Background: an optimization exercise with open tools, aiming at small area. Do not read the settings as production practice. Where RTL was checked, it was by simulation tests only, not by an equivalence proof against the original. Not every run is shown, and edits may drop behaviour that the tests do not exercise. For runs 7 and 8, only the layout was checked, not whether the RTL still works. Power is estimated from default activity; no workload was simulated.

### design/flow/run.sh
#!/bin/bash
# synth_recipe.tcl (not shown) runs the flow's synth.tcl, then flattens the netlist and writes it again
# the make line also repeats each setting of config.mk as NAME=value (left out here)
make -C /OpenROAD-flow-scripts/flow DESIGN_CONFIG=/design/flow/config.mk WORK_HOME=/design/flow/orfs CLKGATE_MAP_FILE= SYNTH_SCRIPT=/design/flow/synth_recipe.tcl finish
### design/flow/config.mk
export PLATFORM = sky130hd
export DESIGN_NAME = DigitalLock
export DESIGN_NICKNAME = DigitalLock
export VERILOG_FILES = /design/flow/design.v
export SDC_FILE = /design/flow/constraint.sdc
export NUM_CORES = 4
export LEC_CHECK = 0
export CAP_MARGIN = 20
export CORE_MARGIN = 2
export CORE_UTILIZATION = 40
export SLEW_MARGIN = 20
### design/flow/constraint.sdc
create_clock -name core_clock -period 12.0 [get_ports {clock}]
set_input_delay 2.4000 -clock core_clock [delete_from_list [all_inputs] [get_ports {clock}]]
set_output_delay 2.4000 -clock core_clock [all_outputs]
set_load 0.01 [all_outputs]
### design/flow/design.v
module HexTo7Seg ( 
	input		[3:0] hex, 
	output reg	[6:0] SevenSeg
);
always @(*) begin
	case(hex)
		4'h0: SevenSeg = ~7'b0000000;   
		4'h1: SevenSeg = ~7'b0000110;  
		4'h2: SevenSeg = ~7'b1011011;  
		4'h4: SevenSeg = ~7'b1001111;  
		4'h8: SevenSeg = ~7'b1100110;  
		4'h3: SevenSeg = ~7'b1111001;  
		4'h5: SevenSeg = ~7'b1010000;  
		4'h6: SevenSeg = ~7'b0111111;  
		4'h7: SevenSeg = ~7'b0111110;  
		4'h9: SevenSeg = ~7'b1010100;  
		4'hA: SevenSeg = ~7'b0111000;  
		4'hB: SevenSeg = ~7'b0111001;  
		4'hC: SevenSeg = ~7'b1011110;  
		4'hD: SevenSeg = ~7'b1101101;  
		4'hE: SevenSeg = ~7'b1111000;  
		default: SevenSeg = 7'b0000000;
	endcase
end
endmodule
module PasswordTo7Seg #(
	parameter NUM_DISPLAYS = 6
)(
	input [(4*NUM_DISPLAYS)-1:0] password,
	output [(7*NUM_DISPLAYS)-1:0] seven_seg
);
genvar i;
generate 
	for (i = 0; i < NUM_DISPLAYS; i = i + 1) begin : SevenSeg_loop
		HexTo7Seg display (
			.hex		( password[(i*4)+:4] ),
			.SevenSeg	( seven_seg[(i*7)+:7] )
		);
	end 
endgenerate
endmodule
module KeyPressFilter (
	input clock,
	input [3:0] key,
	output [3:0] posedge_key
); 
reg delay;
always @(posedge clock) begin
	delay <= |key;
end
assign posedge_key = key & ~{(4){delay}};
endmodule
module DigitalLockFSM #(
	parameter PASSWORD_LENGTH = 4,
	parameter NUM_DISPLAYS = 6,
	parameter MAX_IDLE = 500000000
)(
	input clock, reset,
	input [3:0] key,
	output reg lock_flag, error_flag, enter_pwd_flag, create_pwd_flag,
	output reg [(4*NUM_DISPLAYS)-1:0] display_digits
); 
reg [(4*PASSWORD_LENGTH)-1:0] password, temp_password;
localparam RESET_PASSWORD = {((4*PASSWORD_LENGTH)-1){1'b0}};
integer key_presses;
integer idle_counter;
integer num_pwd_entered;
reg [2:0] state, prev_state, sub_state;
localparam	UNLOCKED 			= 3'd0,
			LOCKED 			= 3'd1,
			CREATE_PASSWORD 	= 3'd2,
			ENTER_PASSWORD		= 3'd3,
			ERROR 			= 3'd4,
			ENTER_DIGIT		= 3'd5,
			CHECK			= 3'd6,
			RETURN_PASSWORD		= 3'd7;
always @(*) begin
	if (reset) begin
		display_digits <= {4'h5, 4'h3, 4'hD, 4'h3, 4'hE};
	end else begin
		case (state) 
			ERROR: display_digits <= {4'h3, 4'h5, 4'h5, 4'h6, 4'h5};
			UNLOCKED: display_digits <= {4'h7, 4'h9, 4'hA, 4'h6, 4'hB, 4'hC};
			LOCKED: display_digits <= {4'hA, 4'h6, 4'hB, 4'hB, 4'h3, 4'hC};
			default: display_digits <= temp_password >> 4*(PASSWORD_LENGTH - key_presses);
		endcase
	end
end
always @(*) begin
	lock_flag = (prev_state == LOCKED);
	error_flag = 1'b0;
	enter_pwd_flag = 1'b0;
	create_pwd_flag = 1'b0;
	case (state)
		UNLOCKED: begin 
			lock_flag = 1'b0;
		end
		LOCKED: begin 
			lock_flag = 1'b1;
		end
		CREATE_PASSWORD: begin 
			create_pwd_flag = 1'b1;
			lock_flag = 1'b0;
		end
		ENTER_PASSWORD: begin
			enter_pwd_flag = 1'b1;
			lock_flag = 1'b1;	
		end
		ERROR: begin
			error_flag = 1'b1;
		end
	endcase
end
always @(posedge clock or posedge reset) begin
	if (reset) begin
		state		<= UNLOCKED;
		sub_state	<= ENTER_DIGIT;
		prev_state	<= UNLOCKED;
		password	<= RESET_PASSWORD;
		temp_password	<= RESET_PASSWORD;
		key_presses	<= 0;
		idle_counter	<= 0;
		num_pwd_entered	<= 0;
	end else if (idle_counter == MAX_IDLE) begin
		state		<= ERROR;
		idle_counter	<= 0;
	end else begin
		case (state)
			UNLOCKED: begin 
				if (|key) begin 
					state	<= CREATE_PASSWORD;
				end else begin
					state	<= UNLOCKED;
				end
			end
			CREATE_PASSWORD: begin 
				prev_state	<= UNLOCKED;
				InputPassword();
				if (sub_state == RETURN_PASSWORD) begin
					if (num_pwd_entered == 0) begin
						password <= temp_password;
						num_pwd_entered	<= num_pwd_entered + 1;
					end else begin
						num_pwd_entered	<= 0;
						if (temp_password == password) begin
							state		<= LOCKED;
						end else begin
							state		<= ERROR;
							password	<= RESET_PASSWORD;
						end
					end 
					temp_password	<= RESET_PASSWORD;
				end
			end
			LOCKED: begin
				if (|key) begin 
					state	<= ENTER_PASSWORD;
				end else begin
					state	<= LOCKED;
				end
			end
			ENTER_PASSWORD: begin
				prev_state <= LOCKED;
				InputPassword();
				if (sub_state == RETURN_PASSWORD) begin
					if (password == temp_password) begin
						state		<= UNLOCKED;
						password	<= RESET_PASSWORD;
						temp_password	<= RESET_PASSWORD;
					end else begin
						state 		<= ERROR;
						temp_password	<= RESET_PASSWORD;
					end
				end
			end
			ERROR: begin
				if (|key) begin
					state		<= prev_state;
					key_presses	<= 0;
				end else begin
					state 		<= ERROR;
				end
			end
			default: begin
				state	<= ERROR;
			end
		endcase
	end
end
task InputPassword();
	case(sub_state)
		ENTER_DIGIT: begin
			if (|key) begin
				temp_password[(4*PASSWORD_LENGTH)-1 - (4*key_presses) -: 4] <= key;
				key_presses	<= key_presses + 1;
				sub_state 	<= CHECK;
				idle_counter 	<= 0;
			end else begin
				sub_state 	<= ENTER_DIGIT;
				idle_counter 	<= idle_counter+1;
			end
		end
		CHECK: begin
			if (key_presses >= PASSWORD_LENGTH) begin
				sub_state 	<= RETURN_PASSWORD;
				key_presses 	<= 0;
			end else begin
				sub_state 	<= ENTER_DIGIT;
			end
		end
		RETURN_PASSWORD: begin
			sub_state	<= ENTER_DIGIT;
		end
		default: begin
			sub_state 	<= ENTER_DIGIT;
		end
	endcase
endtask
endmodule
module DigitalLock #(
	parameter PASSWORD_LENGTH = 5,
	parameter NUM_DISPLAYS = 6,
	parameter MAX_IDLE = 1000
)(
	input clock, 
	input reset,
	input [3:0] key,
	output LED_locked, 
	output LED_error, 
	output LED_ep, 
	output LED_cp, 
	output LED_unlocked, 
	output LED_reset,
	output [(7*NUM_DISPLAYS)-1:0] seven_seg
); 
wire [3:0] filtered_key;
wire [(4*NUM_DISPLAYS)-1:0] display_digits;
KeyPressFilter Filter (
	.clock			( clock ),
	.key			( ~key ),
	.posedge_key		( filtered_key )
);
DigitalLockFSM #(
	.PASSWORD_LENGTH	( PASSWORD_LENGTH ),
	.NUM_DISPLAYS		( NUM_DISPLAYS ),
	.MAX_IDLE		( MAX_IDLE )
) FSM (
	.clock			( clock ),
	.reset			( reset ),
	.key			( filtered_key ),
	.lock_flag		( LED_locked ),
	.error_flag		( LED_error ),
	.enter_pwd_flag		( LED_ep ),
	.create_pwd_flag	( LED_cp ),
	.display_digits		( display_digits )
);
PasswordTo7Seg #(
	.NUM_DISPLAYS		( NUM_DISPLAYS )
) SevenSegments (
	.password		( display_digits ),
	.seven_seg		( seven_seg )
);
assign LED_unlocked = ~LED_locked;
assign LED_reset = reset;
endmodule
**Run 1: M1 wires**

Supply wires on this layer in grey. Cells faint in the background.
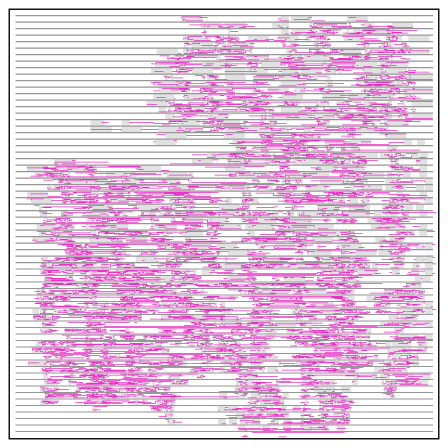
wire length on this layer: 16200 µm
main direction: horizontal
nets with wire on the layer: 1477
final wirelength: 34600 µm
met1 Track Usage GR: 0.302
DR vias: 11600

**Run 1: the metal 3 layer**

Bar = 50 µm.
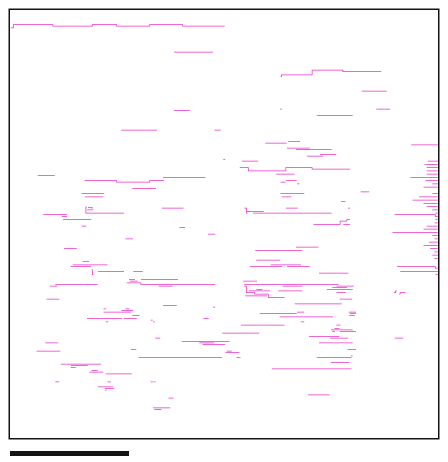
nets with wire on the layer: 139
share of all routed wire: 4.5%
main direction: horizontal
longest straight run: 39.1 µm
met3 GRT Util: 0.0293

==> impl_results.md, run 1 <==
* Status: finished clean
* Int Pwr at about 1400 µW
* Master of the slowest instance on the critical path: or4_1
* Worst-Skew Late Latency at about 0.44 ns
* Postcts setup bufs at 0
* Initial Utilization at 0.403
* Comb pwr at 1390 µW
* CTS tree: done
* Setup WS pre-CTS at between 3 and 4 ns
* CP top delay family: simple AND/OR/NAND/NOR gates
* Layout Utilization at 0.450
* Clock sink count at around 140
* FF+latch count, synth at around 140
* H-tree depth at 4
* Nets@finish at between 1500 and 2000
* Slew Limit Fails at 0
* Hold endpoint: FSM.idle_counter[7]$_DFFE_PP0P_
* Detail Placement HPWL at about 25000 µm
* Comb power frac at 0.550
* Initial antenna violation count at 0
* CP Data Arrival Time at roughly 6.5 ns
* Clock power share at 0.211
* Min Hold Slack at around 0.52 ns
* Crit Path Category: reg2out
* Largest power group: combinational cells
* Crit path max fanout at 15
* First-pass GRT wire length at around 56000 µm
* Share of flip-flops with an asynchronous set or reset at 0.993
* Crit path time final at between 8 and 9 ns
* Synth Cell Area at about 12000 µm²
* Most common cell after layout, fill and taps aside: nor2_1
* Hold Vio Cnt, Final at 0
* Largest family of logic cells by synthesized area: simple AND/OR/NAND/NOR gates
* Number of synthesized flops with an enable pin at 0
* Simple-Gate Fraction of Synth Area at 0.279
* Largest net degree at the start of global routing at ~90
* Period utilization at 0.741
* Slew HR at 0.343
* Worst Setup Start Kind: flop
**Run 1: port wiring**

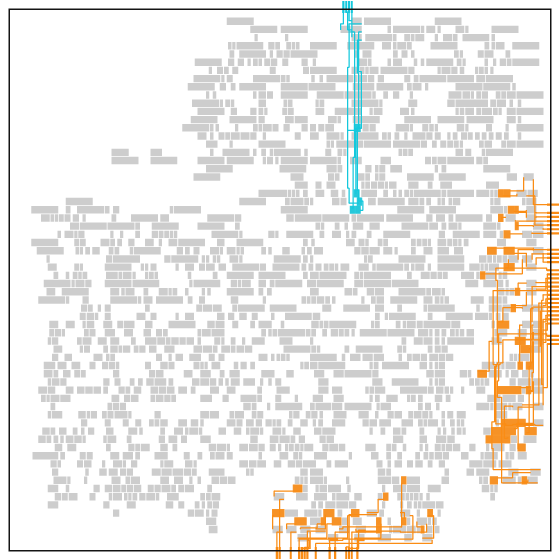
| colour | port | bits | direction | end cells | wire |
|---|---|---|---|---|---|
| cyan | `key` | 4 | input | 5 | 280 µm |
| orange | `seven_seg` | 42 | output | 42 | 1280 µm |
I/O Buffers: 53
IO Count: 54

[run 1: layer usage]
| layer | vias up | track usage | routed length, µm |
|---|---|---|---|
| li1 | 5653 | - | - |
| met1 | 5535 | 0.302 | 16200 |
| met2 | 333 | 0.356 | 16300 |
| met3 | 35 | 0.0293 | 1550 |
| met4 | 0 | 0.0575 | 520 |
| met5 | - | 0 | 0 |
[run 1: synthesized netlist by cell type, drive strengths merged (22+ instances only)]
library cell | count | share of area
nor2 | 174 | 0.053
dfrtp | 141 | 0.29
nand2 | 114 | 0.035
o21ai | 93 | 0.038
clkbuf | 85 | 0.026
nand3 | 83 | 0.034
a21oi | 72 | 0.029
inv | 69 | 0.021
ha | 59 | 0.060
nor3 | 57 | 0.023
xnor2 | 52 | 0.037
xor2 | 52 | 0.037
nor4 | 45 | 0.025
nand4 | 30 | 0.015
a31oi | 26 | 0.013
and3 | 25 | 0.013
o211ai | 24 | 0.015
mux2i | 23 | 0.019
or3 | 23 | 0.012
and2 | 22 | 0.011
[run 1: final cells by class]
class                      count  area, µm²
inverter                      71        272
sequential                   143       3570
timing repair buffer          74        688
multi-input combinational   1242       8070
tap                          396        495
clock buffer                  18        429
fill                        3042      16700
clock inverter                14        155
**Run 1: sequential cells coloured by netlist name**

Bar = 50 µm.
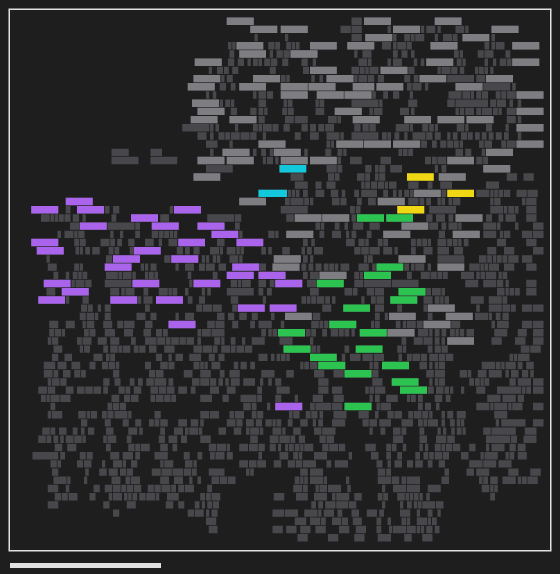

==> run 2: changes to the inputs <==
==> design/flow/design.v (replaced) <==
module HexTo7Seg ( 
	input		[3:0] hex, 
	output reg	[6:0] SevenSeg
);
always @(*) begin
	case(hex)
		4'h0: SevenSeg = ~7'b0000000;   
		4'h1: SevenSeg = ~7'b0000110;  
		4'h2: SevenSeg = ~7'b1011011;  
		4'h4: SevenSeg = ~7'b1001111;  
		4'h8: SevenSeg = ~7'b1100110;  
		4'h3: SevenSeg = ~7'b1111001;  
		4'h5: SevenSeg = ~7'b1010000;  
		4'h6: SevenSeg = ~7'b0111111;  
		4'h7: SevenSeg = ~7'b0111110;  
		4'h9: SevenSeg = ~7'b1010100;  
		4'hA: SevenSeg = ~7'b0111000;  
		4'hB: SevenSeg = ~7'b0111001;  
		4'hC: SevenSeg = ~7'b1011110;  
		4'hD: SevenSeg = ~7'b1101101;  
		4'hE: SevenSeg = ~7'b1111000;  
		default: SevenSeg = 7'b0000000;
	endcase
end
endmodule
module PasswordTo7Seg #(
	parameter NUM_DISPLAYS = 6
)(
	input [(4*NUM_DISPLAYS)-1:0] password,
	output [(7*NUM_DISPLAYS)-1:0] seven_seg
);
genvar i;
generate 
	for (i = 0; i < NUM_DISPLAYS; i = i + 1) begin : SevenSeg_loop
		HexTo7Seg display (
			.hex		( password[(i*4)+:4] ),
			.SevenSeg	( seven_seg[(i*7)+:7] )
		);
	end 
endgenerate
endmodule
module DigitalLock #(
	parameter PASSWORD_LENGTH = 5,
	parameter NUM_DISPLAYS = 6,
	parameter MAX_IDLE = 1000
)(
	input clock,
	input reset,
	input [3:0] key,
	output LED_locked,
	output LED_error,
	output LED_ep,
	output LED_cp,
	output LED_unlocked,
	output LED_reset,
	output [(7*NUM_DISPLAYS)-1:0] seven_seg
);
localparam [1:0] PH_DIGIT = 2'd0, PH_CHECK = 2'd1, PH_RET_OK = 2'd2, PH_RET_BAD = 2'd3;
function [9:0] lfsr_next(input [9:0] s);
	lfsr_next = {s[8:0], ~(s[9] ^ s[6])};
endfunction
function [9:0] lfsr_after(input integer n);
	integer j;
	reg [9:0] s;
	begin
		s = 10'd0;
		for (j = 0; j < n; j = j + 1) s = lfsr_next(s);
		lfsr_after = s;
	end
endfunction
localparam [9:0] IDLE_END = lfsr_after(MAX_IDLE);
wire [3:0] pressed = ~key;
reg dly;
reg S, E, Er, f;
reg [1:0] ph;
reg [19:0] temp, password;
reg [9:0] cnt;
wire ev   = ~dly & (|pressed);
wire tmo  = E & (cnt == IDLE_END);
wire full = |temp[19:16];
wire done = E & (ph == PH_CHECK) & full;
always @(posedge clock) dly <= |pressed;
always @(posedge clock) begin
	if (E & (ph == PH_DIGIT) & ~ev & ~tmo)
		cnt <= lfsr_next(cnt);
	else
		cnt <= 10'd0;
end
always @(posedge clock) begin
	if (~E | done)
		temp <= 20'd0;
	else if ((ph == PH_DIGIT) & ev)
		temp <= {temp[15:0], pressed};
end
always @(posedge clock) begin
	if (done & ~S & ~f)
		password <= temp;
end
always @(posedge clock) begin
	if (~E)
		ph <= PH_DIGIT;
	else case (ph)
		PH_DIGIT: if (ev) ph <= PH_CHECK;
		PH_CHECK: if (full) ph <= ((temp == password) | (~S & ~f)) ? PH_RET_OK : PH_RET_BAD;
		          else ph <= PH_DIGIT;
		default:  ph <= PH_DIGIT;
	endcase
end
always @(posedge clock or posedge reset) begin
	if (reset) begin
		S  <= 1'b0;
		E  <= 1'b0;
		Er <= 1'b0;
		f  <= 1'b0;
	end else if (tmo) begin
		E  <= 1'b0;
		Er <= 1'b1;
	end else if (Er) begin
		if (ev) Er <= 1'b0;
	end else if (~E) begin
		if (ev) E <= 1'b1;
	end else begin
		if (done & ~S) f <= ~f;
		if (ph == PH_RET_BAD) begin
			E  <= 1'b0;
			Er <= 1'b1;
		end else if ((ph == PH_RET_OK) & ~f) begin
			E <= 1'b0;
			S <= ~S;
		end
	end
end
assign LED_locked   = S;
assign LED_unlocked = ~S;
assign LED_error    = Er;
assign LED_ep       = E & S;
assign LED_cp       = E & ~S;
assign LED_reset    = reset;
reg [23:0] digits;
always @(*) begin
	if (reset)
		digits = {4'h0, 4'h5, 4'h3, 4'hD, 4'h3, 4'hE};       
	else if (Er)
		digits = {4'h0, 4'h3, 4'h5, 4'h5, 4'h6, 4'h5};       
	else if (E)
		digits = {4'h0, temp};
	else if (S)
		digits = {4'hA, 4'h6, 4'hB, 4'hB, 4'h3, 4'hC};       
	else
		digits = {4'h7, 4'h9, 4'hA, 4'h6, 4'hB, 4'hC};       
end
PasswordTo7Seg #(.NUM_DISPLAYS(NUM_DISPLAYS)) SevenSegments (
	.password  ( digits ),
	.seven_seg ( seven_seg )
);
endmodule
**Run 2: sequential cells coloured by netlist name**

Bar = 20 µm.
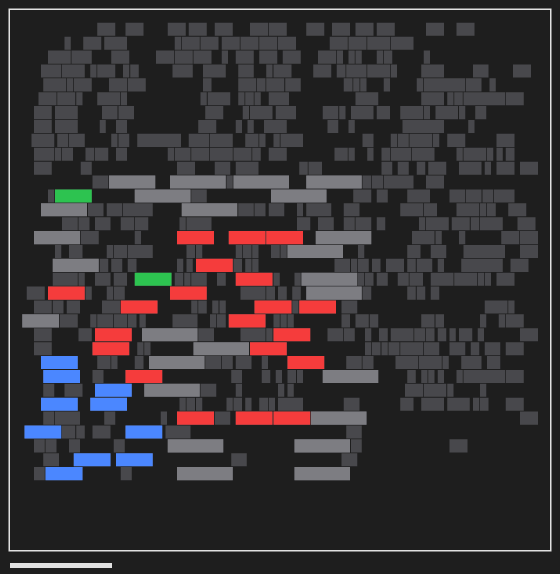
| colour | name in the netlist | flops |
|---|---|---|
| red | `temp` | 20 |
| blue | `cnt` | 10 |
| green | `ph` | 2 |
Layout Utilization: 0.486
register area: 1360 µm²

**Run 2: the metal 3 layer**

Bar = 20 µm.
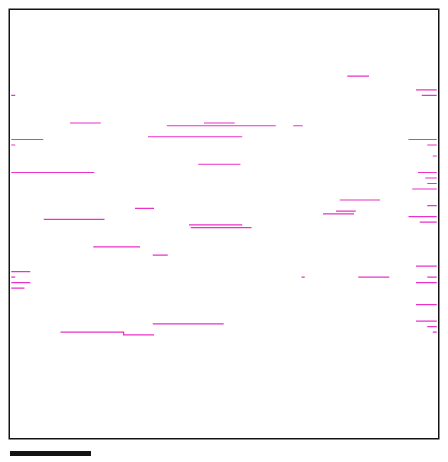
main direction: horizontal
share of all routed wire: 3.5%
met3 GRT Util: 0.0353
final wirelength: 9170 µm
DR vias: 3289

**Run 2: port wiring**

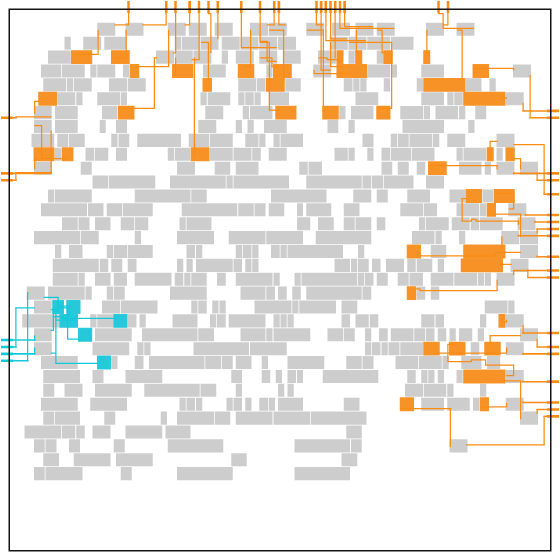
| colour | port | bits | direction | end cells | wire |
|---|---|---|---|---|---|
| cyan | `key` | 4 | input | 6 | 102 µm |
| orange | `seven_seg` | 42 | output | 42 | 750 µm |

==> impl_results.md, run 2 <==
* Postcts setup bufs at 0 (unchanged)
* Int Pwr at 439 µW (was 1400 µW)
* Setup WS pre-CTS at 3.60 ns (was 3.72 ns)
* Initial Utilization at 0.407 (was 0.403)
* Most common cell after layout, fill and taps aside: nand2_1 (was nor2_1)
* Clock power share at 0.226 (was 0.211)
* Most common cell in the synthesized netlist: nand2_1 (was nor2_1)
* Slew HR at 0.356 (was 0.343)
* Worst-Skew Late Latency at 0.33 ns (was 0.44 ns)
* Comb power frac at 0.413 (was 0.550)
* Share of flip-flops with an asynchronous set or reset at 0.0702 (was 0.993)
* CTS tree: done (unchanged)
* Number of synthesized flops with an enable pin at 20 (was 0)
* Crit path max fanout at 15 (unchanged)
* Met1 Track Usage GR at 0.234 (was 0.302)
* First-pass GRT wire length at 15300 µm (was 56100 µm)
* Nets@finish at 547 (was 1614)
* Slew Limit Fails at 0 (unchanged)
* Initial antenna violation count at 0 (unchanged)
* IO Count at 54 (unchanged)
* Largest net degree at the start of global routing at 26 (was 89)
* Hold endpoint: cnt[3]$_SDFF_PN0_ (was FSM.idle_counter[7]$_DFFE_PP0P_)
* CP Data Arrival Time at 6.04 ns (was 6.49 ns)
* Clock sink count at 57 (was 143)
* Crit Path Category: in2out (was reg2out)
* Commonest cells in the synthesized netlist: 57 x nand2_1, 45 x ha_1, 33 x dfxtp_1, 29 x inv_1, 26 x xnor2_1 (was 174 x nor2_1, 141 x dfrtp_1, 114 x nand2_1, 91 x o21ai_0, 85 x clkbuf_1)
* Filler cell count at 993 (was 3042)
* Hold Vio Cnt, Final at 0 (unchanged)
* Status: finished clean (unchanged)
* Grt met2 use at 0.267 (was 0.356)
* H-tree depth at 3 (was 4)
* Period utilization at 0.703 (was 0.741)
* Crit path time final at 8.44 ns (was 8.89 ns)
-- run 2: per-layer routing --
metal,part of all wire,vias to the layer above,wire (µm)
met2,0.47,65,4290
met3,0.035,8,323
li1,-,1663,-
met1,0.49,1553,4490
met5,0,-,0
met4,0.0076,0,70
-- run 2: area by class of cell --
cell class	instances	area share
repair buffers	57	0.113
clock buffers	15	0.0316
well taps	136	0.0344
flip-flops and latches	57	0.275
clock inverters	1	0.00101
inverters	33	0.0250
multi-input cells	338	0.519
-- run 2: power by group through the flow --
stage / clock network [µW] / registers, µW / logic (µW)
4_1_cts: 152 / 236 / 273
5_1_grt: 159 / 239 / 297
6_report: 147 / 236 / 269
3_3_place_gp: 0 / 239 / 267
3_5_place_dp: 0 / 240 / 271
2_1_floorplan: 0 / 232 / 173
-- run 2: logic make-up (layout without fill, tap and decap cells) --
logic type | count (synthesis) | after routing | share of synthesized area
buffers and inverters | 53 | 106 | 0.0556
adder cells (fa/ha/maj) | 45 | 45 | 0.136
flip-flops | 57 | 57 | 0.329
XOR/XNOR | 27 | 27 | 0.0571
AO/OA/AOI/OAI | 83 | 83 | 0.129
AND/OR/NAND/NOR | 145 | 145 | 0.181
multiplexers | 38 | 38 | 0.113
**Run 2: M1 wires**

Supply wires on this layer in grey. Cells faint in the background.
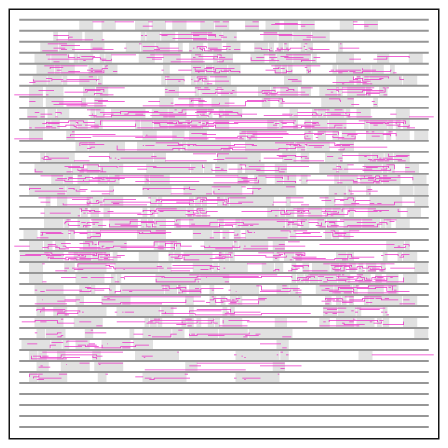

==> run 3: changes to the inputs <==
==> design/flow/flow/run.sh (new file) <==
#!/bin/bash
# Own flow: the standard layout (standard.sh) with three changes passed to ORFS's make:
#  - ADDER_MAP_FILE empty: no half/full-adder extraction in synthesis (the design has no
#    adders; extraction only turned decoder gates into half-adder cells);
#  - port buffers are buf_1 cells;
#  - clock tree of small clock buffers without dummy loads.
# Registers and synthesis are otherwise the standard ones.
set -euo pipefail
cd "$(dirname "$0")/.."
bash standard.sh \
  ADDER_MAP_FILE= \
  "BUFFER_PORTS_ARGS=-buffer_cell sky130_fd_sc_hd__buf_1" \
  finish > run_make.log 2>&1
==> design/flow/standard.sh (new file) <==
#!/bin/bash
# synth_recipe.tcl (not shown) runs the flow's synth.tcl, then flattens the netlist and writes it again
# the make line also repeats each setting of config.mk as NAME=value (left out here)
make -C /OpenROAD-flow-scripts/flow DESIGN_CONFIG=/design/flow/config.mk WORK_HOME=/design/flow/orfs CLKGATE_MAP_FILE= SYNTH_SCRIPT=/design/flow/synth_recipe.tcl "${@:-finish}"
--- a/design/flow/config.mk
+++ b/design/flow/config.mk
@@ -6,4 +6,5 @@
 export NUM_CORES = 4
 export LEC_CHECK = 0
+export ABC_AREA = 1
 export CAP_MARGIN = 20
 export CORE_MARGIN = 2
removed: design/flow/run.sh
**Run 3: M1 wires**

Supply wires on this layer in grey. Cells faint in the background.
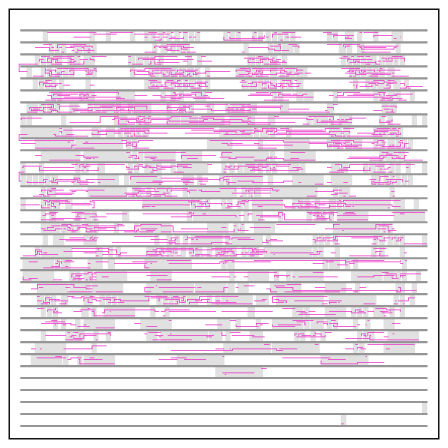
wire length on this layer: 4020 µm
main direction: horizontal
nets with wire on the layer: 499
longest straight run: 41.4 µm

**Run 3: port wiring**

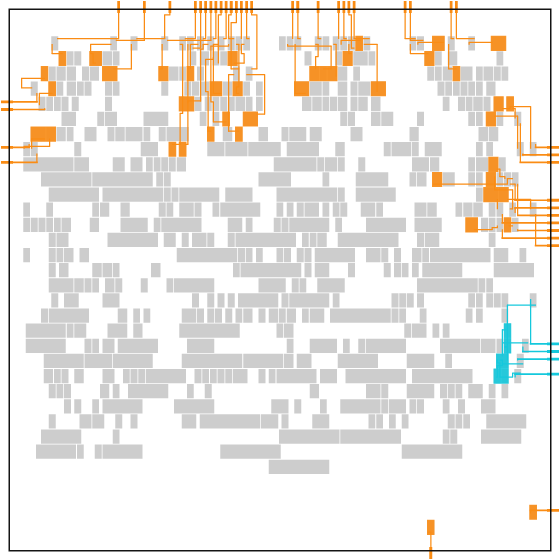
| colour | port | bits | direction | end cells | wire |
|---|---|---|---|---|---|
| cyan | `key` | 4 | input | 5 | 70.1 µm |
| orange | `seven_seg` | 42 | output | 42 | 641 µm |

**Run 3: sequential cells coloured by netlist name**

Bar = 20 µm.
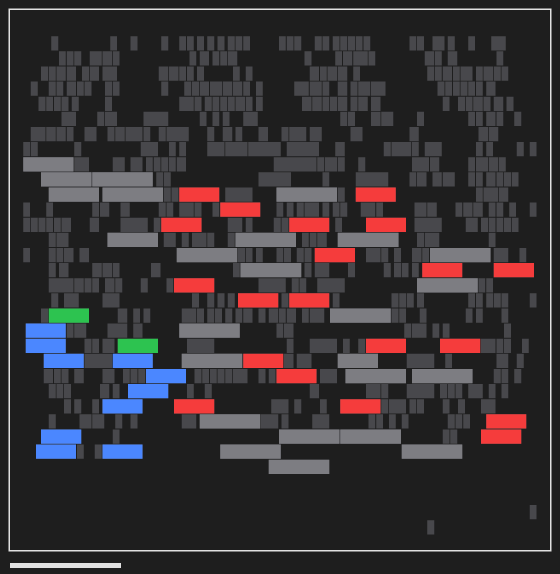
| colour | name in the netlist | flops |
|---|---|---|
| green | `ph` | 2 |
| blue | `cnt` | 10 |
| red | `temp` | 20 |
not coloured: 25

==> impl_results.md, run 3 <==
* Crit path time final at 6.42 ns (was 8.44 ns)
* M1 wire length at 4020 µm (was 4490 µm)
* Fraction of area in registers at 0.350 (was 0.275)
* Data buffer area share at 0.0551 (was 0.113)
* Filler cell count at 857 (was 993)
* Slew HR at 0.483 (was 0.356)
* FF+latch count, synth at 57 (unchanged)
* Period utilization at 0.535 (was 0.703)
* Status: finished clean (unchanged)
* Most common cell after layout, fill and taps aside: nand2_1 (unchanged)
* Register area at 1360 µm² (unchanged)
* Commonest cells in the synthesized netlist: 131 x nand2_1, 68 x inv_1, 60 x nor2_1, 33 x dfxtp_1 (was 57 x nand2_1, 45 x ha_1, 33 x dfxtp_1, 29 x inv_1, 26 x xnor2_1)
* Simple-Gate Fraction of Synth Area at 0.305 (was 0.181)
* First-pass GRT wire length at 13700 µm (was 15300 µm)
* Postcts setup bufs at 0 (unchanged)
* Clock power share at 0.231 (was 0.226)
* Post-Synth XOR/XNOR Area at 0.0126 (was 0.0571)
* Worst-Skew Late Latency at 0.33 ns (about the same)
* Int Pwr at 372 µW (was 439 µW)
* CP top delay family: simple AND/OR/NAND/NOR gates (was buffers and inverters)
* IO Count at 54 (unchanged)
* Number of synthesized flops with an enable pin at 20 (unchanged)
* H-tree depth at 3 (unchanged)
* Final wirelength at 8240 µm (was 9170 µm)
* Met3 WL at 309 µm (was 323 µm)
* Nets@finish at 549 (was 547)
* CTS tree: done (unchanged)
* Non-clk bufs at 54 (was 57)
* Slew Limit Fails at 0 (unchanged)
* Inverter count at 79 (was 33)
* Die Area at 9430 µm² (was 11200 µm²)
* Multi-input gate share of total cell area at 0.442 (was 0.519)
* Clock-cell share at 0.0425 (was 0.0326)
* Crit Path Category: in2out (unchanged)
* Synth area leader: dfxtp_1 (unchanged)
* Initial Utilization at 0.418 (was 0.407)
* Met2 wire length at 3850 µm (was 4290 µm)
* Top cells by area, synth: dfxtp_1 19%, edfxtp_1 17%, nand2_1 14% (was dfxtp_1 16%, edfxtp_1 14%, ha_1 14%)
* I/O Buffers at 51 (was 53)
* Clock sink count at 57 (unchanged)
* Layout cell share with drive strength beyond 1 at 0.0967 (was 0.0878)
* Share of Yosys cell area claimed by the top area cell type at 0.190 (was 0.159)
* Crit path max fanout at 13 (was 15)
* Min Hold Slack at 0.439 ns (was 0.451 ns)
* Largest cell class: multi-input gates (unchanged)
* Largest net degree at the start of global routing at 25 (was 26)
* Sequential cell count at 57 (unchanged)
* Initial antenna violation count at 0 (unchanged)
* Comb power frac at 0.425 (was 0.413)
* Footprint of the multi-input gates at 1720 µm² (was 2570 µm²)
* Synth Area in Compound Gates at 0.174 (was 0.129)
* Setup WS pre-CTS at 5.58 ns (was 3.60 ns)
* DR vias at 3299 (was 3289)
* Layout clock buffer count at 12 (was 15)
* Detail Placement HPWL at 6120 µm (was 6800 µm)
* Multi-input comb cells at 342 (was 338)
* Share of flip-flops with an asynchronous set or reset at 0.0702 (unchanged)
* Top sig layer: met4 (unchanged)
* Synth Cell Area at 3470 µm² (was 4140 µm²)
* Most common cell in the synthesized netlist: nand2_1 (unchanged)
[run 3: changes by cell type after synthesis, moves of 22 or more]
cell,change
ha_1,-45
inv_1,+39
mux2i_1,-22
nand2_1,+74
nor2_1,+36
xnor2_1,-22
[run 3: cells by family (layout without fill, tap and decap cells)]
family / after synthesis / in the layout
DFF: 57 / 57
xor gates and xnor gates: 5 / 5
AOI/OAI and AO/OA: 89 / 89
buffers and inverters: 95 / 149
and+or+nand+nor: 246 / 246
other: 1 / 2
[run 3: through the flow]
stage	cell area (µm²)	util
floorplan	3470	-
global placement	3720	0.448
detailed placement	3720	0.448
CTS	3880	0.468
global route	3880	0.468
finish	3880	0.468
[run 3: routing by layer]
layer	global-route usage	vias to the layer above
met4	0.0433	0
met2	0.285	57
met5	0	-
li1	-	1704
met3	0.0561	6
met1	0.233	1532
[run 3: power groups by stage]
stage	sequential, µW	combinational, µW	clock (µW)
after global placement	228	275	0
after CTS	224	279	155
after detailed placement	228	277	0
final	224	277	150
after global routing	226	312	167
after floorplan	224	207	0
**Run 3: the metal 3 layer**

Bar = 20 µm.
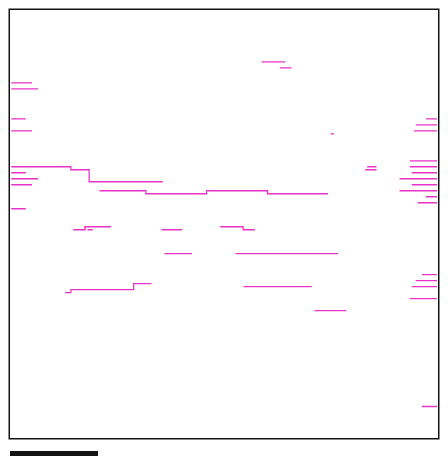

==> run 4: changes to the inputs <==
==> design/flow/flow/run.sh (replaced) <==
#!/bin/bash
# Own flow: the standard layout (standard.sh) with these changes passed to ORFS's make:
#  - ADDER_MAP_FILE empty: no half/full-adder extraction in synthesis (the design has no
#    adders; extraction only turned decoder gates into half-adder cells);
#  - an area-oriented ABC script (flow/abc_area.script) in a copy of ORFS's scripts folder;
#  - port buffers are buf_1 cells;
#  - a clock tree of small clock buffers without dummy loads.
# Everything else, registers included, is the standard flow. make's full output goes to
# run_make.log here, and ORFS keeps each step's log under orfs/logs/.
set -euo pipefail
cd "$(dirname "$0")/.."
rm -rf scripts_own
cp -r "$FLOW_HOME/scripts" scripts_own
cp flow/abc_area.script scripts_own/abc_area.script
bash standard.sh \
  SCRIPTS_DIR="$PWD/scripts_own" \
  ADDER_MAP_FILE= \
  "BUFFER_PORTS_ARGS=-buffer_cell sky130_fd_sc_hd__buf_1" \
  "CTS_ARGS=-sink_clustering_enable -repair_clock_nets -dont_use_dummy_load -root_buf sky130_fd_sc_hd__clkbuf_4 -buf_list sky130_fd_sc_hd__clkbuf_4 -sink_clustering_size 20 -sink_clustering_max_diameter 100" \
  finish > run_make.log 2>&1
==> design/flow/flow/abc_area.script (new file) <==
strash
dch
amap
strash
dch
amap
topo
**Run 4: the metal 3 layer**

Bar = 20 µm.
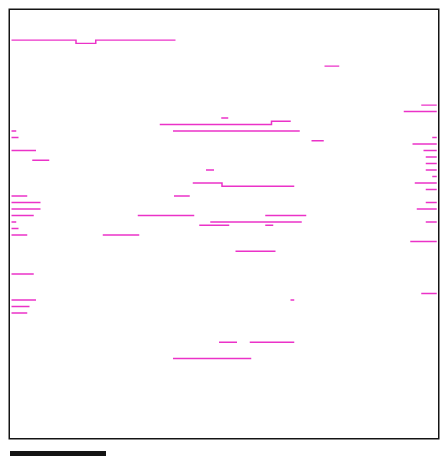
main direction: horizontal
nets with wire on the layer: 42
met3 GRT Util: 0.0411
final wirelength: 7050 µm

**Run 4: port wiring**

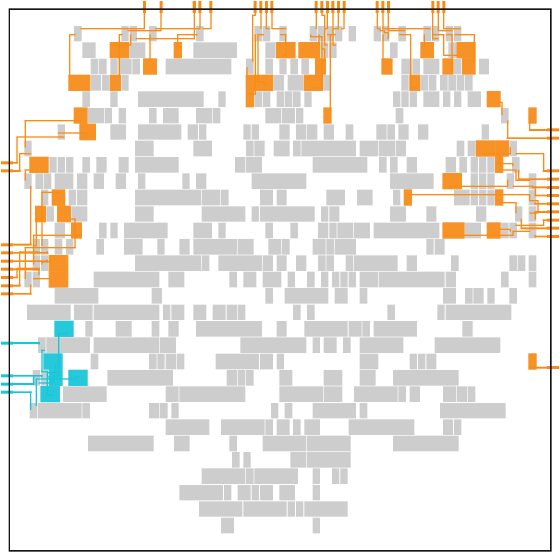
| colour | port | bits | direction | end cells | wire |
|---|---|---|---|---|---|
| orange | `seven_seg` | 42 | output | 39 | 549 µm |
| cyan | `key` | 4 | input | 5 | 58.3 µm |

==> impl_results.md, run 4 <==
* Status: finished clean (unchanged)
* Master of the slowest instance on the critical path: o21ai_0 (was nor2_4)
* H-tree depth at 3 (unchanged)
* Top cells by area, synth: dfxtp_1 23%, edfxtp_1 20%, nor2_1 11% (was dfxtp_1 19%, edfxtp_1 17%, nand2_1 14%)
* Grt met2 use at 0.293 (was 0.285)
* Initial antenna violation count at 0 (unchanged)
* M1 wire length at 3350 µm (was 4020 µm)
* Most common cell after layout, fill and taps aside: nor2_1 (was nand2_1)
* Hold Vio Cnt, Final at 0 (unchanged)
* Global route hottest layer: met2 (unchanged)
* Largest power group: sequential cells (was combinational cells)
* Fraction of area in registers at 0.413 (was 0.350)
* Multi-input gate share of total cell area at 0.409 (was 0.442)
* CTS tree: done (unchanged)
* Crit path max fanout at 8 (was 13)
* Largest cell class: sequential cells (was multi-input gates)
* Commonest cells in the synthesized netlist: 85 x nor2_1, 52 x clkinv_1, 33 x dfxtp_1, 29 x o21ai_0, 23 x nand2_1 (was 131 x nand2_1, 68 x inv_1, 60 x nor2_1, 33 x dfxtp_1)
* Finished Cell Area at 3300 µm² (was 3880 µm²)
* Filler cell count at 750 (was 857)
* Nets@finish at 432 (was 549)
* CP Data Arrival Time at 4.57 ns (was 4.02 ns)
* Initial Utilization at 0.409 (was 0.418)
* Layout cell share with drive strength beyond 1 at 0.0259 (was 0.0967)
* Share of Yosys cell area claimed by the top area cell type at 0.225 (was 0.190)
* Comb pwr at 220 µW (was 277 µW)
* Hold endpoint: cnt[9]$_SDFF_PN0_ (was cnt[5]$_SDFF_PN0_)
* Clock group at 92.6 µW (was 150 µW)
* Post-Synth XOR/XNOR Area at 0.00299 (was 0.0126)
* Inverter count at 52 (was 79)
* Detail Placement HPWL at 5320 µm (was 6120 µm)
* Register area at 1360 µm² (unchanged)
* Synth Cell Area at 2930 µm² (was 3470 µm²)
* P_seq at 228 µW (was 224 µW)
* Simple-Gate Fraction of Synth Area at 0.205 (was 0.305)
* CP top delay family: buffers and inverters (was simple AND/OR/NAND/NOR gates)
* I/O Buffers at 51 (unchanged)
* Clock power share at 0.171 (was 0.231)
* Crit Path Category: in2out (unchanged)
* IO Count at 54 (unchanged)
* Largest net degree at the start of global routing at 22 (was 25)
* First-pass GRT wire length at 11200 µm (was 13700 µm)
* Tap Cells at 99 (was 105)
* Post-Synth Adder-Cell Area at 0 (unchanged)
* Worst Setup Start Kind: primary input (unchanged)
* Min Hold Slack at 0.405 ns (was 0.439 ns)
* Die Area at 8030 µm² (was 9430 µm²)
* DR vias at 2761 (was 3299)
* Layout clock buffer count at 9 (was 12)
* Int Pwr at 320 µW (was 372 µW)
* Worst-Skew Late Latency at 0.40 ns (was 0.33 ns)
* Number of synthesized flops with an enable pin at 20 (unchanged)
* Clock sink count at 57 (unchanged)
* Sequential cell count at 57 (unchanged)
* Footprint of the multi-input gates at 1350 µm² (was 1720 µm²)
* Met2 wire length at 3290 µm (was 3850 µm)
* Slew Limit Fails at 0 (unchanged)
* Crit path time final at 6.97 ns (was 6.42 ns)
* Slew HR at 0.297 (was 0.483)
* Placed instance area at 3230 µm² (was 3720 µm²)
* Share of flip-flops with an asynchronous set or reset at 0.0702 (unchanged)
**Run 4: M1 wires**

Supply wires on this layer in grey. Cells faint in the background.
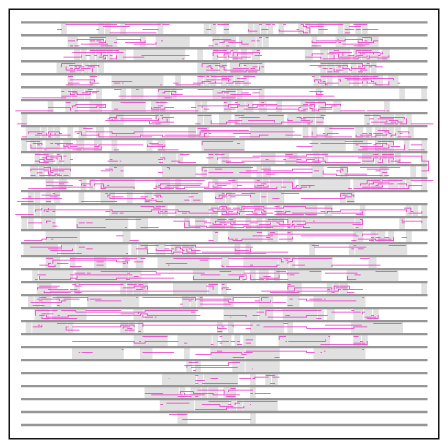
longest straight run: 45.1 µm
main direction: horizontal

==> run 4: cell count changes after synthesis, sizes merged, moves of 5 or more <==
cell    delta
a221oi    +18
nand2    -115
clkinv    +52
inv       -79
o22ai     +11
o21ai      -6
buf        -7
a211oi    -11
nand3     -24
nor2      +22
o211ai     -5
nor3       +7
==> run 4: cell families (layout without fill, tap and decap cells) <==
family | Yosys count | count (layout)
buffers and inverters | 58 | 113
XOR/XNOR | 1 | 1
AND/OR/NAND/NOR | 141 | 141
AO/OA/AOI/OAI | 110 | 110
flip-flops | 57 | 57
other | 1 | 2
==> run 4: worst reg2reg max path, stage by stage (launching register included) <==
cell	delay [ns]
dfrtp_1	0.55
clkinv_1	0.52
nor2_1	0.29
clkinv_1	0.13
nor3_2	0.57
buf_4	0.34
==> run 4: how the worst max path moves through the flow <==
| stage | cells after the start | from | end | slack [ns] |
|---|---|---|---|---|
| after CTS | 10 | reset | seven_seg[1] | 4.99 |
| final | 10 | reset | seven_seg[1] | 5.03 |
| after global placement | 10 | reset | seven_seg[1] | 5.14 |
| after detailed placement | 10 | reset | seven_seg[1] | 5.02 |
| after global routing | 10 | reset | seven_seg[1] | 4.61 |
| after floorplan | 9 | reset | seven_seg[8] | 5.83 |
**Run 4: sequential cells coloured by netlist name**

Bar = 20 µm.
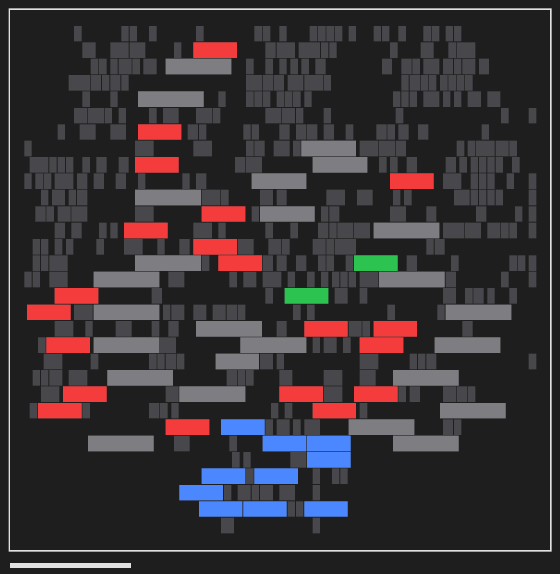

==> run 5: changes to the inputs <==
--- a/design/flow/flow/run.sh
+++ b/design/flow/flow/run.sh
@@ -17,4 +17,4 @@
   ADDER_MAP_FILE= \
   "BUFFER_PORTS_ARGS=-buffer_cell sky130_fd_sc_hd__buf_1" \
-  "CTS_ARGS=-sink_clustering_enable -repair_clock_nets -dont_use_dummy_load -root_buf sky130_fd_sc_hd__clkbuf_4 -buf_list sky130_fd_sc_hd__clkbuf_4 -sink_clustering_size 20 -sink_clustering_max_diameter 100" \
+  "CTS_ARGS=-sink_clustering_enable -repair_clock_nets -dont_use_dummy_load -root_buf sky130_fd_sc_hd__clkbuf_8 -buf_list sky130_fd_sc_hd__clkbuf_4 -sink_clustering_size 15 -sink_clustering_max_diameter 150" \
   finish > run_make.log 2>&1
**Run 5: sequential cells coloured by netlist name**

Bar = 20 µm.
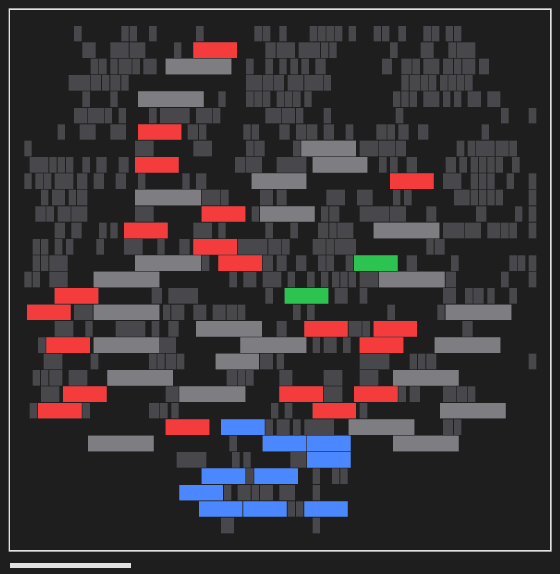
| colour | name in the netlist | flops |
|---|---|---|
| blue | `cnt` | 10 |
| green | `ph` | 2 |
| red | `temp` | 20 |
not coloured: 25

**Run 5: the metal 3 layer**

Bar = 20 µm.
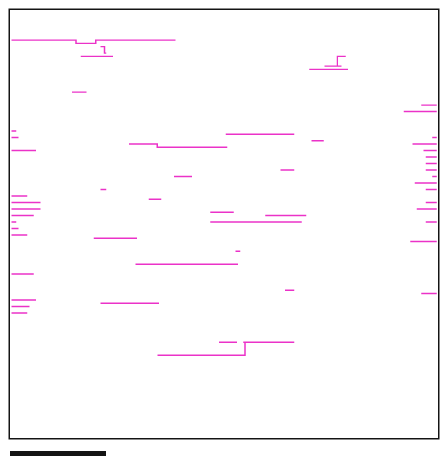
longest straight run: 21.2 µm
share of all routed wire: 4.4%
wire length on this layer: 312 µm
main direction: horizontal
DR vias: 2764
final wirelength: 7140 µm

**Run 5: port wiring**

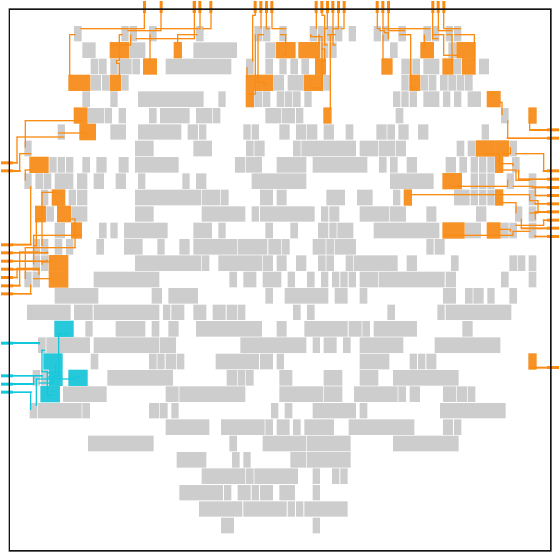
| colour | port | bits | direction | end cells | wire |
|---|---|---|---|---|---|
| orange | `seven_seg` | 42 | output | 39 | 550 µm |
| cyan | `key` | 4 | input | 5 | 58.3 µm |
I/O Buffers: 51

==> impl_results.md, run 5 <==
* Detail Placement HPWL at 5320 µm (unchanged)
* Bufs on Longest Clock Path at 2 (unchanged)
* Filler cell count at 738 (was 750)
* Overall Global Routing Usage at 0.187 (was 0.186)
* Critical Path Stages at 10 (unchanged)
* Commonest cells in the synthesized netlist: 85 x nor2_1, 52 x clkinv_1, 33 x dfxtp_1, 29 x o21ai_0, 23 x nand2_1 (unchanged)
* Initial Utilization at 0.409 (unchanged)
* Finished Cell Area at 3350 µm² (was 3300 µm²)
* Setup WS pre-CTS at 5.02 ns (unchanged)
* Layout cell share with drive strength beyond 1 at 0.0259 (unchanged)
* Share of Yosys cell area claimed by the top area cell type at 0.225 (unchanged)
* CP Data Arrival Time at 4.57 ns (about the same)
* Clock power share at 0.225 (was 0.171)
* Int Pwr at 352 µW (was 320 µW)
* Layout Utilization at 0.467 (was 0.459)
* Share of flip-flops with an asynchronous set or reset at 0.0702 (unchanged)
* Global route hottest layer: met2 (unchanged)
* H-tree depth at 3 (unchanged)
* Crit path max fanout at 8 (unchanged)
* Comb power frac at 0.381 (was 0.407)
* Synth Cell Area at 2930 µm² (unchanged)
* Met2 wire length at 3270 µm (was 3290 µm)
* Largest power group: sequential cells (unchanged)
* Initial antenna violation count at 0 (unchanged)
* Grt met2 use at 0.293 (unchanged)
* First-pass GRT wire length at 11300 µm (was 11200 µm)
* Met3 GRT Util at 0.0411 (unchanged)
* Most common cell after layout, fill and taps aside: nor2_1 (unchanged)
* Worst-Skew Late Latency at 0.34 ns (was 0.40 ns)
* Synth area leader: dfxtp_1 (unchanged)
* Most common cell in the synthesized netlist: nor2_1 (unchanged)
* Comb pwr at 221 µW (was 220 µW)
* Min Hold Slack at 0.410 ns (was 0.405 ns)
* Placed instance area at 3230 µm² (unchanged)
* Number of synthesized flops with an enable pin at 20 (unchanged)
* Met3 WL at 311 µm (was 307 µm)
* Clock group at 130 µW (was 92.6 µW)
* Status: finished clean (unchanged)
* P_seq at 229 µW (was 228 µW)
* Master of the slowest instance on the critical path: o21ai_0 (unchanged)
* Postcts setup bufs at 0 (unchanged)
* FF+latch count, synth at 57 (unchanged)
* CTS tree: done (unchanged)
* Crit path time final at 6.97 ns (about the same)
* IO Count at 54 (unchanged)
* Clock sink count at 57 (unchanged)
* Register area at 1360 µm² (unchanged)
* Die Area at 8030 µm² (unchanged)
* CP top delay family: buffers and inverters (unchanged)
* Footprint of the multi-input gates at 1350 µm² (unchanged)
* Met1 Track Usage GR at 0.251 (was 0.250)
* M1 wire length at 3460 µm (was 3350 µm)
* Top sig layer: met4 (unchanged)
* Crit Path Category: in2out (unchanged)
* Worst Setup Start Kind: primary input (unchanged)
* Top cells by area, synth: dfxtp_1 23%, edfxtp_1 20%, nor2_1 11% (unchanged)
* Period utilization at 0.581 (about the same)
run 5: changes by cell type in the layout (fill, tap and decap cells not counted):
cell      change
clkbuf_4      -9
clkbuf_8      +9
run 5: cell type report:
cell class,instances,share of cell area
sequential,57,0.406
multi-input combinational,254,0.403
timing repair buffer,52,0.0593
inverter,52,0.0582
clock buffer,9,0.0369
tap,99,0.0369
run 5: worst paths after layout:
kind                                     endpoint         startpoint  slack [ns]
max                                  seven_seg[1]              reset        5.03
min                             cnt[9]$_SDFF_PN0_  cnt[8]$_SDFF_PN0_        0.41
max reg2reg                password[14]$_DFFE_PP_      E$_DFFE_PP0P_        9.29
min reg2reg                     cnt[9]$_SDFF_PN0_  cnt[8]$_SDFF_PN0_        0.41
max in group asynchronous           S$_DFFE_PP0P_              reset        9.76
min in group asynchronous           f$_DFFE_PP0P_              reset        2.09
run 5: kinds of logic (layout without fill, tap and decap cells):
group | after synthesis | count (layout) | synth area share
AND/OR/NAND/NOR | 141 | 141 | 0.205
flip-flops | 57 | 57 | 0.464
XOR/XNOR | 1 | 1 | 0.00299
AO/OA/AOI/OAI | 110 | 110 | 0.248
other | 1 | 2 | 0.00128
buffers and inverters | 58 | 113 | 0.0781
==> run 6: changes to the inputs <==
--- a/design/flow/flow/run.sh
+++ b/design/flow/flow/run.sh
@@ -6,6 +6,5 @@
 #  - port buffers are buf_1 cells;
 #  - a clock tree of small clock buffers without dummy loads.
-# Everything else, registers included, is the standard flow. make's full output goes to
-# run_make.log here, and ORFS keeps each step's log under orfs/logs/.
+# Everything else, registers included, is the standard flow.
 set -euo pipefail
 cd "$(dirname "$0")/.."
@@ -17,4 +16,4 @@
   ADDER_MAP_FILE= \
   "BUFFER_PORTS_ARGS=-buffer_cell sky130_fd_sc_hd__buf_1" \
-  "CTS_ARGS=-sink_clustering_enable -repair_clock_nets -dont_use_dummy_load -root_buf sky130_fd_sc_hd__clkbuf_8 -buf_list sky130_fd_sc_hd__clkbuf_4 -sink_clustering_size 15 -sink_clustering_max_diameter 150" \
+  "CTS_ARGS=-sink_clustering_enable -repair_clock_nets -dont_use_dummy_load -root_buf sky130_fd_sc_hd__clkbuf_4 -buf_list sky130_fd_sc_hd__clkbuf_4 -sink_clustering_size 30" \
   finish > run_make.log 2>&1
==> impl_results.md, run 6 <==
* Min Hold Slack at 0.405 ns (was 0.410 ns)
* IO Count at 54 (unchanged)
* Clock sink count at 57 (unchanged)
* Hold endpoint: cnt[9]$_SDFF_PN0_ (unchanged)
* CTS tree: done (unchanged)
* Placed instance area at 3230 µm² (unchanged)
* Share of flip-flops with an asynchronous set or reset at 0.0702 (unchanged)
* Synth area leader: dfxtp_1 (unchanged)
* Hold Vio Cnt, Final at 0 (unchanged)
* Slew Limit Fails at 0 (unchanged)
* Filler cell count at 750 (was 738)
* Detail Placement HPWL at 5320 µm (unchanged)
* Overall Global Routing Usage at 0.186 (was 0.187)
* Slew HR at 0.297 (was 0.306)
* Most common cell after layout, fill and taps aside: nor2_1 (unchanged)
* Met3 WL at 307 µm (was 311 µm)
* Postcts setup bufs at 0 (unchanged)
* Status: finished clean (unchanged)
* DR vias at 2761 (was 2764)
* First-pass GRT wire length at 11200 µm (was 11300 µm)
* Commonest cells in the synthesized netlist: 85 x nor2_1, 52 x clkinv_1, 33 x dfxtp_1, 29 x o21ai_0, 23 x nand2_1 (unchanged)
* Grt met2 use at 0.293 (unchanged)
* Setup WS pre-CTS at 5.02 ns (unchanged)
* Worst Setup Start Kind: primary input (unchanged)
* Bufs on Longest Clock Path at 2 (unchanged)
* Footprint of the multi-input gates at 1350 µm² (unchanged)
* R2R Setup Slk at 9.30 ns (was 9.29 ns)
* Comb pwr at 220 µW (was 221 µW)
* Hold path startpoint: cnt[8]$_SDFF_PN0_ (unchanged)
* Met1 Track Usage GR at 0.250 (was 0.251)
## run 6: area by class of cell
class,instances,share of cell area
clock buffer,9,0.0205
timing repair buffer,52,0.0603
inverter,52,0.0592
multi-input combinational,254,0.409
sequential,57,0.413
tap,99,0.0376
## run 6: worst min-delay path: cells and delay by family, from the launching register on
kind | cells | cell delay [ns]
flip-flops | 1 | 0.30
buffers and inverters | 1 | 0.05
AND/OR/NAND/NOR | 1 | 0.04
## run 6: how the worst max path moves through the flow
stage / from / to / slack (ns) / depth (start not counted)
2_1_floorplan: reset / seven_seg[8] / 5.83 / 9
5_1_grt: reset / seven_seg[1] / 4.61 / 10
3_5_place_dp: reset / seven_seg[1] / 5.02 / 10
3_3_place_gp: reset / seven_seg[1] / 5.14 / 10
6_report: reset / seven_seg[1] / 5.03 / 10
4_1_cts: reset / seven_seg[1] / 4.99 / 10
## run 6: kinds of logic (layout without fill, tap and decap cells)
kind of cell              count (synthesis)  count (layout)  synth area share
AOI/OAI and AO/OA                       110             110             0.248
xor gates and xnor gates                  1               1           0.00299
buffers and inverters                    58             113            0.0781
DFF                                      57              57             0.464
other                                     1               2           0.00128
and+or+nand+nor                         141             141             0.205
--- run 7 (changed files replaced; the others as in run 6) ---
==> design/flow/design.v <==
module HexTo7Seg ( 
	input		[3:0] hex, 
	output reg	[6:0] SevenSeg
);
always @(*) begin
	case(hex)
		4'h0: SevenSeg = ~7'b0000000;   
		4'h1: SevenSeg = ~7'b0000110;  
		4'h2: SevenSeg = ~7'b1011011;  
		4'h4: SevenSeg = ~7'b1001111;  
		4'h8: SevenSeg = ~7'b1100110;  
		4'h3: SevenSeg = ~7'b1111001;  
		4'h5: SevenSeg = ~7'b1010000;  
		4'h6: SevenSeg = ~7'b0111111;  
		4'h7: SevenSeg = ~7'b0111110;  
		4'h9: SevenSeg = ~7'b1010100;  
		4'hA: SevenSeg = ~7'b0111000;  
		4'hB: SevenSeg = ~7'b0111001;  
		4'hC: SevenSeg = ~7'b1011110;  
		4'hD: SevenSeg = ~7'b1101101;  
		4'hE: SevenSeg = ~7'b1111000;  
		default: SevenSeg = 7'b0000000;
	endcase
end
endmodule
module PasswordTo7Seg #(
	parameter NUM_DISPLAYS = 6
)(
	input [(4*NUM_DISPLAYS)-1:0] password,
	output [(7*NUM_DISPLAYS)-1:0] seven_seg
);
genvar i;
generate 
	for (i = 0; i < NUM_DISPLAYS; i = i + 1) begin : SevenSeg_loop
		HexTo7Seg display (
			.hex		( password[(i*4)+:4] ),
			.SevenSeg	( seven_seg[(i*7)+:7] )
		);
	end 
endgenerate
endmodule
module DigitalLock #(
	parameter PASSWORD_LENGTH = 5,
	parameter NUM_DISPLAYS = 6,
	parameter MAX_IDLE = 1000
)(
	input clock,
	input reset,
	input [3:0] key,
	output LED_locked,
	output LED_error,
	output LED_ep,
	output LED_cp,
	output LED_unlocked,
	output LED_reset,
	output [(7*NUM_DISPLAYS)-1:0] seven_seg
);
function [9:0] lfsr_next(input [9:0] s);
	lfsr_next = {s[8:0], ~(s[9] ^ s[6])};
endfunction
function [9:0] lfsr_after(input integer n);
	integer j;
	reg [9:0] s;
	begin
		s = 10'd0;
		for (j = 0; j < n; j = j + 1) s = lfsr_next(s);
		lfsr_after = s;
	end
endfunction
localparam [9:0] IDLE_END = lfsr_after(MAX_IDLE);
function [3:0] enc_key(input [3:0] v);
	enc_key =
		({4{v == 4'd1}} & 4'd2) |
		({4{v == 4'd2}} & 4'd14) |
		({4{v == 4'd3}} & 4'd7) |
		({4{v == 4'd4}} & 4'd10) |
		({4{v == 4'd5}} & 4'd1) |
		({4{v == 4'd6}} & 4'd6) |
		({4{v == 4'd7}} & 4'd13) |
		({4{v == 4'd8}} & 4'd3) |
		({4{v == 4'd9}} & 4'd9) |
		({4{v == 4'd10}} & 4'd12) |
		({4{v == 4'd11}} & 4'd4) |
		({4{v == 4'd12}} & 4'd8) |
		({4{v == 4'd13}} & 4'd11) |
		({4{v == 4'd14}} & 4'd5) |
		({4{v == 4'd15}} & 4'd15);
endfunction
wire [3:0] pressed = ~key;
reg dly;
reg S, E, Er, f;
reg C;
reg [19:0] temp, password;
reg [9:0] cnt;
wire ev     = ~dly & (|pressed);
wire tmo    = E & (cnt == IDLE_END);
wire full   = |temp[19:16];
wire empty0 = ~|temp[3:0];
wire done   = E & C & full;
wire match  = (temp == password);
always @(posedge clock) dly <= |pressed;
always @(posedge clock) begin
	if (E & ~C & ~ev & ~tmo)
		cnt <= lfsr_next(cnt);
	else
		cnt <= 10'd0;
end
always @(posedge clock) begin
	if (~E | done)
		temp <= 20'd0;
	else if (~C & ev)
		temp <= {temp[15:0], enc_key(pressed)};
end
always @(posedge clock) begin
	if (done & ~S & ~f)
		password <= temp;
end
always @(posedge clock) begin
	if (~E)
		C <= 1'b0;
	else if (C)
		C <= full;
	else
		C <= ev;
end
always @(posedge clock or posedge reset) begin
	if (reset) begin
		S  <= 1'b0;
		E  <= 1'b0;
		Er <= 1'b0;
		f  <= 1'b0;
	end else if (tmo) begin
		E  <= 1'b0;
		Er <= 1'b1;
	end else if (~E) begin
		if (ev) begin
			if (Er) Er <= 1'b0;
			else    E  <= 1'b1;
		end
	end else if (C) begin
		if (full) begin
			if (~S) f <= ~f;
			Er <= ~match & (S | f);
		end else if (empty0) begin
			if (Er)
				E <= 1'b0;
			else if (~f) begin
				E <= 1'b0;
				S <= ~S;
			end
		end
	end
end
assign LED_locked   = S;
assign LED_unlocked = ~S;
assign LED_error    = Er & ~E;
assign LED_ep       = E & S;
assign LED_cp       = E & ~S;
assign LED_reset    = reset;
wire [6:0] g0 =
	({7{temp[3:0] == 4'd0}} & 7'b1111111) |
	({7{temp[3:0] == 4'd1}} & 7'b0101111) |
	({7{temp[3:0] == 4'd2}} & 7'b1111001) |
	({7{temp[3:0] == 4'd3}} & 7'b0011001) |
	({7{temp[3:0] == 4'd4}} & 7'b1000110) |
	({7{temp[3:0] == 4'd5}} & 7'b0000111) |
	({7{temp[3:0] == 4'd6}} & 7'b1000000) |
	({7{temp[3:0] == 4'd7}} & 7'b0000110) |
	({7{temp[3:0] == 4'd8}} & 7'b0100001) |
	({7{temp[3:0] == 4'd9}} & 7'b0101011) |
	({7{temp[3:0] == 4'd10}} & 7'b0110000) |
	({7{temp[3:0] == 4'd11}} & 7'b0010010) |
	({7{temp[3:0] == 4'd12}} & 7'b1000111) |
	({7{temp[3:0] == 4'd13}} & 7'b1000001) |
	({7{temp[3:0] == 4'd14}} & 7'b0100100);
assign seven_seg[6:0] = E ? g0 : Er ? 7'b0101111 : S ? 7'b0100001 : reset ? 7'b0000111 : 7'b0100001;
wire [6:0] g1 =
	({7{temp[7:4] == 4'd0}} & 7'b1111111) |
	({7{temp[7:4] == 4'd1}} & 7'b0101111) |
	({7{temp[7:4] == 4'd2}} & 7'b1111001) |
	({7{temp[7:4] == 4'd3}} & 7'b0011001) |
	({7{temp[7:4] == 4'd4}} & 7'b1000110) |
	({7{temp[7:4] == 4'd5}} & 7'b0000111) |
	({7{temp[7:4] == 4'd6}} & 7'b1000000) |
	({7{temp[7:4] == 4'd7}} & 7'b0000110) |
	({7{temp[7:4] == 4'd8}} & 7'b0100001) |
	({7{temp[7:4] == 4'd9}} & 7'b0101011) |
	({7{temp[7:4] == 4'd10}} & 7'b0110000) |
	({7{temp[7:4] == 4'd11}} & 7'b0010010) |
	({7{temp[7:4] == 4'd12}} & 7'b1000111) |
	({7{temp[7:4] == 4'd13}} & 7'b1000001) |
	({7{temp[7:4] == 4'd14}} & 7'b0100100);
assign seven_seg[13:7] = E ? g1 : Er ? 7'b1000000 : S ? 7'b0000110 : reset ? 7'b0000110 : 7'b1000110;
wire [6:0] g2 =
	({7{temp[11:8] == 4'd0}} & 7'b1111111) |
	({7{temp[11:8] == 4'd1}} & 7'b0101111) |
	({7{temp[11:8] == 4'd2}} & 7'b1111001) |
	({7{temp[11:8] == 4'd3}} & 7'b0011001) |
	({7{temp[11:8] == 4'd4}} & 7'b1000110) |
	({7{temp[11:8] == 4'd5}} & 7'b0000111) |
	({7{temp[11:8] == 4'd6}} & 7'b1000000) |
	({7{temp[11:8] == 4'd7}} & 7'b0000110) |
	({7{temp[11:8] == 4'd8}} & 7'b0100001) |
	({7{temp[11:8] == 4'd9}} & 7'b0101011) |
	({7{temp[11:8] == 4'd10}} & 7'b0110000) |
	({7{temp[11:8] == 4'd11}} & 7'b0010010) |
	({7{temp[11:8] == 4'd12}} & 7'b1000111) |
	({7{temp[11:8] == 4'd13}} & 7'b1000001) |
	({7{temp[11:8] == 4'd14}} & 7'b0100100);
assign seven_seg[20:14] = E ? g2 : Er ? 7'b0101111 : S ? 7'b1000110 : reset ? 7'b0010010 : 7'b1000000;
wire [6:0] g3 =
	({7{temp[15:12] == 4'd0}} & 7'b1111111) |
	({7{temp[15:12] == 4'd1}} & 7'b0101111) |
	({7{temp[15:12] == 4'd2}} & 7'b1111001) |
	({7{temp[15:12] == 4'd3}} & 7'b0011001) |
	({7{temp[15:12] == 4'd4}} & 7'b1000110) |
	({7{temp[15:12] == 4'd5}} & 7'b0000111) |
	({7{temp[15:12] == 4'd6}} & 7'b1000000) |
	({7{temp[15:12] == 4'd7}} & 7'b0000110) |
	({7{temp[15:12] == 4'd8}} & 7'b0100001) |
	({7{temp[15:12] == 4'd9}} & 7'b0101011) |
	({7{temp[15:12] == 4'd10}} & 7'b0110000) |
	({7{temp[15:12] == 4'd11}} & 7'b0010010) |
	({7{temp[15:12] == 4'd12}} & 7'b1000111) |
	({7{temp[15:12] == 4'd13}} & 7'b1000001) |
	({7{temp[15:12] == 4'd14}} & 7'b0100100);
assign seven_seg[27:21] = E ? g3 : Er ? 7'b0101111 : S ? 7'b1000110 : reset ? 7'b0000110 : 7'b1000111;
wire [6:0] g4 =
	({7{temp[19:16] == 4'd0}} & 7'b1111111) |
	({7{temp[19:16] == 4'd1}} & 7'b0101111) |
	({7{temp[19:16] == 4'd2}} & 7'b1111001) |
	({7{temp[19:16] == 4'd3}} & 7'b0011001) |
	({7{temp[19:16] == 4'd4}} & 7'b1000110) |
	({7{temp[19:16] == 4'd5}} & 7'b0000111) |
	({7{temp[19:16] == 4'd6}} & 7'b1000000) |
	({7{temp[19:16] == 4'd7}} & 7'b0000110) |
	({7{temp[19:16] == 4'd8}} & 7'b0100001) |
	({7{temp[19:16] == 4'd9}} & 7'b0101011) |
	({7{temp[19:16] == 4'd10}} & 7'b0110000) |
	({7{temp[19:16] == 4'd11}} & 7'b0010010) |
	({7{temp[19:16] == 4'd12}} & 7'b1000111) |
	({7{temp[19:16] == 4'd13}} & 7'b1000001) |
	({7{temp[19:16] == 4'd14}} & 7'b0100100);
assign seven_seg[34:28] = E ? g4 : Er ? 7'b0000110 : S ? 7'b1000000 : reset ? 7'b0101111 : 7'b0101011;
assign seven_seg[41:35] = E ? 7'b1111111 : Er ? 7'b1111111 : S ? 7'b1000111 : reset ? 7'b1111111 : 7'b1000001;
endmodule
==> design/flow/flow/run.sh <==
#!/bin/bash
# Own flow: the standard layout (standard.sh) with these changes passed to ORFS's make:
#  - ADDER_MAP_FILE empty: no half/full-adder extraction in synthesis (the design has no
#    adders; extraction only turned decoder gates into half-adder cells);
#  - an area-oriented ABC script (flow/abc_area.script) in a copy of ORFS's scripts folder;
#  - port buffers are buf_1 cells;
#  - a clock tree of small clock buffers without dummy loads.
# Everything else, registers included, is the standard flow. make's full output goes to
# run_make.log here, and ORFS keeps each step's log under orfs/logs/.
set -euo pipefail
cd "$(dirname "$0")/.."
rm -rf scripts_own
cp -r "$FLOW_HOME/scripts" scripts_own
cp flow/abc_area.script scripts_own/abc_area.script
bash standard.sh \
  SCRIPTS_DIR="$PWD/scripts_own" \
  ADDER_MAP_FILE= \
  "BUFFER_PORTS_ARGS=-buffer_cell sky130_fd_sc_hd__buf_1" \
  "CTS_ARGS=-sink_clustering_enable -repair_clock_nets -dont_use_dummy_load -root_buf sky130_fd_sc_hd__clkbuf_4 -buf_list \"sky130_fd_sc_hd__clkbuf_4 sky130_fd_sc_hd__clkbuf_8\" -sink_clustering_size 15 -sink_clustering_max_diameter 100" \
  finish > run_make.log 2>&1
==> impl_results.md, run 7 <==
* Syn avg cell area at 8.24 µm² (was 7.97 µm²)
* Share of flip-flops with an asynchronous set or reset at 0.0714 (was 0.0702)
* FF+latch count, synth at 56 (was 57)
* Cells after DPL at 461 (was 514)
* Die X at 86.8 µm (was 89.6 µm)
* Initial Utilization at 0.408 (was 0.409)
* Routability congestion estimate at 0.871 (was 0.813)
* Sequential area share after synthesis at 0.489 (was 0.464)
* Commonest cells in the synthesized netlist: 61 x nor2_1, 42 x clkinv_1, 34 x o21ai_0, 32 x dfxtp_1, 28 x a21oi_1 (was 85 x nor2_1, 52 x clkinv_1, 33 x dfxtp_1, 29 x o21ai_0, 23 x nand2_1)
* IO Count at 54 (unchanged)
* Chip height at 86.8 µm (was 89.6 µm)
* Stop stage: clock tree synthesis
* Post-synth top flop: dfxtp_1 (unchanged)
* Placed instance area at 3010 µm² (was 3230 µm²)
* Share of Yosys cell area claimed by the top area cell type at 0.233 (was 0.225)
* Status: did not finish (was finished clean)
* Number of synthesized flops with an enable pin at 20 (unchanged)
* Cell Rows at 30 (was 31)
* Synth Cell Area at 2740 µm² (was 2930 µm²)
* Detail Placement HPWL at 5360 µm (was 5320 µm)
* Top cells by area, synth: dfxtp_1 23%, edfxtp_1 22%, nor2_1 8.3% (was dfxtp_1 23%, edfxtp_1 20%, nor2_1 11%)
* Unique masters post-synth at 28 (was 35)
* I/O Buffers at 51 (unchanged)
* Setup WS pre-CTS at 5.55 ns (was 5.02 ns)
* Most common cell in the synthesized netlist: nor2_1 (unchanged)
* Yosys warnings at 1 (was 2)
* Mapped Cells at 333 (was 368)
* Synth area leader: dfxtp_1 (unchanged)
* Stop err: [ERROR STA-0564] clock_tree_synthesis positional arguments not supported.
[run 7: cell types whose count changed after synthesis, sizes merged, moves of 6 or more]
cell / delta
o22ai: -7
nor2: -24
nand3: +6
a31oi: +7
a21oi: +9
clkinv: -10
[run 7: power groups by stage]
| stage | combinational, µW | clock [µW] | sequential [µW] |
|---|---|---|---|
| 2_1_floorplan | 205 | 0 | 260 |
| 3_3_place_gp | 302 | 0 | 273 |
| 3_5_place_dp | 303 | 0 | 273 |
[run 7: cells by family after synthesis]
| kind of cell | Yosys count | synth area share |
|---|---|---|
| AOI/OAI and AO/OA | 110 | 0.251 |
| buffers and inverters | 48 | 0.0739 |
| DFF | 56 | 0.489 |
| other | 1 | 0.00137 |
| and+or+nand+nor | 118 | 0.185 |
[run 7: how the worst min path moves through the flow]
| stage | to | slack [ns] | depth (start not counted) |
|---|---|---|---|
| 3_5_place_dp | cnt[4]$_SDFF_PN0_ | 0.42 | 2 |
| 3_3_place_gp | cnt[1]$_SDFF_PN0_ | 0.41 | 2 |
| 2_1_floorplan | cnt[5]$_SDFF_PN0_ | 0.40 | 2 |
==> run 8: changes to the inputs <==
--- a/design/flow/flow/run.sh
+++ b/design/flow/flow/run.sh
@@ -17,4 +17,4 @@
   ADDER_MAP_FILE= \
   "BUFFER_PORTS_ARGS=-buffer_cell sky130_fd_sc_hd__buf_1" \
-  "CTS_ARGS=-sink_clustering_enable -repair_clock_nets -dont_use_dummy_load -root_buf sky130_fd_sc_hd__clkbuf_4 -buf_list \"sky130_fd_sc_hd__clkbuf_4 sky130_fd_sc_hd__clkbuf_8\" -sink_clustering_size 15 -sink_clustering_max_diameter 100" \
+  "CTS_ARGS=-sink_clustering_enable -repair_clock_nets -dont_use_dummy_load -root_buf sky130_fd_sc_hd__clkbuf_8 -buf_list sky130_fd_sc_hd__clkbuf_8" \
   finish > run_make.log 2>&1
**Run 8: sequential cells coloured by netlist name**

Bar = 20 µm.
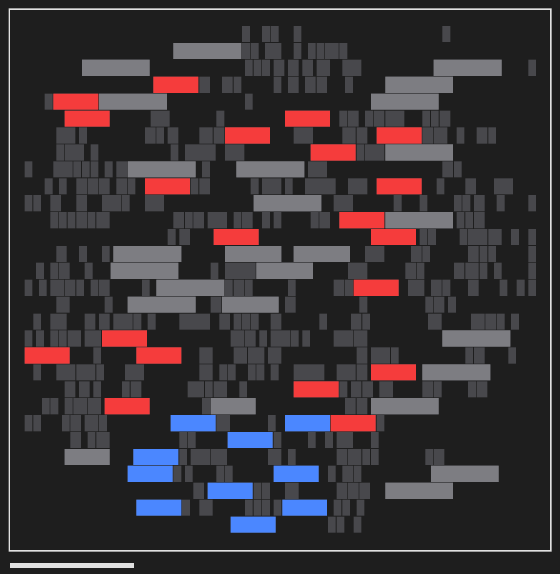
| colour | name in the netlist | flops |
|---|---|---|
| red | `temp` | 20 |
| blue | `cnt` | 10 |

**Run 8: the metal 3 layer**

Bar = 20 µm.
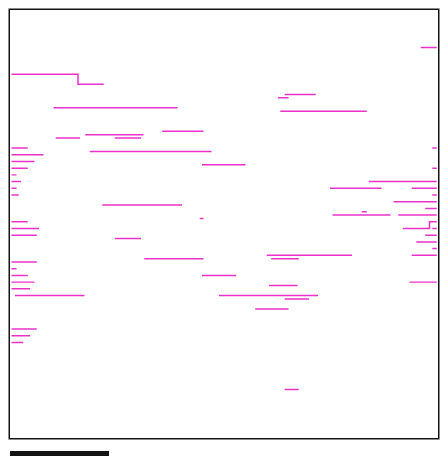
share of all routed wire: 5.4%
wire length on this layer: 396 µm

**Run 8: M1 wires**

Supply wires on this layer in grey. Cells faint in the background.
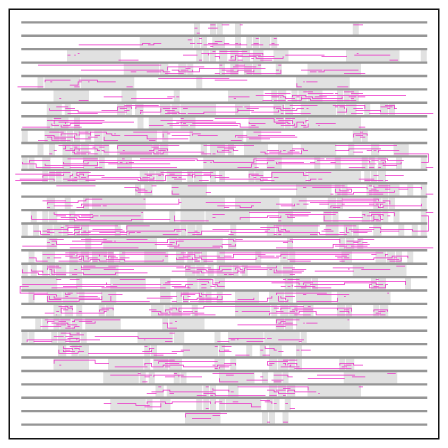
share of all routed wire: 49%
nets with wire on the layer: 348
longest straight run: 37.7 µm
main direction: horizontal

==> impl_results.md, run 8 <==
* I/O Buffers at 51 (unchanged)
* Critical Path Stages at 6
* Status: finished clean (was did not finish)
* Slew HR at 0.498
* Crit path capture: seven_seg[2]
* Crit path time final at roughly 6.5 ns
* Initial antenna violation count at 0
* Final wirelength at ~7300 µm
* Die X at 86.8 µm (unchanged)
* Synth Cell Area at 2740 µm² (unchanged)
* Clock sink count at between 50 and 60
* Crit Path Category: in2out
* Synth area leader: dfxtp_1 (unchanged)
* Finished Cell Area at approximately 3100 µm²
* CTS tree: done
* H-tree depth at 2
* Overall Global Routing Usage at 0.197
* Hold path startpoint: cnt[8]$_SDFF_PN0_
* Routability congestion estimate at 0.871 (unchanged)
* Sequential area share after synthesis at 0.489 (unchanged)
* Slew Limit Fails at 0
* R2R Path End: temp[17]$_SDFFE_PP0P_
* Crit path max fanout at 8
* CP top delay family: buffers and inverters
* Period utilization at 0.538
* Layout cell share with drive strength beyond 1 at 0.0181
* Worst-Skew Late Latency at ~0.3 ns
* Cell Rows at 30 (unchanged)
* Initial Utilization at 0.408 (unchanged)
* Unique masters post-synth at 28 (unchanged)
* Master of the slowest instance on the critical path: o21ai_0
* Chip height at 86.8 µm (unchanged)
* Syn avg cell area at 8.24 µm² (unchanged)
run 8: cell counts after synthesis:
Identical to the previous run, type by type.
run 8: kinds of logic after synthesis:
family / synth area share
other: 0.00137
buffers and inverters: 0.0739
AND/OR/NAND/NOR: 0.185
AO/OA/AOI/OAI: 0.251
flip-flops: 0.489
run 8: worst min-delay path: cells and delay by family (launching register included):
family        cells  cell delay (ns)
flops             1             0.31
buf+inv           1             0.05
simple gates      1             0.04
run 8: area by class of cell:
type | count | area, µm²
Timing Repair Buffer | 53 | 206
Fill cell | 665 | 3640
Tap cell | 80 | 100
Inverter | 42 | 158
Multi-Input combinational cell | 230 | 1200
Sequential cell | 56 | 1340
Clock buffer | 5 | 68.8
run 8: where the power goes:
group	internal [µW]	total (µW)	switching, µW
Clock	37.9	93.4	55.6
Combinational	97.8	303	205
Sequential	227	270	43.1
Total	363	666	304
run 8: routing by layer:
layer | wire length (µm) | part of all wire | global-route usage | vias to the layer above
met2 | 3260 | 0.44 | 0.303 | 81
met3 | 396 | 0.054 | 0.0343 | 11
li1 | - | - | - | 1316
met4 | 100 | 0.014 | 0.0511 | 0
met1 | 3570 | 0.49 | 0.287 | 1213
met5 | 0 | 0 | 0 | -
**Run 8: port wiring**

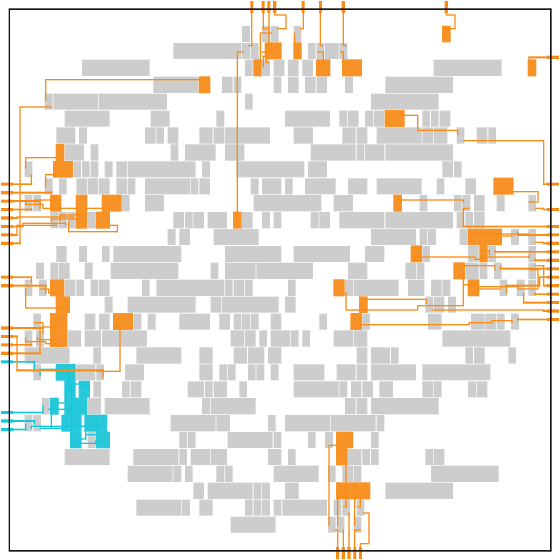

--- run 9 (changed files replaced; the others as in run 8) ---
==> design/flow/design.v <==
module HexTo7Seg ( 
	input		[3:0] hex, 
	output reg	[6:0] SevenSeg
);
always @(*) begin
	case(hex)
		4'h0: SevenSeg = ~7'b0000000;   
		4'h1: SevenSeg = ~7'b0000110;  
		4'h2: SevenSeg = ~7'b1011011;  
		4'h4: SevenSeg = ~7'b1001111;  
		4'h8: SevenSeg = ~7'b1100110;  
		4'h3: SevenSeg = ~7'b1111001;  
		4'h5: SevenSeg = ~7'b1010000;  
		4'h6: SevenSeg = ~7'b0111111;  
		4'h7: SevenSeg = ~7'b0111110;  
		4'h9: SevenSeg = ~7'b1010100;  
		4'hA: SevenSeg = ~7'b0111000;  
		4'hB: SevenSeg = ~7'b0111001;  
		4'hC: SevenSeg = ~7'b1011110;  
		4'hD: SevenSeg = ~7'b1101101;  
		4'hE: SevenSeg = ~7'b1111000;  
		default: SevenSeg = 7'b0000000;
	endcase
end
endmodule
module PasswordTo7Seg #(
	parameter NUM_DISPLAYS = 6
)(
	input [(4*NUM_DISPLAYS)-1:0] password,
	output [(7*NUM_DISPLAYS)-1:0] seven_seg
);
genvar i;
generate 
	for (i = 0; i < NUM_DISPLAYS; i = i + 1) begin : SevenSeg_loop
		HexTo7Seg display (
			.hex		( password[(i*4)+:4] ),
			.SevenSeg	( seven_seg[(i*7)+:7] )
		);
	end 
endgenerate
endmodule
module DigitalLock #(
	parameter PASSWORD_LENGTH = 5,
	parameter NUM_DISPLAYS = 6,
	parameter MAX_IDLE = 1000
)(
	input clock,
	input reset,
	input [3:0] key,
	output LED_locked,
	output LED_error,
	output LED_ep,
	output LED_cp,
	output LED_unlocked,
	output LED_reset,
	output [(7*NUM_DISPLAYS)-1:0] seven_seg
);
function [9:0] lfsr_next(input [9:0] s);
	lfsr_next = {s[8:0], ~(s[9] ^ s[6])};
endfunction
function [9:0] lfsr_after(input integer n);
	integer j;
	reg [9:0] s;
	begin
		s = 10'd0;
		for (j = 0; j < n; j = j + 1) s = lfsr_next(s);
		lfsr_after = s;
	end
endfunction
localparam [9:0] IDLE_END = lfsr_after(MAX_IDLE);
function [3:0] enc_key(input [3:0] v);
	enc_key =
		({4{v == 4'd1}} & 4'd8) |
		({4{v == 4'd2}} & 4'd14) |
		({4{v == 4'd3}} & 4'd6) |
		({4{v == 4'd4}} & 4'd10) |
		({4{v == 4'd5}} & 4'd1) |
		({4{v == 4'd6}} & 4'd12) |
		({4{v == 4'd7}} & 4'd13) |
		({4{v == 4'd8}} & 4'd3) |
		({4{v == 4'd9}} & 4'd9) |
		({4{v == 4'd10}} & 4'd5) |
		({4{v == 4'd11}} & 4'd4) |
		({4{v == 4'd12}} & 4'd2) |
		({4{v == 4'd13}} & 4'd11) |
		({4{v == 4'd14}} & 4'd7) |
		({4{v == 4'd15}} & 4'd15);
endfunction
wire [3:0] pressed = ~key;
reg dly;
reg S, E, Er, f;
reg C;
reg [19:0] temp, password;
reg [9:0] cnt;
wire ev     = ~dly & (|pressed);
wire tmo    = E & (cnt == IDLE_END);
wire full   = |temp[19:16];
wire empty0 = ~|temp[3:0];
wire done   = E & C & full;
wire match  = (temp == password);
always @(posedge clock) dly <= |pressed;
always @(posedge clock) begin
	if (E & ~C & ~ev & ~tmo)
		cnt <= lfsr_next(cnt);
	else
		cnt <= 10'd0;
end
always @(posedge clock) begin
	if (~E | done)
		temp <= 20'd0;
	else if (~C & ev)
		temp <= {temp[15:0], enc_key(pressed)};
end
always @(posedge clock) begin
	if (done & ~S & ~f)
		password <= temp;
end
always @(posedge clock) begin
	if (~E)
		C <= 1'b0;
	else if (C)
		C <= full;
	else
		C <= ev;
end
always @(posedge clock or posedge reset) begin
	if (reset) begin
		S  <= 1'b0;
		E  <= 1'b0;
		Er <= 1'b0;
		f  <= 1'b0;
	end else if (tmo) begin
		E  <= 1'b0;
		Er <= 1'b1;
	end else if (~E) begin
		if (ev) begin
			if (Er) Er <= 1'b0;
			else    E  <= 1'b1;
		end
	end else if (C) begin
		if (full) begin
			if (~S) f <= ~f;
			Er <= ~match & (S | f);
		end else if (empty0) begin
			if (Er)
				E <= 1'b0;
			else if (~f) begin
				E <= 1'b0;
				S <= ~S;
			end
		end
	end
end
assign LED_locked   = S;
assign LED_unlocked = ~S;
assign LED_error    = Er & ~E;
assign LED_ep       = E & S;
assign LED_cp       = E & ~S;
assign LED_reset    = reset;
wire [6:0] g0 =
	({7{temp[3:0] == 4'd0}} & 7'b1111111) |
	({7{temp[3:0] == 4'd1}} & 7'b0101111) |
	({7{temp[3:0] == 4'd2}} & 7'b0100001) |
	({7{temp[3:0] == 4'd3}} & 7'b0011001) |
	({7{temp[3:0] == 4'd4}} & 7'b1000110) |
	({7{temp[3:0] == 4'd5}} & 7'b1000111) |
	({7{temp[3:0] == 4'd6}} & 7'b0000110) |
	({7{temp[3:0] == 4'd7}} & 7'b0000111) |
	({7{temp[3:0] == 4'd8}} & 7'b1111001) |
	({7{temp[3:0] == 4'd9}} & 7'b0101011) |
	({7{temp[3:0] == 4'd10}} & 7'b0110000) |
	({7{temp[3:0] == 4'd11}} & 7'b0010010) |
	({7{temp[3:0] == 4'd12}} & 7'b1000000) |
	({7{temp[3:0] == 4'd13}} & 7'b1000001) |
	({7{temp[3:0] == 4'd14}} & 7'b0100100);
assign seven_seg[6:0] = E ? g0 : Er ? 7'b0101111 : S ? 7'b0100001 : reset ? 7'b0000111 : 7'b0100001;
wire [6:0] g1 =
	({7{temp[7:4] == 4'd0}} & 7'b1111111) |
	({7{temp[7:4] == 4'd1}} & 7'b0101111) |
	({7{temp[7:4] == 4'd2}} & 7'b0100001) |
	({7{temp[7:4] == 4'd3}} & 7'b0011001) |
	({7{temp[7:4] == 4'd4}} & 7'b1000110) |
	({7{temp[7:4] == 4'd5}} & 7'b1000111) |
	({7{temp[7:4] == 4'd6}} & 7'b0000110) |
	({7{temp[7:4] == 4'd7}} & 7'b0000111) |
	({7{temp[7:4] == 4'd8}} & 7'b1111001) |
	({7{temp[7:4] == 4'd9}} & 7'b0101011) |
	({7{temp[7:4] == 4'd10}} & 7'b0110000) |
	({7{temp[7:4] == 4'd11}} & 7'b0010010) |
	({7{temp[7:4] == 4'd12}} & 7'b1000000) |
	({7{temp[7:4] == 4'd13}} & 7'b1000001) |
	({7{temp[7:4] == 4'd14}} & 7'b0100100);
assign seven_seg[13:7] = E ? g1 : Er ? 7'b1000000 : S ? 7'b0000110 : reset ? 7'b0000110 : 7'b1000110;
wire [6:0] g2 =
	({7{temp[11:8] == 4'd0}} & 7'b1111111) |
	({7{temp[11:8] == 4'd1}} & 7'b0101111) |
	({7{temp[11:8] == 4'd2}} & 7'b0100001) |
	({7{temp[11:8] == 4'd3}} & 7'b0011001) |
	({7{temp[11:8] == 4'd4}} & 7'b1000110) |
	({7{temp[11:8] == 4'd5}} & 7'b1000111) |
	({7{temp[11:8] == 4'd6}} & 7'b0000110) |
	({7{temp[11:8] == 4'd7}} & 7'b0000111) |
	({7{temp[11:8] == 4'd8}} & 7'b1111001) |
	({7{temp[11:8] == 4'd9}} & 7'b0101011) |
	({7{temp[11:8] == 4'd10}} & 7'b0110000) |
	({7{temp[11:8] == 4'd11}} & 7'b0010010) |
	({7{temp[11:8] == 4'd12}} & 7'b1000000) |
	({7{temp[11:8] == 4'd13}} & 7'b1000001) |
	({7{temp[11:8] == 4'd14}} & 7'b0100100);
assign seven_seg[20:14] = E ? g2 : Er ? 7'b0101111 : S ? 7'b1000110 : reset ? 7'b0010010 : 7'b1000000;
wire [6:0] g3 =
	({7{temp[15:12] == 4'd0}} & 7'b1111111) |
	({7{temp[15:12] == 4'd1}} & 7'b0101111) |
	({7{temp[15:12] == 4'd2}} & 7'b0100001) |
	({7{temp[15:12] == 4'd3}} & 7'b0011001) |
	({7{temp[15:12] == 4'd4}} & 7'b1000110) |
	({7{temp[15:12] == 4'd5}} & 7'b1000111) |
	({7{temp[15:12] == 4'd6}} & 7'b0000110) |
	({7{temp[15:12] == 4'd7}} & 7'b0000111) |
	({7{temp[15:12] == 4'd8}} & 7'b1111001) |
	({7{temp[15:12] == 4'd9}} & 7'b0101011) |
	({7{temp[15:12] == 4'd10}} & 7'b0110000) |
	({7{temp[15:12] == 4'd11}} & 7'b0010010) |
	({7{temp[15:12] == 4'd12}} & 7'b1000000) |
	({7{temp[15:12] == 4'd13}} & 7'b1000001) |
	({7{temp[15:12] == 4'd14}} & 7'b0100100);
assign seven_seg[27:21] = E ? g3 : Er ? 7'b0101111 : S ? 7'b1000110 : reset ? 7'b0000110 : 7'b1000111;
wire [6:0] g4 =
	({7{temp[19:16] == 4'd0}} & 7'b1111111) |
	({7{temp[19:16] == 4'd1}} & 7'b0101111) |
	({7{temp[19:16] == 4'd2}} & 7'b0100001) |
	({7{temp[19:16] == 4'd3}} & 7'b0011001) |
	({7{temp[19:16] == 4'd4}} & 7'b1000110) |
	({7{temp[19:16] == 4'd5}} & 7'b1000111) |
	({7{temp[19:16] == 4'd6}} & 7'b0000110) |
	({7{temp[19:16] == 4'd7}} & 7'b0000111) |
	({7{temp[19:16] == 4'd8}} & 7'b1111001) |
	({7{temp[19:16] == 4'd9}} & 7'b0101011) |
	({7{temp[19:16] == 4'd10}} & 7'b0110000) |
	({7{temp[19:16] == 4'd11}} & 7'b0010010) |
	({7{temp[19:16] == 4'd12}} & 7'b1000000) |
	({7{temp[19:16] == 4'd13}} & 7'b1000001) |
	({7{temp[19:16] == 4'd14}} & 7'b0100100);
assign seven_seg[34:28] = E ? g4 : Er ? 7'b0000110 : S ? 7'b1000000 : reset ? 7'b0101111 : 7'b0101011;
assign seven_seg[41:35] = E ? 7'b1111111 : Er ? 7'b1111111 : S ? 7'b1000111 : reset ? 7'b1111111 : 7'b1000001;
endmodule
==> design/flow/config.mk <==
export PLATFORM = sky130hd
export DESIGN_NAME = DigitalLock
export DESIGN_NICKNAME = DigitalLock
export VERILOG_FILES = /design/flow/design.v
export SDC_FILE = /design/flow/constraint.sdc
export NUM_CORES = 4
export LEC_CHECK = 0
export ABC_AREA = 1
export CAP_MARGIN = 0
export CORE_MARGIN = 2
export CORE_UTILIZATION = 40
export GPL_TIMING_DRIVEN = 0
export SLEW_MARGIN = 0
**Run 9: port wiring**

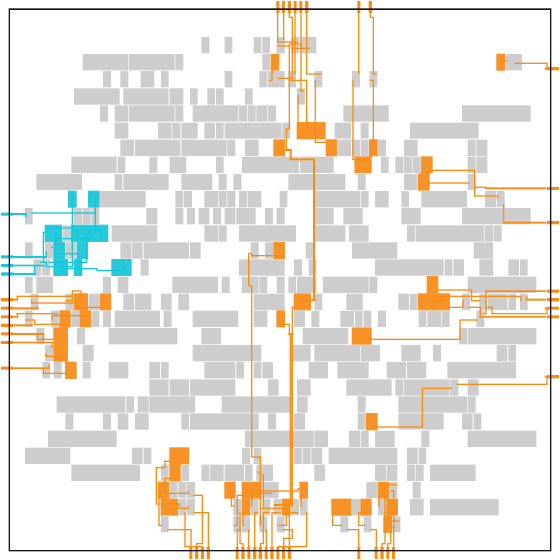
| colour | port | bits | direction | end cells | wire |
|---|---|---|---|---|---|
| cyan | `key` | 4 | input | 11 | 105 µm |
| orange | `seven_seg` | 42 | output | 39 | 785 µm |

**Run 9: the metal 3 layer**

Bar = 20 µm.
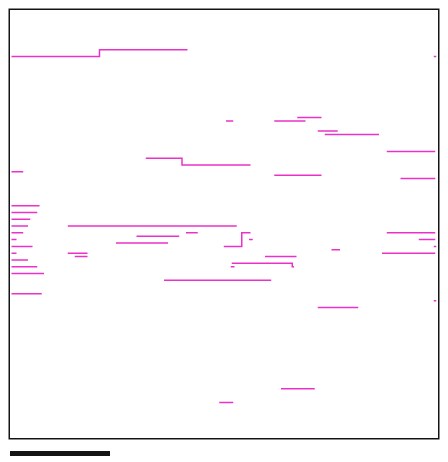
share of all routed wire: 4.3%
nets with wire on the layer: 39
longest straight run: 33.6 µm
DR vias: 2503
met3 GRT Util: 0.0462
final wirelength: 7130 µm

**Run 9: M1 wires**

Supply wires on this layer in grey. Cells faint in the background.
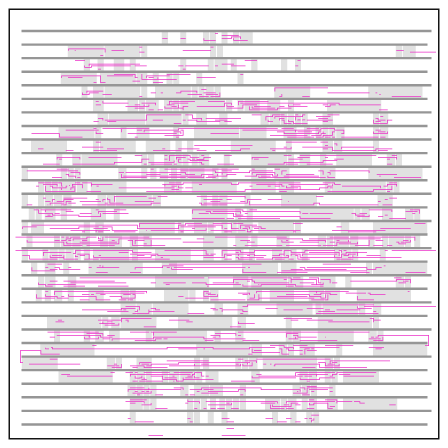
share of all routed wire: 48%
nets with wire on the layer: 354
wire length on this layer: 3400 µm
main direction: horizontal
longest straight run: 26.2 µm
met1 Track Usage GR: 0.276

==> impl_results.md, run 9 <==
* Status: finished clean (unchanged)
* Largest power group: combinational cells (unchanged)
* Finished Cell Area at 3060 µm² (was 3080 µm²)
* Synth Area in Compound Gates at 0.238 (was 0.251)
* Largest family of logic cells by synthesized area: compound AO/OA/AOI/OAI gates (unchanged)
* Hold Vio Cnt, Final at 0 (unchanged)
* Nets@finish at 387 (was 394)
* Synth area leader: dfxtp_1 (unchanged)
* Most common cell in the synthesized netlist: nor2_1 (unchanged)
* Worst Setup Start Kind: primary input (unchanged)
* Slew HR at 0.480 (was 0.498)
* Sequential area share after synthesis at 0.501 (was 0.489)
* Min Hold Slack at 0.436 ns (was 0.427 ns)
* H-tree depth at 2 (unchanged)
* Register area at 1340 µm² (unchanged)
* Int Pwr at 367 µW (was 363 µW)
* Slew Limit Fails at 0 (unchanged)
* Cell Rows at 29 (was 30)
* Comb power frac at 0.460 (was 0.454)
* FF+latch count, synth at 56 (unchanged)
* Inverter count at 42 (unchanged)
* Sw Ratio at 0.449 (was 0.456)
* Comb pwr at 307 µW (was 303 µW)
* Footprint of the multi-input gates at 1140 µm² (was 1200 µm²)
* Yosys warnings at 1 (unchanged)
* Clock sink count at 56 (unchanged)
* CTS tree: done (unchanged)
* Setup WS pre-CTS at 5.34 ns (was 5.55 ns)
* Layout clock buffer count at 5 (unchanged)
* Mapped Cells at 321 (was 333)
* M1 wire length at 3400 µm (was 3570 µm)
* Post-synth top flop: dfxtp_1 (unchanged)
* Sequential share of power at 0.400 (was 0.405)
* Die Area at 7360 µm² (was 7540 µm²)
* Detail Placement HPWL at 5260 µm (was 5360 µm)
* Syn avg cell area at 8.34 µm² (was 8.24 µm²)
* Most common cell after layout, fill and taps aside: nor2_1 (unchanged)
* Data buffer area share at 0.0823 (was 0.0671)
* Clock power share at 0.140 (about the same)
* Clock-cell share at 0.0225 (was 0.0224)
==> run 9: changes by cell type after synthesis, sizes merged, moves of 2 or more <==
| cell | previous run | this run |
|---|---|---|
| nand2 | 24 | 38 |
| a21oi | 28 | 19 |
| nor2 | 61 | 53 |
| nor3 | 10 | 6 |
| a31oi | 8 | 5 |
| o21ai | 34 | 31 |
| o311ai | 0 | 3 |
| or2 | 3 | 0 |
| a221oi | 19 | 17 |
| nor4 | 6 | 8 |
| o22ai | 6 | 8 |
| o31ai | 0 | 2 |
==> run 9: kinds of logic (layout without fill, tap and decap cells) <==
logic type             Yosys count  in the layout
AO/OA/AOI/OAI                   99             99
buffers and inverters           48            105
flip-flops                      56             56
other                            1              2
AND/OR/NAND/NOR                117            117
==> run 9: final timing paths <==
check	start	endpoint	cells after the start
worst max-delay path	reset	seven_seg[2]	6
worst min-delay path	cnt[4]$_SDFF_PN0_	cnt[5]$_SDFF_PN0_	2
worst max register to register	E$_DFF_PP0_	password[7]$_DFFE_PP_	5
worst min register to register	cnt[4]$_SDFF_PN0_	cnt[5]$_SDFF_PN0_	2
max in group asynchronous	reset	E$_DFF_PP0_	2
min in group asynchronous	reset	f$_DFFE_PP0P_	2
**Run 9: sequential cells coloured by netlist name**

Bar = 20 µm.
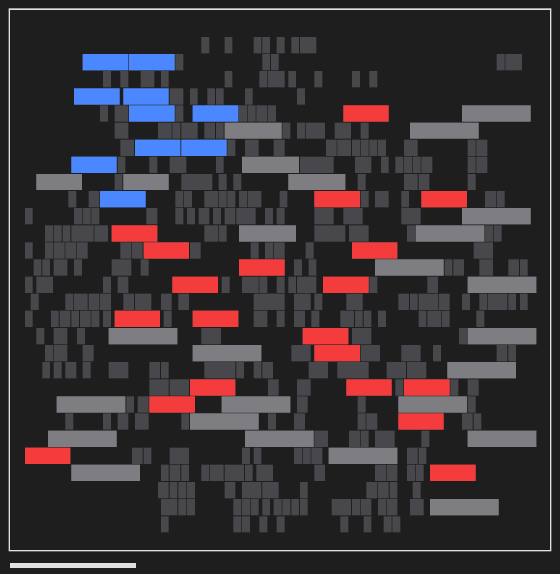

==> run 10: changes to the inputs <==
--- a/design/flow/config.mk
+++ b/design/flow/config.mk
@@ -7,7 +7,6 @@
 export LEC_CHECK = 0
 export ABC_AREA = 1
-export CAP_MARGIN = 0
+export CAP_MARGIN = 20
 export CORE_MARGIN = 2
 export CORE_UTILIZATION = 40
-export GPL_TIMING_DRIVEN = 0
-export SLEW_MARGIN = 0
+export SLEW_MARGIN = 20
**Run 10: sequential cells coloured by netlist name**

Bar = 20 µm.
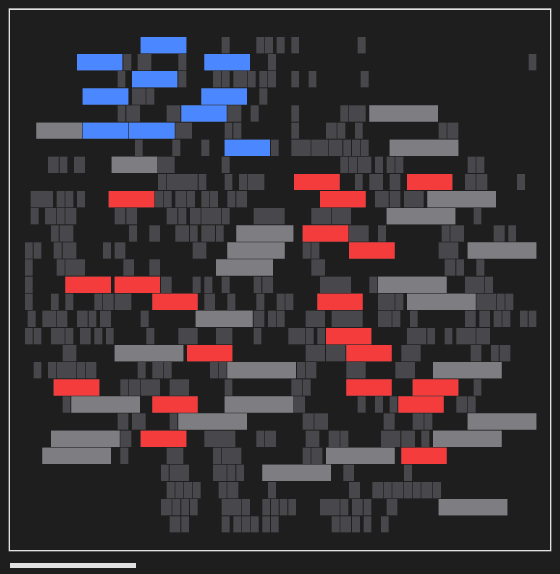
| colour | name in the netlist | flops |
|---|---|---|
| blue | `cnt` | 10 |
| red | `temp` | 20 |
not coloured: 26

**Run 10: port wiring**

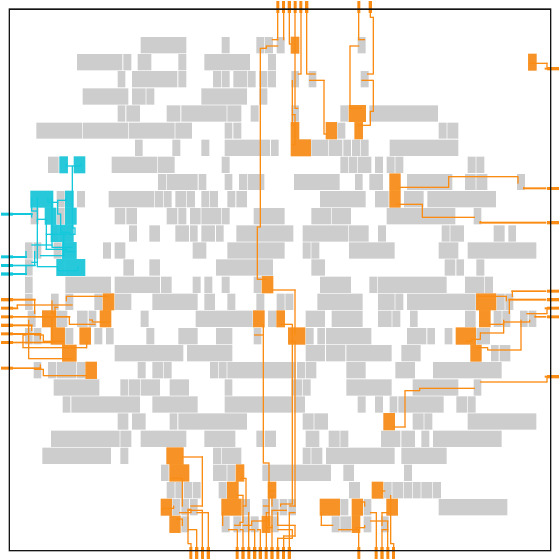
| colour | port | bits | direction | end cells | wire |
|---|---|---|---|---|---|
| cyan | `key` | 4 | input | 11 | 101 µm |
| orange | `seven_seg` | 42 | output | 39 | 693 µm |

==> impl_results.md, run 10 <==
* Status: finished clean (unchanged)
* Met3 WL at 392 µm (was 305 µm)
* Reg2reg path depth at 4 (was 5)
* Min Hold Slack at 0.423 ns (was 0.436 ns)
* First-pass GRT wire length at 11400 µm (about the same)
* Mapped Cells at 321 (unchanged)
* Layout Utilization at 0.467 (was 0.476)
* Top sig layer: met4 (unchanged)
* Die X at 85.8 µm (unchanged)
* Period utilization at 0.546 (was 0.555)
* Crit path time final at 6.55 ns (was 6.66 ns)
* Largest net degree at the start of global routing at 24 (unchanged)
* Cell Rows at 29 (unchanged)
* Worst setup path start: reset (unchanged)
* P_seq at 266 µW (about the same)
* H-tree depth at 2 (unchanged)
* Sequential share of power at 0.404 (was 0.400)
* CP top delay family: buffers and inverters (unchanged)
* Unique masters post-synth at 30 (unchanged)
* Slew Limit Fails at 0 (unchanged)
* Bufs on Longest Clock Path at 2 (unchanged)
* Clock sink count at 56 (unchanged)
* Critical Path Stages at 6 (unchanged)
* Syn avg cell area at 8.34 µm² (unchanged)
* Die Area at 7360 µm² (unchanged)
* Nets@finish at 381 (was 387)
* Int Pwr at 362 µW (was 367 µW)
* DR vias at 2588 (was 2503)
* Grt met2 use at 0.326 (was 0.308)
* Hold path startpoint: cnt[0]$_SDFF_PN0_ (was cnt[4]$_SDFF_PN0_)
* FF+latch count, synth at 56 (unchanged)
* Share of Yosys cell area claimed by the top area cell type at 0.239 (unchanged)
* Initial antenna violation count at 0 (unchanged)
* CTS tree: done (unchanged)
* Worst-Skew Late Latency at 0.31 ns (about the same)
* Most common cell after layout, fill and taps aside: nor2_1 (unchanged)
* Hold endpoint: cnt[1]$_SDFF_PN0_ (was cnt[5]$_SDFF_PN0_)
* IO Count at 54 (unchanged)
* Overall Global Routing Usage at 0.199 (about the same)
* Master of the slowest instance on the critical path: o21ai_0 (unchanged)
* Comb pwr at 299 µW (was 307 µW)
* Net Sw Power at 297 µW (was 299 µW)
* Postcts setup bufs at 0 (unchanged)
* Yosys warnings at 1 (unchanged)
* Slew HR at 0.468 (was 0.480)
* Worst Setup Start Kind: primary input (unchanged)
* Initial Utilization at 0.417 (unchanged)
* Detail Placement HPWL at 5150 µm (was 5260 µm)
* I/O Buffers at 51 (unchanged)
* Clock power share at 0.142 (was 0.140)
* Share of flip-flops with an asynchronous set or reset at 0.0714 (unchanged)
* Sw Ratio at 0.451 (was 0.449)
* Comb power frac at 0.455 (was 0.460)
* Post-synth top flop: dfxtp_1 (unchanged)
**Run 10: M1 wires**

Supply wires on this layer in grey. Cells faint in the background.
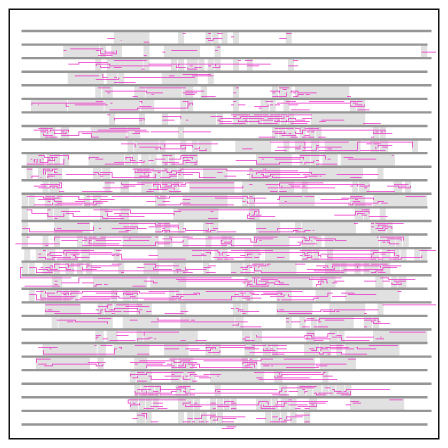
main direction: horizontal
share of all routed wire: 47%
wire length on this layer: 3260 µm
longest straight run: 30.6 µm
nets with wire on the layer: 343

## run 10: cell counts after synthesis
Identical to the previous run, type by type.
## run 10: through the flow
stage | power, µW | std cells | worst slack, ns
3_3_place_gp | 567 | 445 | 5.55
2_1_floorplan | 460 | 322 | 5.96
5_1_grt | 710 | 450 | 5.22
4_1_cts | 662 | 450 | 5.46
3_5_place_dp | 569 | 445 | 5.48
6_report | 659 | 450 | 5.45
## run 10: cells by family (layout without fill, tap and decap cells)
| family | after synthesis | after routing | share of synthesized area |
|---|---|---|---|
| flops | 56 | 56 | 0.501 |
| simple gates | 117 | 117 | 0.184 |
| other cells | 1 | 2 | 0.00140 |
| buf+inv | 48 | 99 | 0.0757 |
| compound gates | 99 | 99 | 0.238 |
## run 10: layout make-up
| type | count | area (µm²) |
|---|---|---|
| Clock buffer | 5 | 68.8 |
| Fill cell | 656 | 3420 |
| Inverter | 42 | 158 |
| Multi-Input combinational cell | 218 | 1140 |
| Sequential cell | 56 | 1340 |
| Tap cell | 77 | 96.3 |
| Timing Repair Buffer | 52 | 199 |
**Run 10: the metal 3 layer**

Bar = 20 µm.
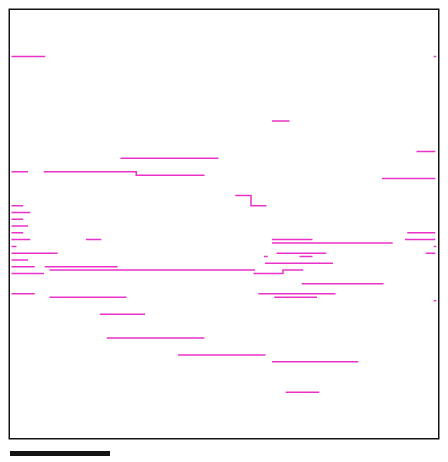

==> run 11: a larger rewrite; changed files in full <==
==> design/flow/design.v <==
module HexTo7Seg ( 
	input		[3:0] hex, 
	output reg	[6:0] SevenSeg
);
always @(*) begin
	case(hex)
		4'h0: SevenSeg = ~7'b0000000;   
		4'h1: SevenSeg = ~7'b0000110;  
		4'h2: SevenSeg = ~7'b1011011;  
		4'h4: SevenSeg = ~7'b1001111;  
		4'h8: SevenSeg = ~7'b1100110;  
		4'h3: SevenSeg = ~7'b1111001;  
		4'h5: SevenSeg = ~7'b1010000;  
		4'h6: SevenSeg = ~7'b0111111;  
		4'h7: SevenSeg = ~7'b0111110;  
		4'h9: SevenSeg = ~7'b1010100;  
		4'hA: SevenSeg = ~7'b0111000;  
		4'hB: SevenSeg = ~7'b0111001;  
		4'hC: SevenSeg = ~7'b1011110;  
		4'hD: SevenSeg = ~7'b1101101;  
		4'hE: SevenSeg = ~7'b1111000;  
		default: SevenSeg = 7'b0000000;
	endcase
end
endmodule
module PasswordTo7Seg #(
	parameter NUM_DISPLAYS = 6
)(
	input [(4*NUM_DISPLAYS)-1:0] password,
	output [(7*NUM_DISPLAYS)-1:0] seven_seg
);
genvar i;
generate 
	for (i = 0; i < NUM_DISPLAYS; i = i + 1) begin : SevenSeg_loop
		HexTo7Seg display (
			.hex		( password[(i*4)+:4] ),
			.SevenSeg	( seven_seg[(i*7)+:7] )
		);
	end 
endgenerate
endmodule
module DigitalLock #(
	parameter PASSWORD_LENGTH = 5,
	parameter NUM_DISPLAYS = 6,
	parameter MAX_IDLE = 1000
)(
	input clock,
	input reset,
	input [3:0] key,
	output LED_locked,
	output LED_error,
	output LED_ep,
	output LED_cp,
	output LED_unlocked,
	output LED_reset,
	output [(7*NUM_DISPLAYS)-1:0] seven_seg
);
function [9:0] lfsr_next(input [9:0] s);
	lfsr_next = {s[8:0], ~(s[9] ^ s[6])};
endfunction
function [9:0] lfsr_after(input integer n);
	integer j;
	reg [9:0] s;
	begin
		s = 10'd0;
		for (j = 0; j < n; j = j + 1) s = lfsr_next(s);
		lfsr_after = s;
	end
endfunction
localparam [9:0] IDLE_END = lfsr_after(MAX_IDLE);
function [3:0] enc_key(input [3:0] v);
	enc_key =
		({4{v == 4'd1}} & 4'd8) |
		({4{v == 4'd2}} & 4'd15) |
		({4{v == 4'd3}} & 4'd7) |
		({4{v == 4'd4}} & 4'd11) |
		({4{v == 4'd5}} & 4'd2) |
		({4{v == 4'd6}} & 4'd12) |
		({4{v == 4'd7}} & 4'd13) |
		({4{v == 4'd8}} & 4'd10) |
		({4{v == 4'd9}} & 4'd1) |
		({4{v == 4'd10}} & 4'd5) |
		({4{v == 4'd11}} & 4'd4) |
		({4{v == 4'd12}} & 4'd9) |
		({4{v == 4'd13}} & 4'd3) |
		({4{v == 4'd14}} & 4'd6) |
		({4{v == 4'd15}} & 4'd14);
endfunction
wire [3:0] pressed = ~key;
reg dly;
reg S, E, Er, f;
reg C;
reg [19:0] temp, password;
reg [9:0] cnt;
wire ev     = ~dly & (|pressed);
wire tmo    = E & (cnt == IDLE_END);
wire full   = |temp[19:16];
wire empty0 = ~|temp[3:0];
wire done   = E & C & full;
wire match  = (temp == password);
always @(posedge clock) dly <= |pressed;
always @(posedge clock) begin
	if (E & ~C & ~ev & ~tmo)
		cnt <= lfsr_next(cnt);
	else
		cnt <= 10'd0;
end
always @(posedge clock) begin
	if (~E | done)
		temp <= 20'd0;
	else if (~C & ev)
		temp <= {temp[15:0], enc_key(pressed)};
end
always @(posedge clock) begin
	if (done & ~S & ~f)
		password <= temp;
end
always @(posedge clock) begin
	if (~E)
		C <= 1'b0;
	else if (C)
		C <= full;
	else
		C <= ev;
end
always @(posedge clock or posedge reset) begin
	if (reset) begin
		S  <= 1'b0;
		E  <= 1'b0;
		Er <= 1'b0;
		f  <= 1'b0;
	end else if (tmo) begin
		E  <= 1'b0;
		Er <= 1'b1;
	end else if (~E) begin
		if (ev) begin
			if (Er) Er <= 1'b0;
			else    E  <= 1'b1;
		end
	end else if (C) begin
		if (full) begin
			if (~S) f <= ~f;
			Er <= ~match & (S | f);
		end else if (empty0) begin
			if (Er)
				E <= 1'b0;
			else if (~f) begin
				E <= 1'b0;
				S <= ~S;
			end
		end
	end
end
assign LED_locked   = S;
assign LED_unlocked = ~S;
assign LED_error    = Er & ~E;
assign LED_ep       = E & S;
assign LED_cp       = E & ~S;
assign LED_reset    = reset;
wire [6:0] g0 =
	({7{temp[3:0] == 4'd0}} & 7'b1111111) |
	({7{temp[3:0] == 4'd1}} & 7'b0101011) |
	({7{temp[3:0] == 4'd2}} & 7'b0101111) |
	({7{temp[3:0] == 4'd3}} & 7'b0010010) |
	({7{temp[3:0] == 4'd4}} & 7'b1000110) |
	({7{temp[3:0] == 4'd5}} & 7'b1000111) |
	({7{temp[3:0] == 4'd6}} & 7'b0000111) |
	({7{temp[3:0] == 4'd7}} & 7'b0000110) |
	({7{temp[3:0] == 4'd8}} & 7'b1111001) |
	({7{temp[3:0] == 4'd9}} & 7'b0100001) |
	({7{temp[3:0] == 4'd10}} & 7'b0011001) |
	({7{temp[3:0] == 4'd11}} & 7'b0110000) |
	({7{temp[3:0] == 4'd12}} & 7'b1000000) |
	({7{temp[3:0] == 4'd13}} & 7'b1000001) |
	({7{temp[3:0] == 4'd15}} & 7'b0100100);
assign seven_seg[6:0] = E ? g0 : Er ? 7'b0101111 : S ? 7'b0100001 : reset ? 7'b0000111 : 7'b0100001;
wire [6:0] g1 =
	({7{temp[7:4] == 4'd0}} & 7'b1111111) |
	({7{temp[7:4] == 4'd1}} & 7'b0101011) |
	({7{temp[7:4] == 4'd2}} & 7'b0101111) |
	({7{temp[7:4] == 4'd3}} & 7'b0010010) |
	({7{temp[7:4] == 4'd4}} & 7'b1000110) |
	({7{temp[7:4] == 4'd5}} & 7'b1000111) |
	({7{temp[7:4] == 4'd6}} & 7'b0000111) |
	({7{temp[7:4] == 4'd7}} & 7'b0000110) |
	({7{temp[7:4] == 4'd8}} & 7'b1111001) |
	({7{temp[7:4] == 4'd9}} & 7'b0100001) |
	({7{temp[7:4] == 4'd10}} & 7'b0011001) |
	({7{temp[7:4] == 4'd11}} & 7'b0110000) |
	({7{temp[7:4] == 4'd12}} & 7'b1000000) |
	({7{temp[7:4] == 4'd13}} & 7'b1000001) |
	({7{temp[7:4] == 4'd15}} & 7'b0100100);
assign seven_seg[13:7] = E ? g1 : Er ? 7'b1000000 : S ? 7'b0000110 : reset ? 7'b0000110 : 7'b1000110;
wire [6:0] g2 =
	({7{temp[11:8] == 4'd0}} & 7'b1111111) |
	({7{temp[11:8] == 4'd1}} & 7'b0101011) |
	({7{temp[11:8] == 4'd2}} & 7'b0101111) |
	({7{temp[11:8] == 4'd3}} & 7'b0010010) |
	({7{temp[11:8] == 4'd4}} & 7'b1000110) |
	({7{temp[11:8] == 4'd5}} & 7'b1000111) |
	({7{temp[11:8] == 4'd6}} & 7'b0000111) |
	({7{temp[11:8] == 4'd7}} & 7'b0000110) |
	({7{temp[11:8] == 4'd8}} & 7'b1111001) |
	({7{temp[11:8] == 4'd9}} & 7'b0100001) |
	({7{temp[11:8] == 4'd10}} & 7'b0011001) |
	({7{temp[11:8] == 4'd11}} & 7'b0110000) |
	({7{temp[11:8] == 4'd12}} & 7'b1000000) |
	({7{temp[11:8] == 4'd13}} & 7'b1000001) |
	({7{temp[11:8] == 4'd15}} & 7'b0100100);
assign seven_seg[20:14] = E ? g2 : Er ? 7'b0101111 : S ? 7'b1000110 : reset ? 7'b0010010 : 7'b1000000;
wire [6:0] g3 =
	({7{temp[15:12] == 4'd0}} & 7'b1111111) |
	({7{temp[15:12] == 4'd1}} & 7'b0101011) |
	({7{temp[15:12] == 4'd2}} & 7'b0101111) |
	({7{temp[15:12] == 4'd3}} & 7'b0010010) |
	({7{temp[15:12] == 4'd4}} & 7'b1000110) |
	({7{temp[15:12] == 4'd5}} & 7'b1000111) |
	({7{temp[15:12] == 4'd6}} & 7'b0000111) |
	({7{temp[15:12] == 4'd7}} & 7'b0000110) |
	({7{temp[15:12] == 4'd8}} & 7'b1111001) |
	({7{temp[15:12] == 4'd9}} & 7'b0100001) |
	({7{temp[15:12] == 4'd10}} & 7'b0011001) |
	({7{temp[15:12] == 4'd11}} & 7'b0110000) |
	({7{temp[15:12] == 4'd12}} & 7'b1000000) |
	({7{temp[15:12] == 4'd13}} & 7'b1000001) |
	({7{temp[15:12] == 4'd15}} & 7'b0100100);
assign seven_seg[27:21] = E ? g3 : Er ? 7'b0101111 : S ? 7'b1000110 : reset ? 7'b0000110 : 7'b1000111;
wire [6:0] g4 =
	({7{temp[19:16] == 4'd0}} & 7'b1111111) |
	({7{temp[19:16] == 4'd1}} & 7'b0101011) |
	({7{temp[19:16] == 4'd2}} & 7'b0101111) |
	({7{temp[19:16] == 4'd3}} & 7'b0010010) |
	({7{temp[19:16] == 4'd4}} & 7'b1000110) |
	({7{temp[19:16] == 4'd5}} & 7'b1000111) |
	({7{temp[19:16] == 4'd6}} & 7'b0000111) |
	({7{temp[19:16] == 4'd7}} & 7'b0000110) |
	({7{temp[19:16] == 4'd8}} & 7'b1111001) |
	({7{temp[19:16] == 4'd9}} & 7'b0100001) |
	({7{temp[19:16] == 4'd10}} & 7'b0011001) |
	({7{temp[19:16] == 4'd11}} & 7'b0110000) |
	({7{temp[19:16] == 4'd12}} & 7'b1000000) |
	({7{temp[19:16] == 4'd13}} & 7'b1000001) |
	({7{temp[19:16] == 4'd15}} & 7'b0100100);
assign seven_seg[34:28] = E ? g4 : Er ? 7'b0000110 : S ? 7'b1000000 : reset ? 7'b0101111 : 7'b0101011;
assign seven_seg[41:35] = E ? 7'b1111111 : Er ? 7'b1111111 : S ? 7'b1000111 : reset ? 7'b1111111 : 7'b1000001;
endmodule
==> design/flow/flow/run.sh <==
#!/bin/bash
# Own flow: the standard layout (standard.sh) with these changes passed to ORFS's make:
#  - ADDER_MAP_FILE empty: no half/full-adder extraction in synthesis (the design has no
#    adders; extraction only turned decoder gates into half-adder cells);
#  - an area-oriented ABC script (flow/abc_area.script: AIG search with &deepsyn, fixed seed,
#    no timeout, so the result is reproducible) in a copy of ORFS's scripts folder;
#  - port buffers are buf_1 cells;
#  - a clock tree of small clock buffers without dummy loads.
# Everything else, registers included, is the standard flow. make's full output goes to
# run_make.log here, and ORFS keeps each step's log under orfs/logs/.
set -euo pipefail
cd "$(dirname "$0")/.."
rm -rf scripts_own
cp -r "$FLOW_HOME/scripts" scripts_own
cp flow/abc_area.script scripts_own/abc_area.script
bash standard.sh \
  SCRIPTS_DIR="$PWD/scripts_own" \
  ADDER_MAP_FILE= \
  "BUFFER_PORTS_ARGS=-buffer_cell sky130_fd_sc_hd__buf_1" \
  "CTS_ARGS=-sink_clustering_enable -repair_clock_nets -dont_use_dummy_load -root_buf sky130_fd_sc_hd__clkbuf_8 -buf_list sky130_fd_sc_hd__clkbuf_8" \
  finish > run_make.log 2>&1
==> design/flow/flow/abc_area.script <==
strash
dch
amap
strash
&get -n
&deepsyn -I 1 -J 100 -S 5
&put
dch
amap
topo
**Run 11: the metal 3 layer**

Bar = 20 µm.
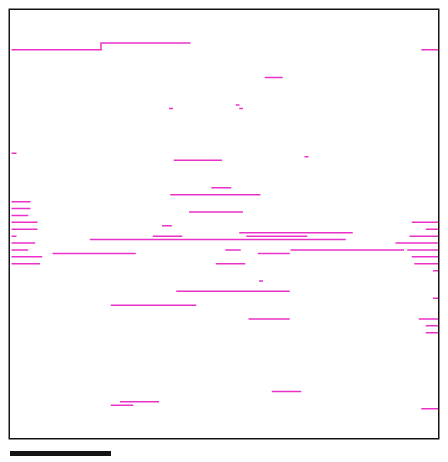
share of all routed wire: 5.6%
main direction: horizontal
wire length on this layer: 378 µm
longest straight run: 50.1 µm

**Run 11: M1 wires**

Supply wires on this layer in grey. Cells faint in the background.
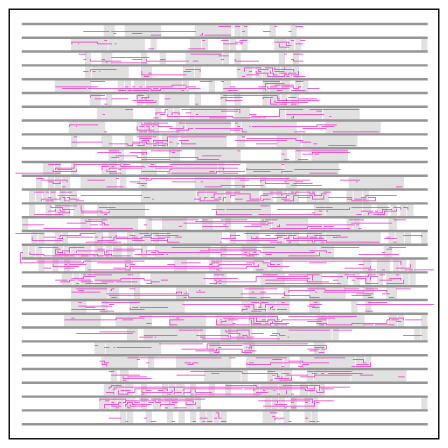
wire length on this layer: 3020 µm
nets with wire on the layer: 324
main direction: horizontal
share of all routed wire: 45%
met1 Track Usage GR: 0.267
DR vias: 2393
final wirelength: 6720 µm

**Run 11: port wiring**

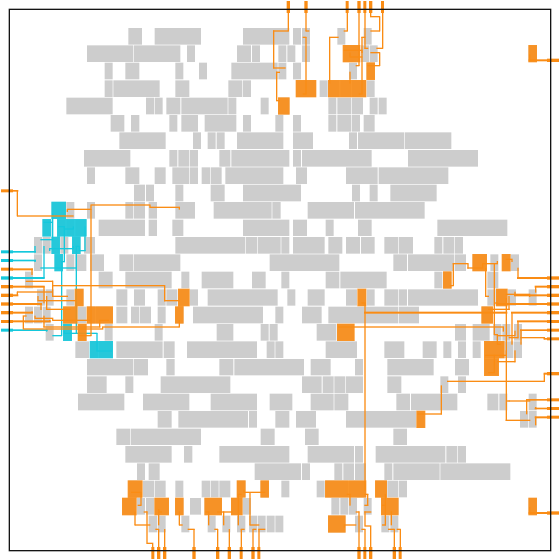
| colour | port | bits | direction | end cells | wire |
|---|---|---|---|---|---|
| orange | `seven_seg` | 42 | output | 39 | 641 µm |
| cyan | `key` | 4 | input | 11 | 92.0 µm |

==> impl_results.md, run 11 <==
* Initial Utilization at 0.409 (was 0.417)
* Die Area at 7110 µm² (was 7360 µm²)
* Chip height at 84.4 µm (was 85.8 µm)
* Layout Utilization at 0.460 (was 0.467)
* Die X at 84.4 µm (was 85.8 µm)
* Worst-Skew Late Latency at 0.31 ns (about the same)
* CP Data Arrival Time at 3.72 ns (was 4.15 ns)
* First-pass GRT wire length at 10600 µm (was 11400 µm)
* Status: finished clean (unchanged)
* Hold Vio Cnt, Final at 0 (unchanged)
* Hold endpoint: cnt[1]$_SDFF_PN0_ (unchanged)
* Crit path capture: seven_seg[2] (unchanged)
* Placed instance area at 2840 µm² (was 2930 µm²)
* Reg2reg path depth at 5 (was 4)
* WHS Path Cells at 2 (unchanged)
* R2R Path End: password[16]$_DFFE_PP_ (was temp[13]$_SDFFE_PP0P_)
* Post-synth top flop: dfxtp_1 (unchanged)
* IO Count at 54 (unchanged)
* Unique masters post-synth at 34 (was 30)
* Cells after DPL at 423 (was 445)
* Mapped Cells at 299 (was 321)
* Routability congestion estimate at 0.870 (was 0.897)
* Top cells by area, synth: dfxtp_1 25%, edfxtp_1 23%, nor2_1 7.7% (was dfxtp_1 24%, edfxtp_1 22%, nor2_1 7.4%)
* Footprint of the multi-input gates at 1020 µm² (was 1140 µm²)
* Syn avg cell area at 8.64 µm² (was 8.34 µm²)
* Crit Path Category: in2out (unchanged)
* Postcts setup bufs at 0 (unchanged)
* Synth area leader: dfxtp_1 (unchanged)
* Commonest cells in the synthesized netlist: 53 x nor2_1, 47 x clkinv_1, 32 x dfxtp_1, 28 x o22ai_1, 20 x edfxtp_1 (was 53 x nor2_1, 42 x clkinv_1, 38 x nand2_1, 32 x dfxtp_1, 31 x o21ai_0)
* Largest net degree at the start of global routing at 23 (was 24)
* Slew HR at 0.525 (was 0.468)
* Number of synthesized flops with an enable pin at 20 (unchanged)
* Min Hold Slack at 0.425 ns (was 0.423 ns)
* Most common cell after layout, fill and taps aside: nor2_1 (unchanged)
* CP top delay family: simple AND/OR/NAND/NOR gates (was buffers and inverters)
* Filler cell count at 663 (was 656)
* Clock sink count at 56 (unchanged)
* Critical Path Stages at 8 (was 6)
* Overall Global Routing Usage at 0.191 (was 0.199)
* PnR Total Power at 475 µW (was 659 µW)
* Cell Rows at 29 (unchanged)
* Most common cell in the synthesized netlist: nor2_1 (unchanged)
* Worst setup path start: reset (unchanged)
* Share of Yosys cell area claimed by the top area cell type at 0.248 (was 0.239)
* Yosys warnings at 1 (unchanged)
* FF+latch count, synth at 56 (unchanged)
* Setup WS pre-CTS at 5.87 ns (was 5.48 ns)
* Initial antenna violation count at 0 (unchanged)
* Nets@finish at 359 (was 381)
* R2R Setup Slk at 8.83 ns (was 8.80 ns)
* Crit path time final at 6.12 ns (was 6.55 ns)
* I/O Buffers at 51 (unchanged)
run 11: cell types whose count changed after synthesis, moves of 3 or more:
cell / delta
a21oi_1: -7
o22ai_1: +20
clkinv_1: +5
nor4_1: -4
o311ai_0: -3
and3_1: +3
a221o_1: +4
a31o_1: -4
o21ai_0: -15
or2_0: +3
nor3_1: +6
a221oi_1: -16
nand2_1: -23
run 11: logic make-up (layout without fill, tap and decap cells):
logic type             after synthesis  in the layout  synth area share
AND/OR/NAND/NOR                    103            103             0.176
AO/OA/AOI/OAI                       86             86             0.217
flip-flops                          56             56             0.519
buffers and inverters               53            104            0.0858
other                                1              2           0.00145
run 11: metal layers:
metal  vias to the layer above  wire length, µm  global-route usage
met4                         0              148              0.0693
met1                      1131             3020               0.267
met5                         -                0                   0
met2                        74             3170               0.303
met3                        13              377              0.0285
li1                       1175                -                   -
run 11: final cells by class:
type	instances	share of cell area
clock buffers	5	0.0237
inverters	47	0.0607
multi-input cells	191	0.352
flip-flops and latches	56	0.462
well taps	77	0.0332
repair buffers	52	0.0685
run 11: where the power goes:
group	leakage (µW)	internal, µW	switching [µW]
Sequential	0.000496	200	7.72
Clock	0.0000359	37.8	53.9
Combinational	0.000409	55.5	120

-- re-timing with driven ports --
In the flow no input, the clock included, has a driving cell. The finished layouts below were timed again as built, in two steps.
Step 1 (the two cells are an assumption about what drives the block):
set clk [get_ports {clock}]
set_driving_cell -lib_cell sky130_fd_sc_hd__clkbuf_16 $clk
set_driving_cell -lib_cell sky130_fd_sc_hd__buf_2 [delete_from_list [all_inputs] $clk]
Step 2 also shifts input and output timing later by t, the mid clock arrival at the registers, as if the neighbouring blocks saw the same clock.
Slacks: ideal / step 1 / step 2; pairs: ideal / step 1.
| run | shift t [ns] | slack for setup (ns) | worst hold slack (ns) | worst setup path after step 2 |
|---|---|---|---|---|
| run 1 | 0.475 | 3.114 / 3.068 / 3.543 | 0.516 / 0.516 / 0.516 | register to output |
| run 2 | 0.350 | 3.559 / 3.535 / 3.535 | 0.451 / 0.451 / 0.451 | input to output |
| run 3 | 0.355 | 5.580 / 5.558 / 5.558 | 0.439 / 0.439 / 0.439 | input to output |
| run 4 | 0.407 | 5.033 / 5.010 / 5.010 | 0.405 / 0.405 / 0.405 | input to output |
| run 5 | 0.356 | 5.028 / 5.006 / 5.006 | 0.410 / 0.410 / 0.410 | input to output |
| run 6 | 0.407 | 5.033 / 5.010 / 5.010 | 0.405 / 0.405 / 0.405 | input to output |
| run 8 | 0.325 | 5.546 / 5.524 / 5.524 | 0.427 / 0.427 / 0.427 | input to output |
| run 9 | 0.334 | 5.339 / 5.314 / 5.314 | 0.436 / 0.436 / 0.436 | input to output |
| run 10 | 0.329 | 5.447 / 5.425 / 5.425 | 0.423 / 0.423 / 0.423 | input to output |
| run 11 | 0.326 | 5.884 / 5.862 / 5.862 | 0.425 / 0.425 / 0.425 | input to output |
After both steps setup and hold are still met in every run listed. For run 9, which loses most, drivers alone change the setup slack by -0.025 ns; drivers and shift together by -0.025 ns.
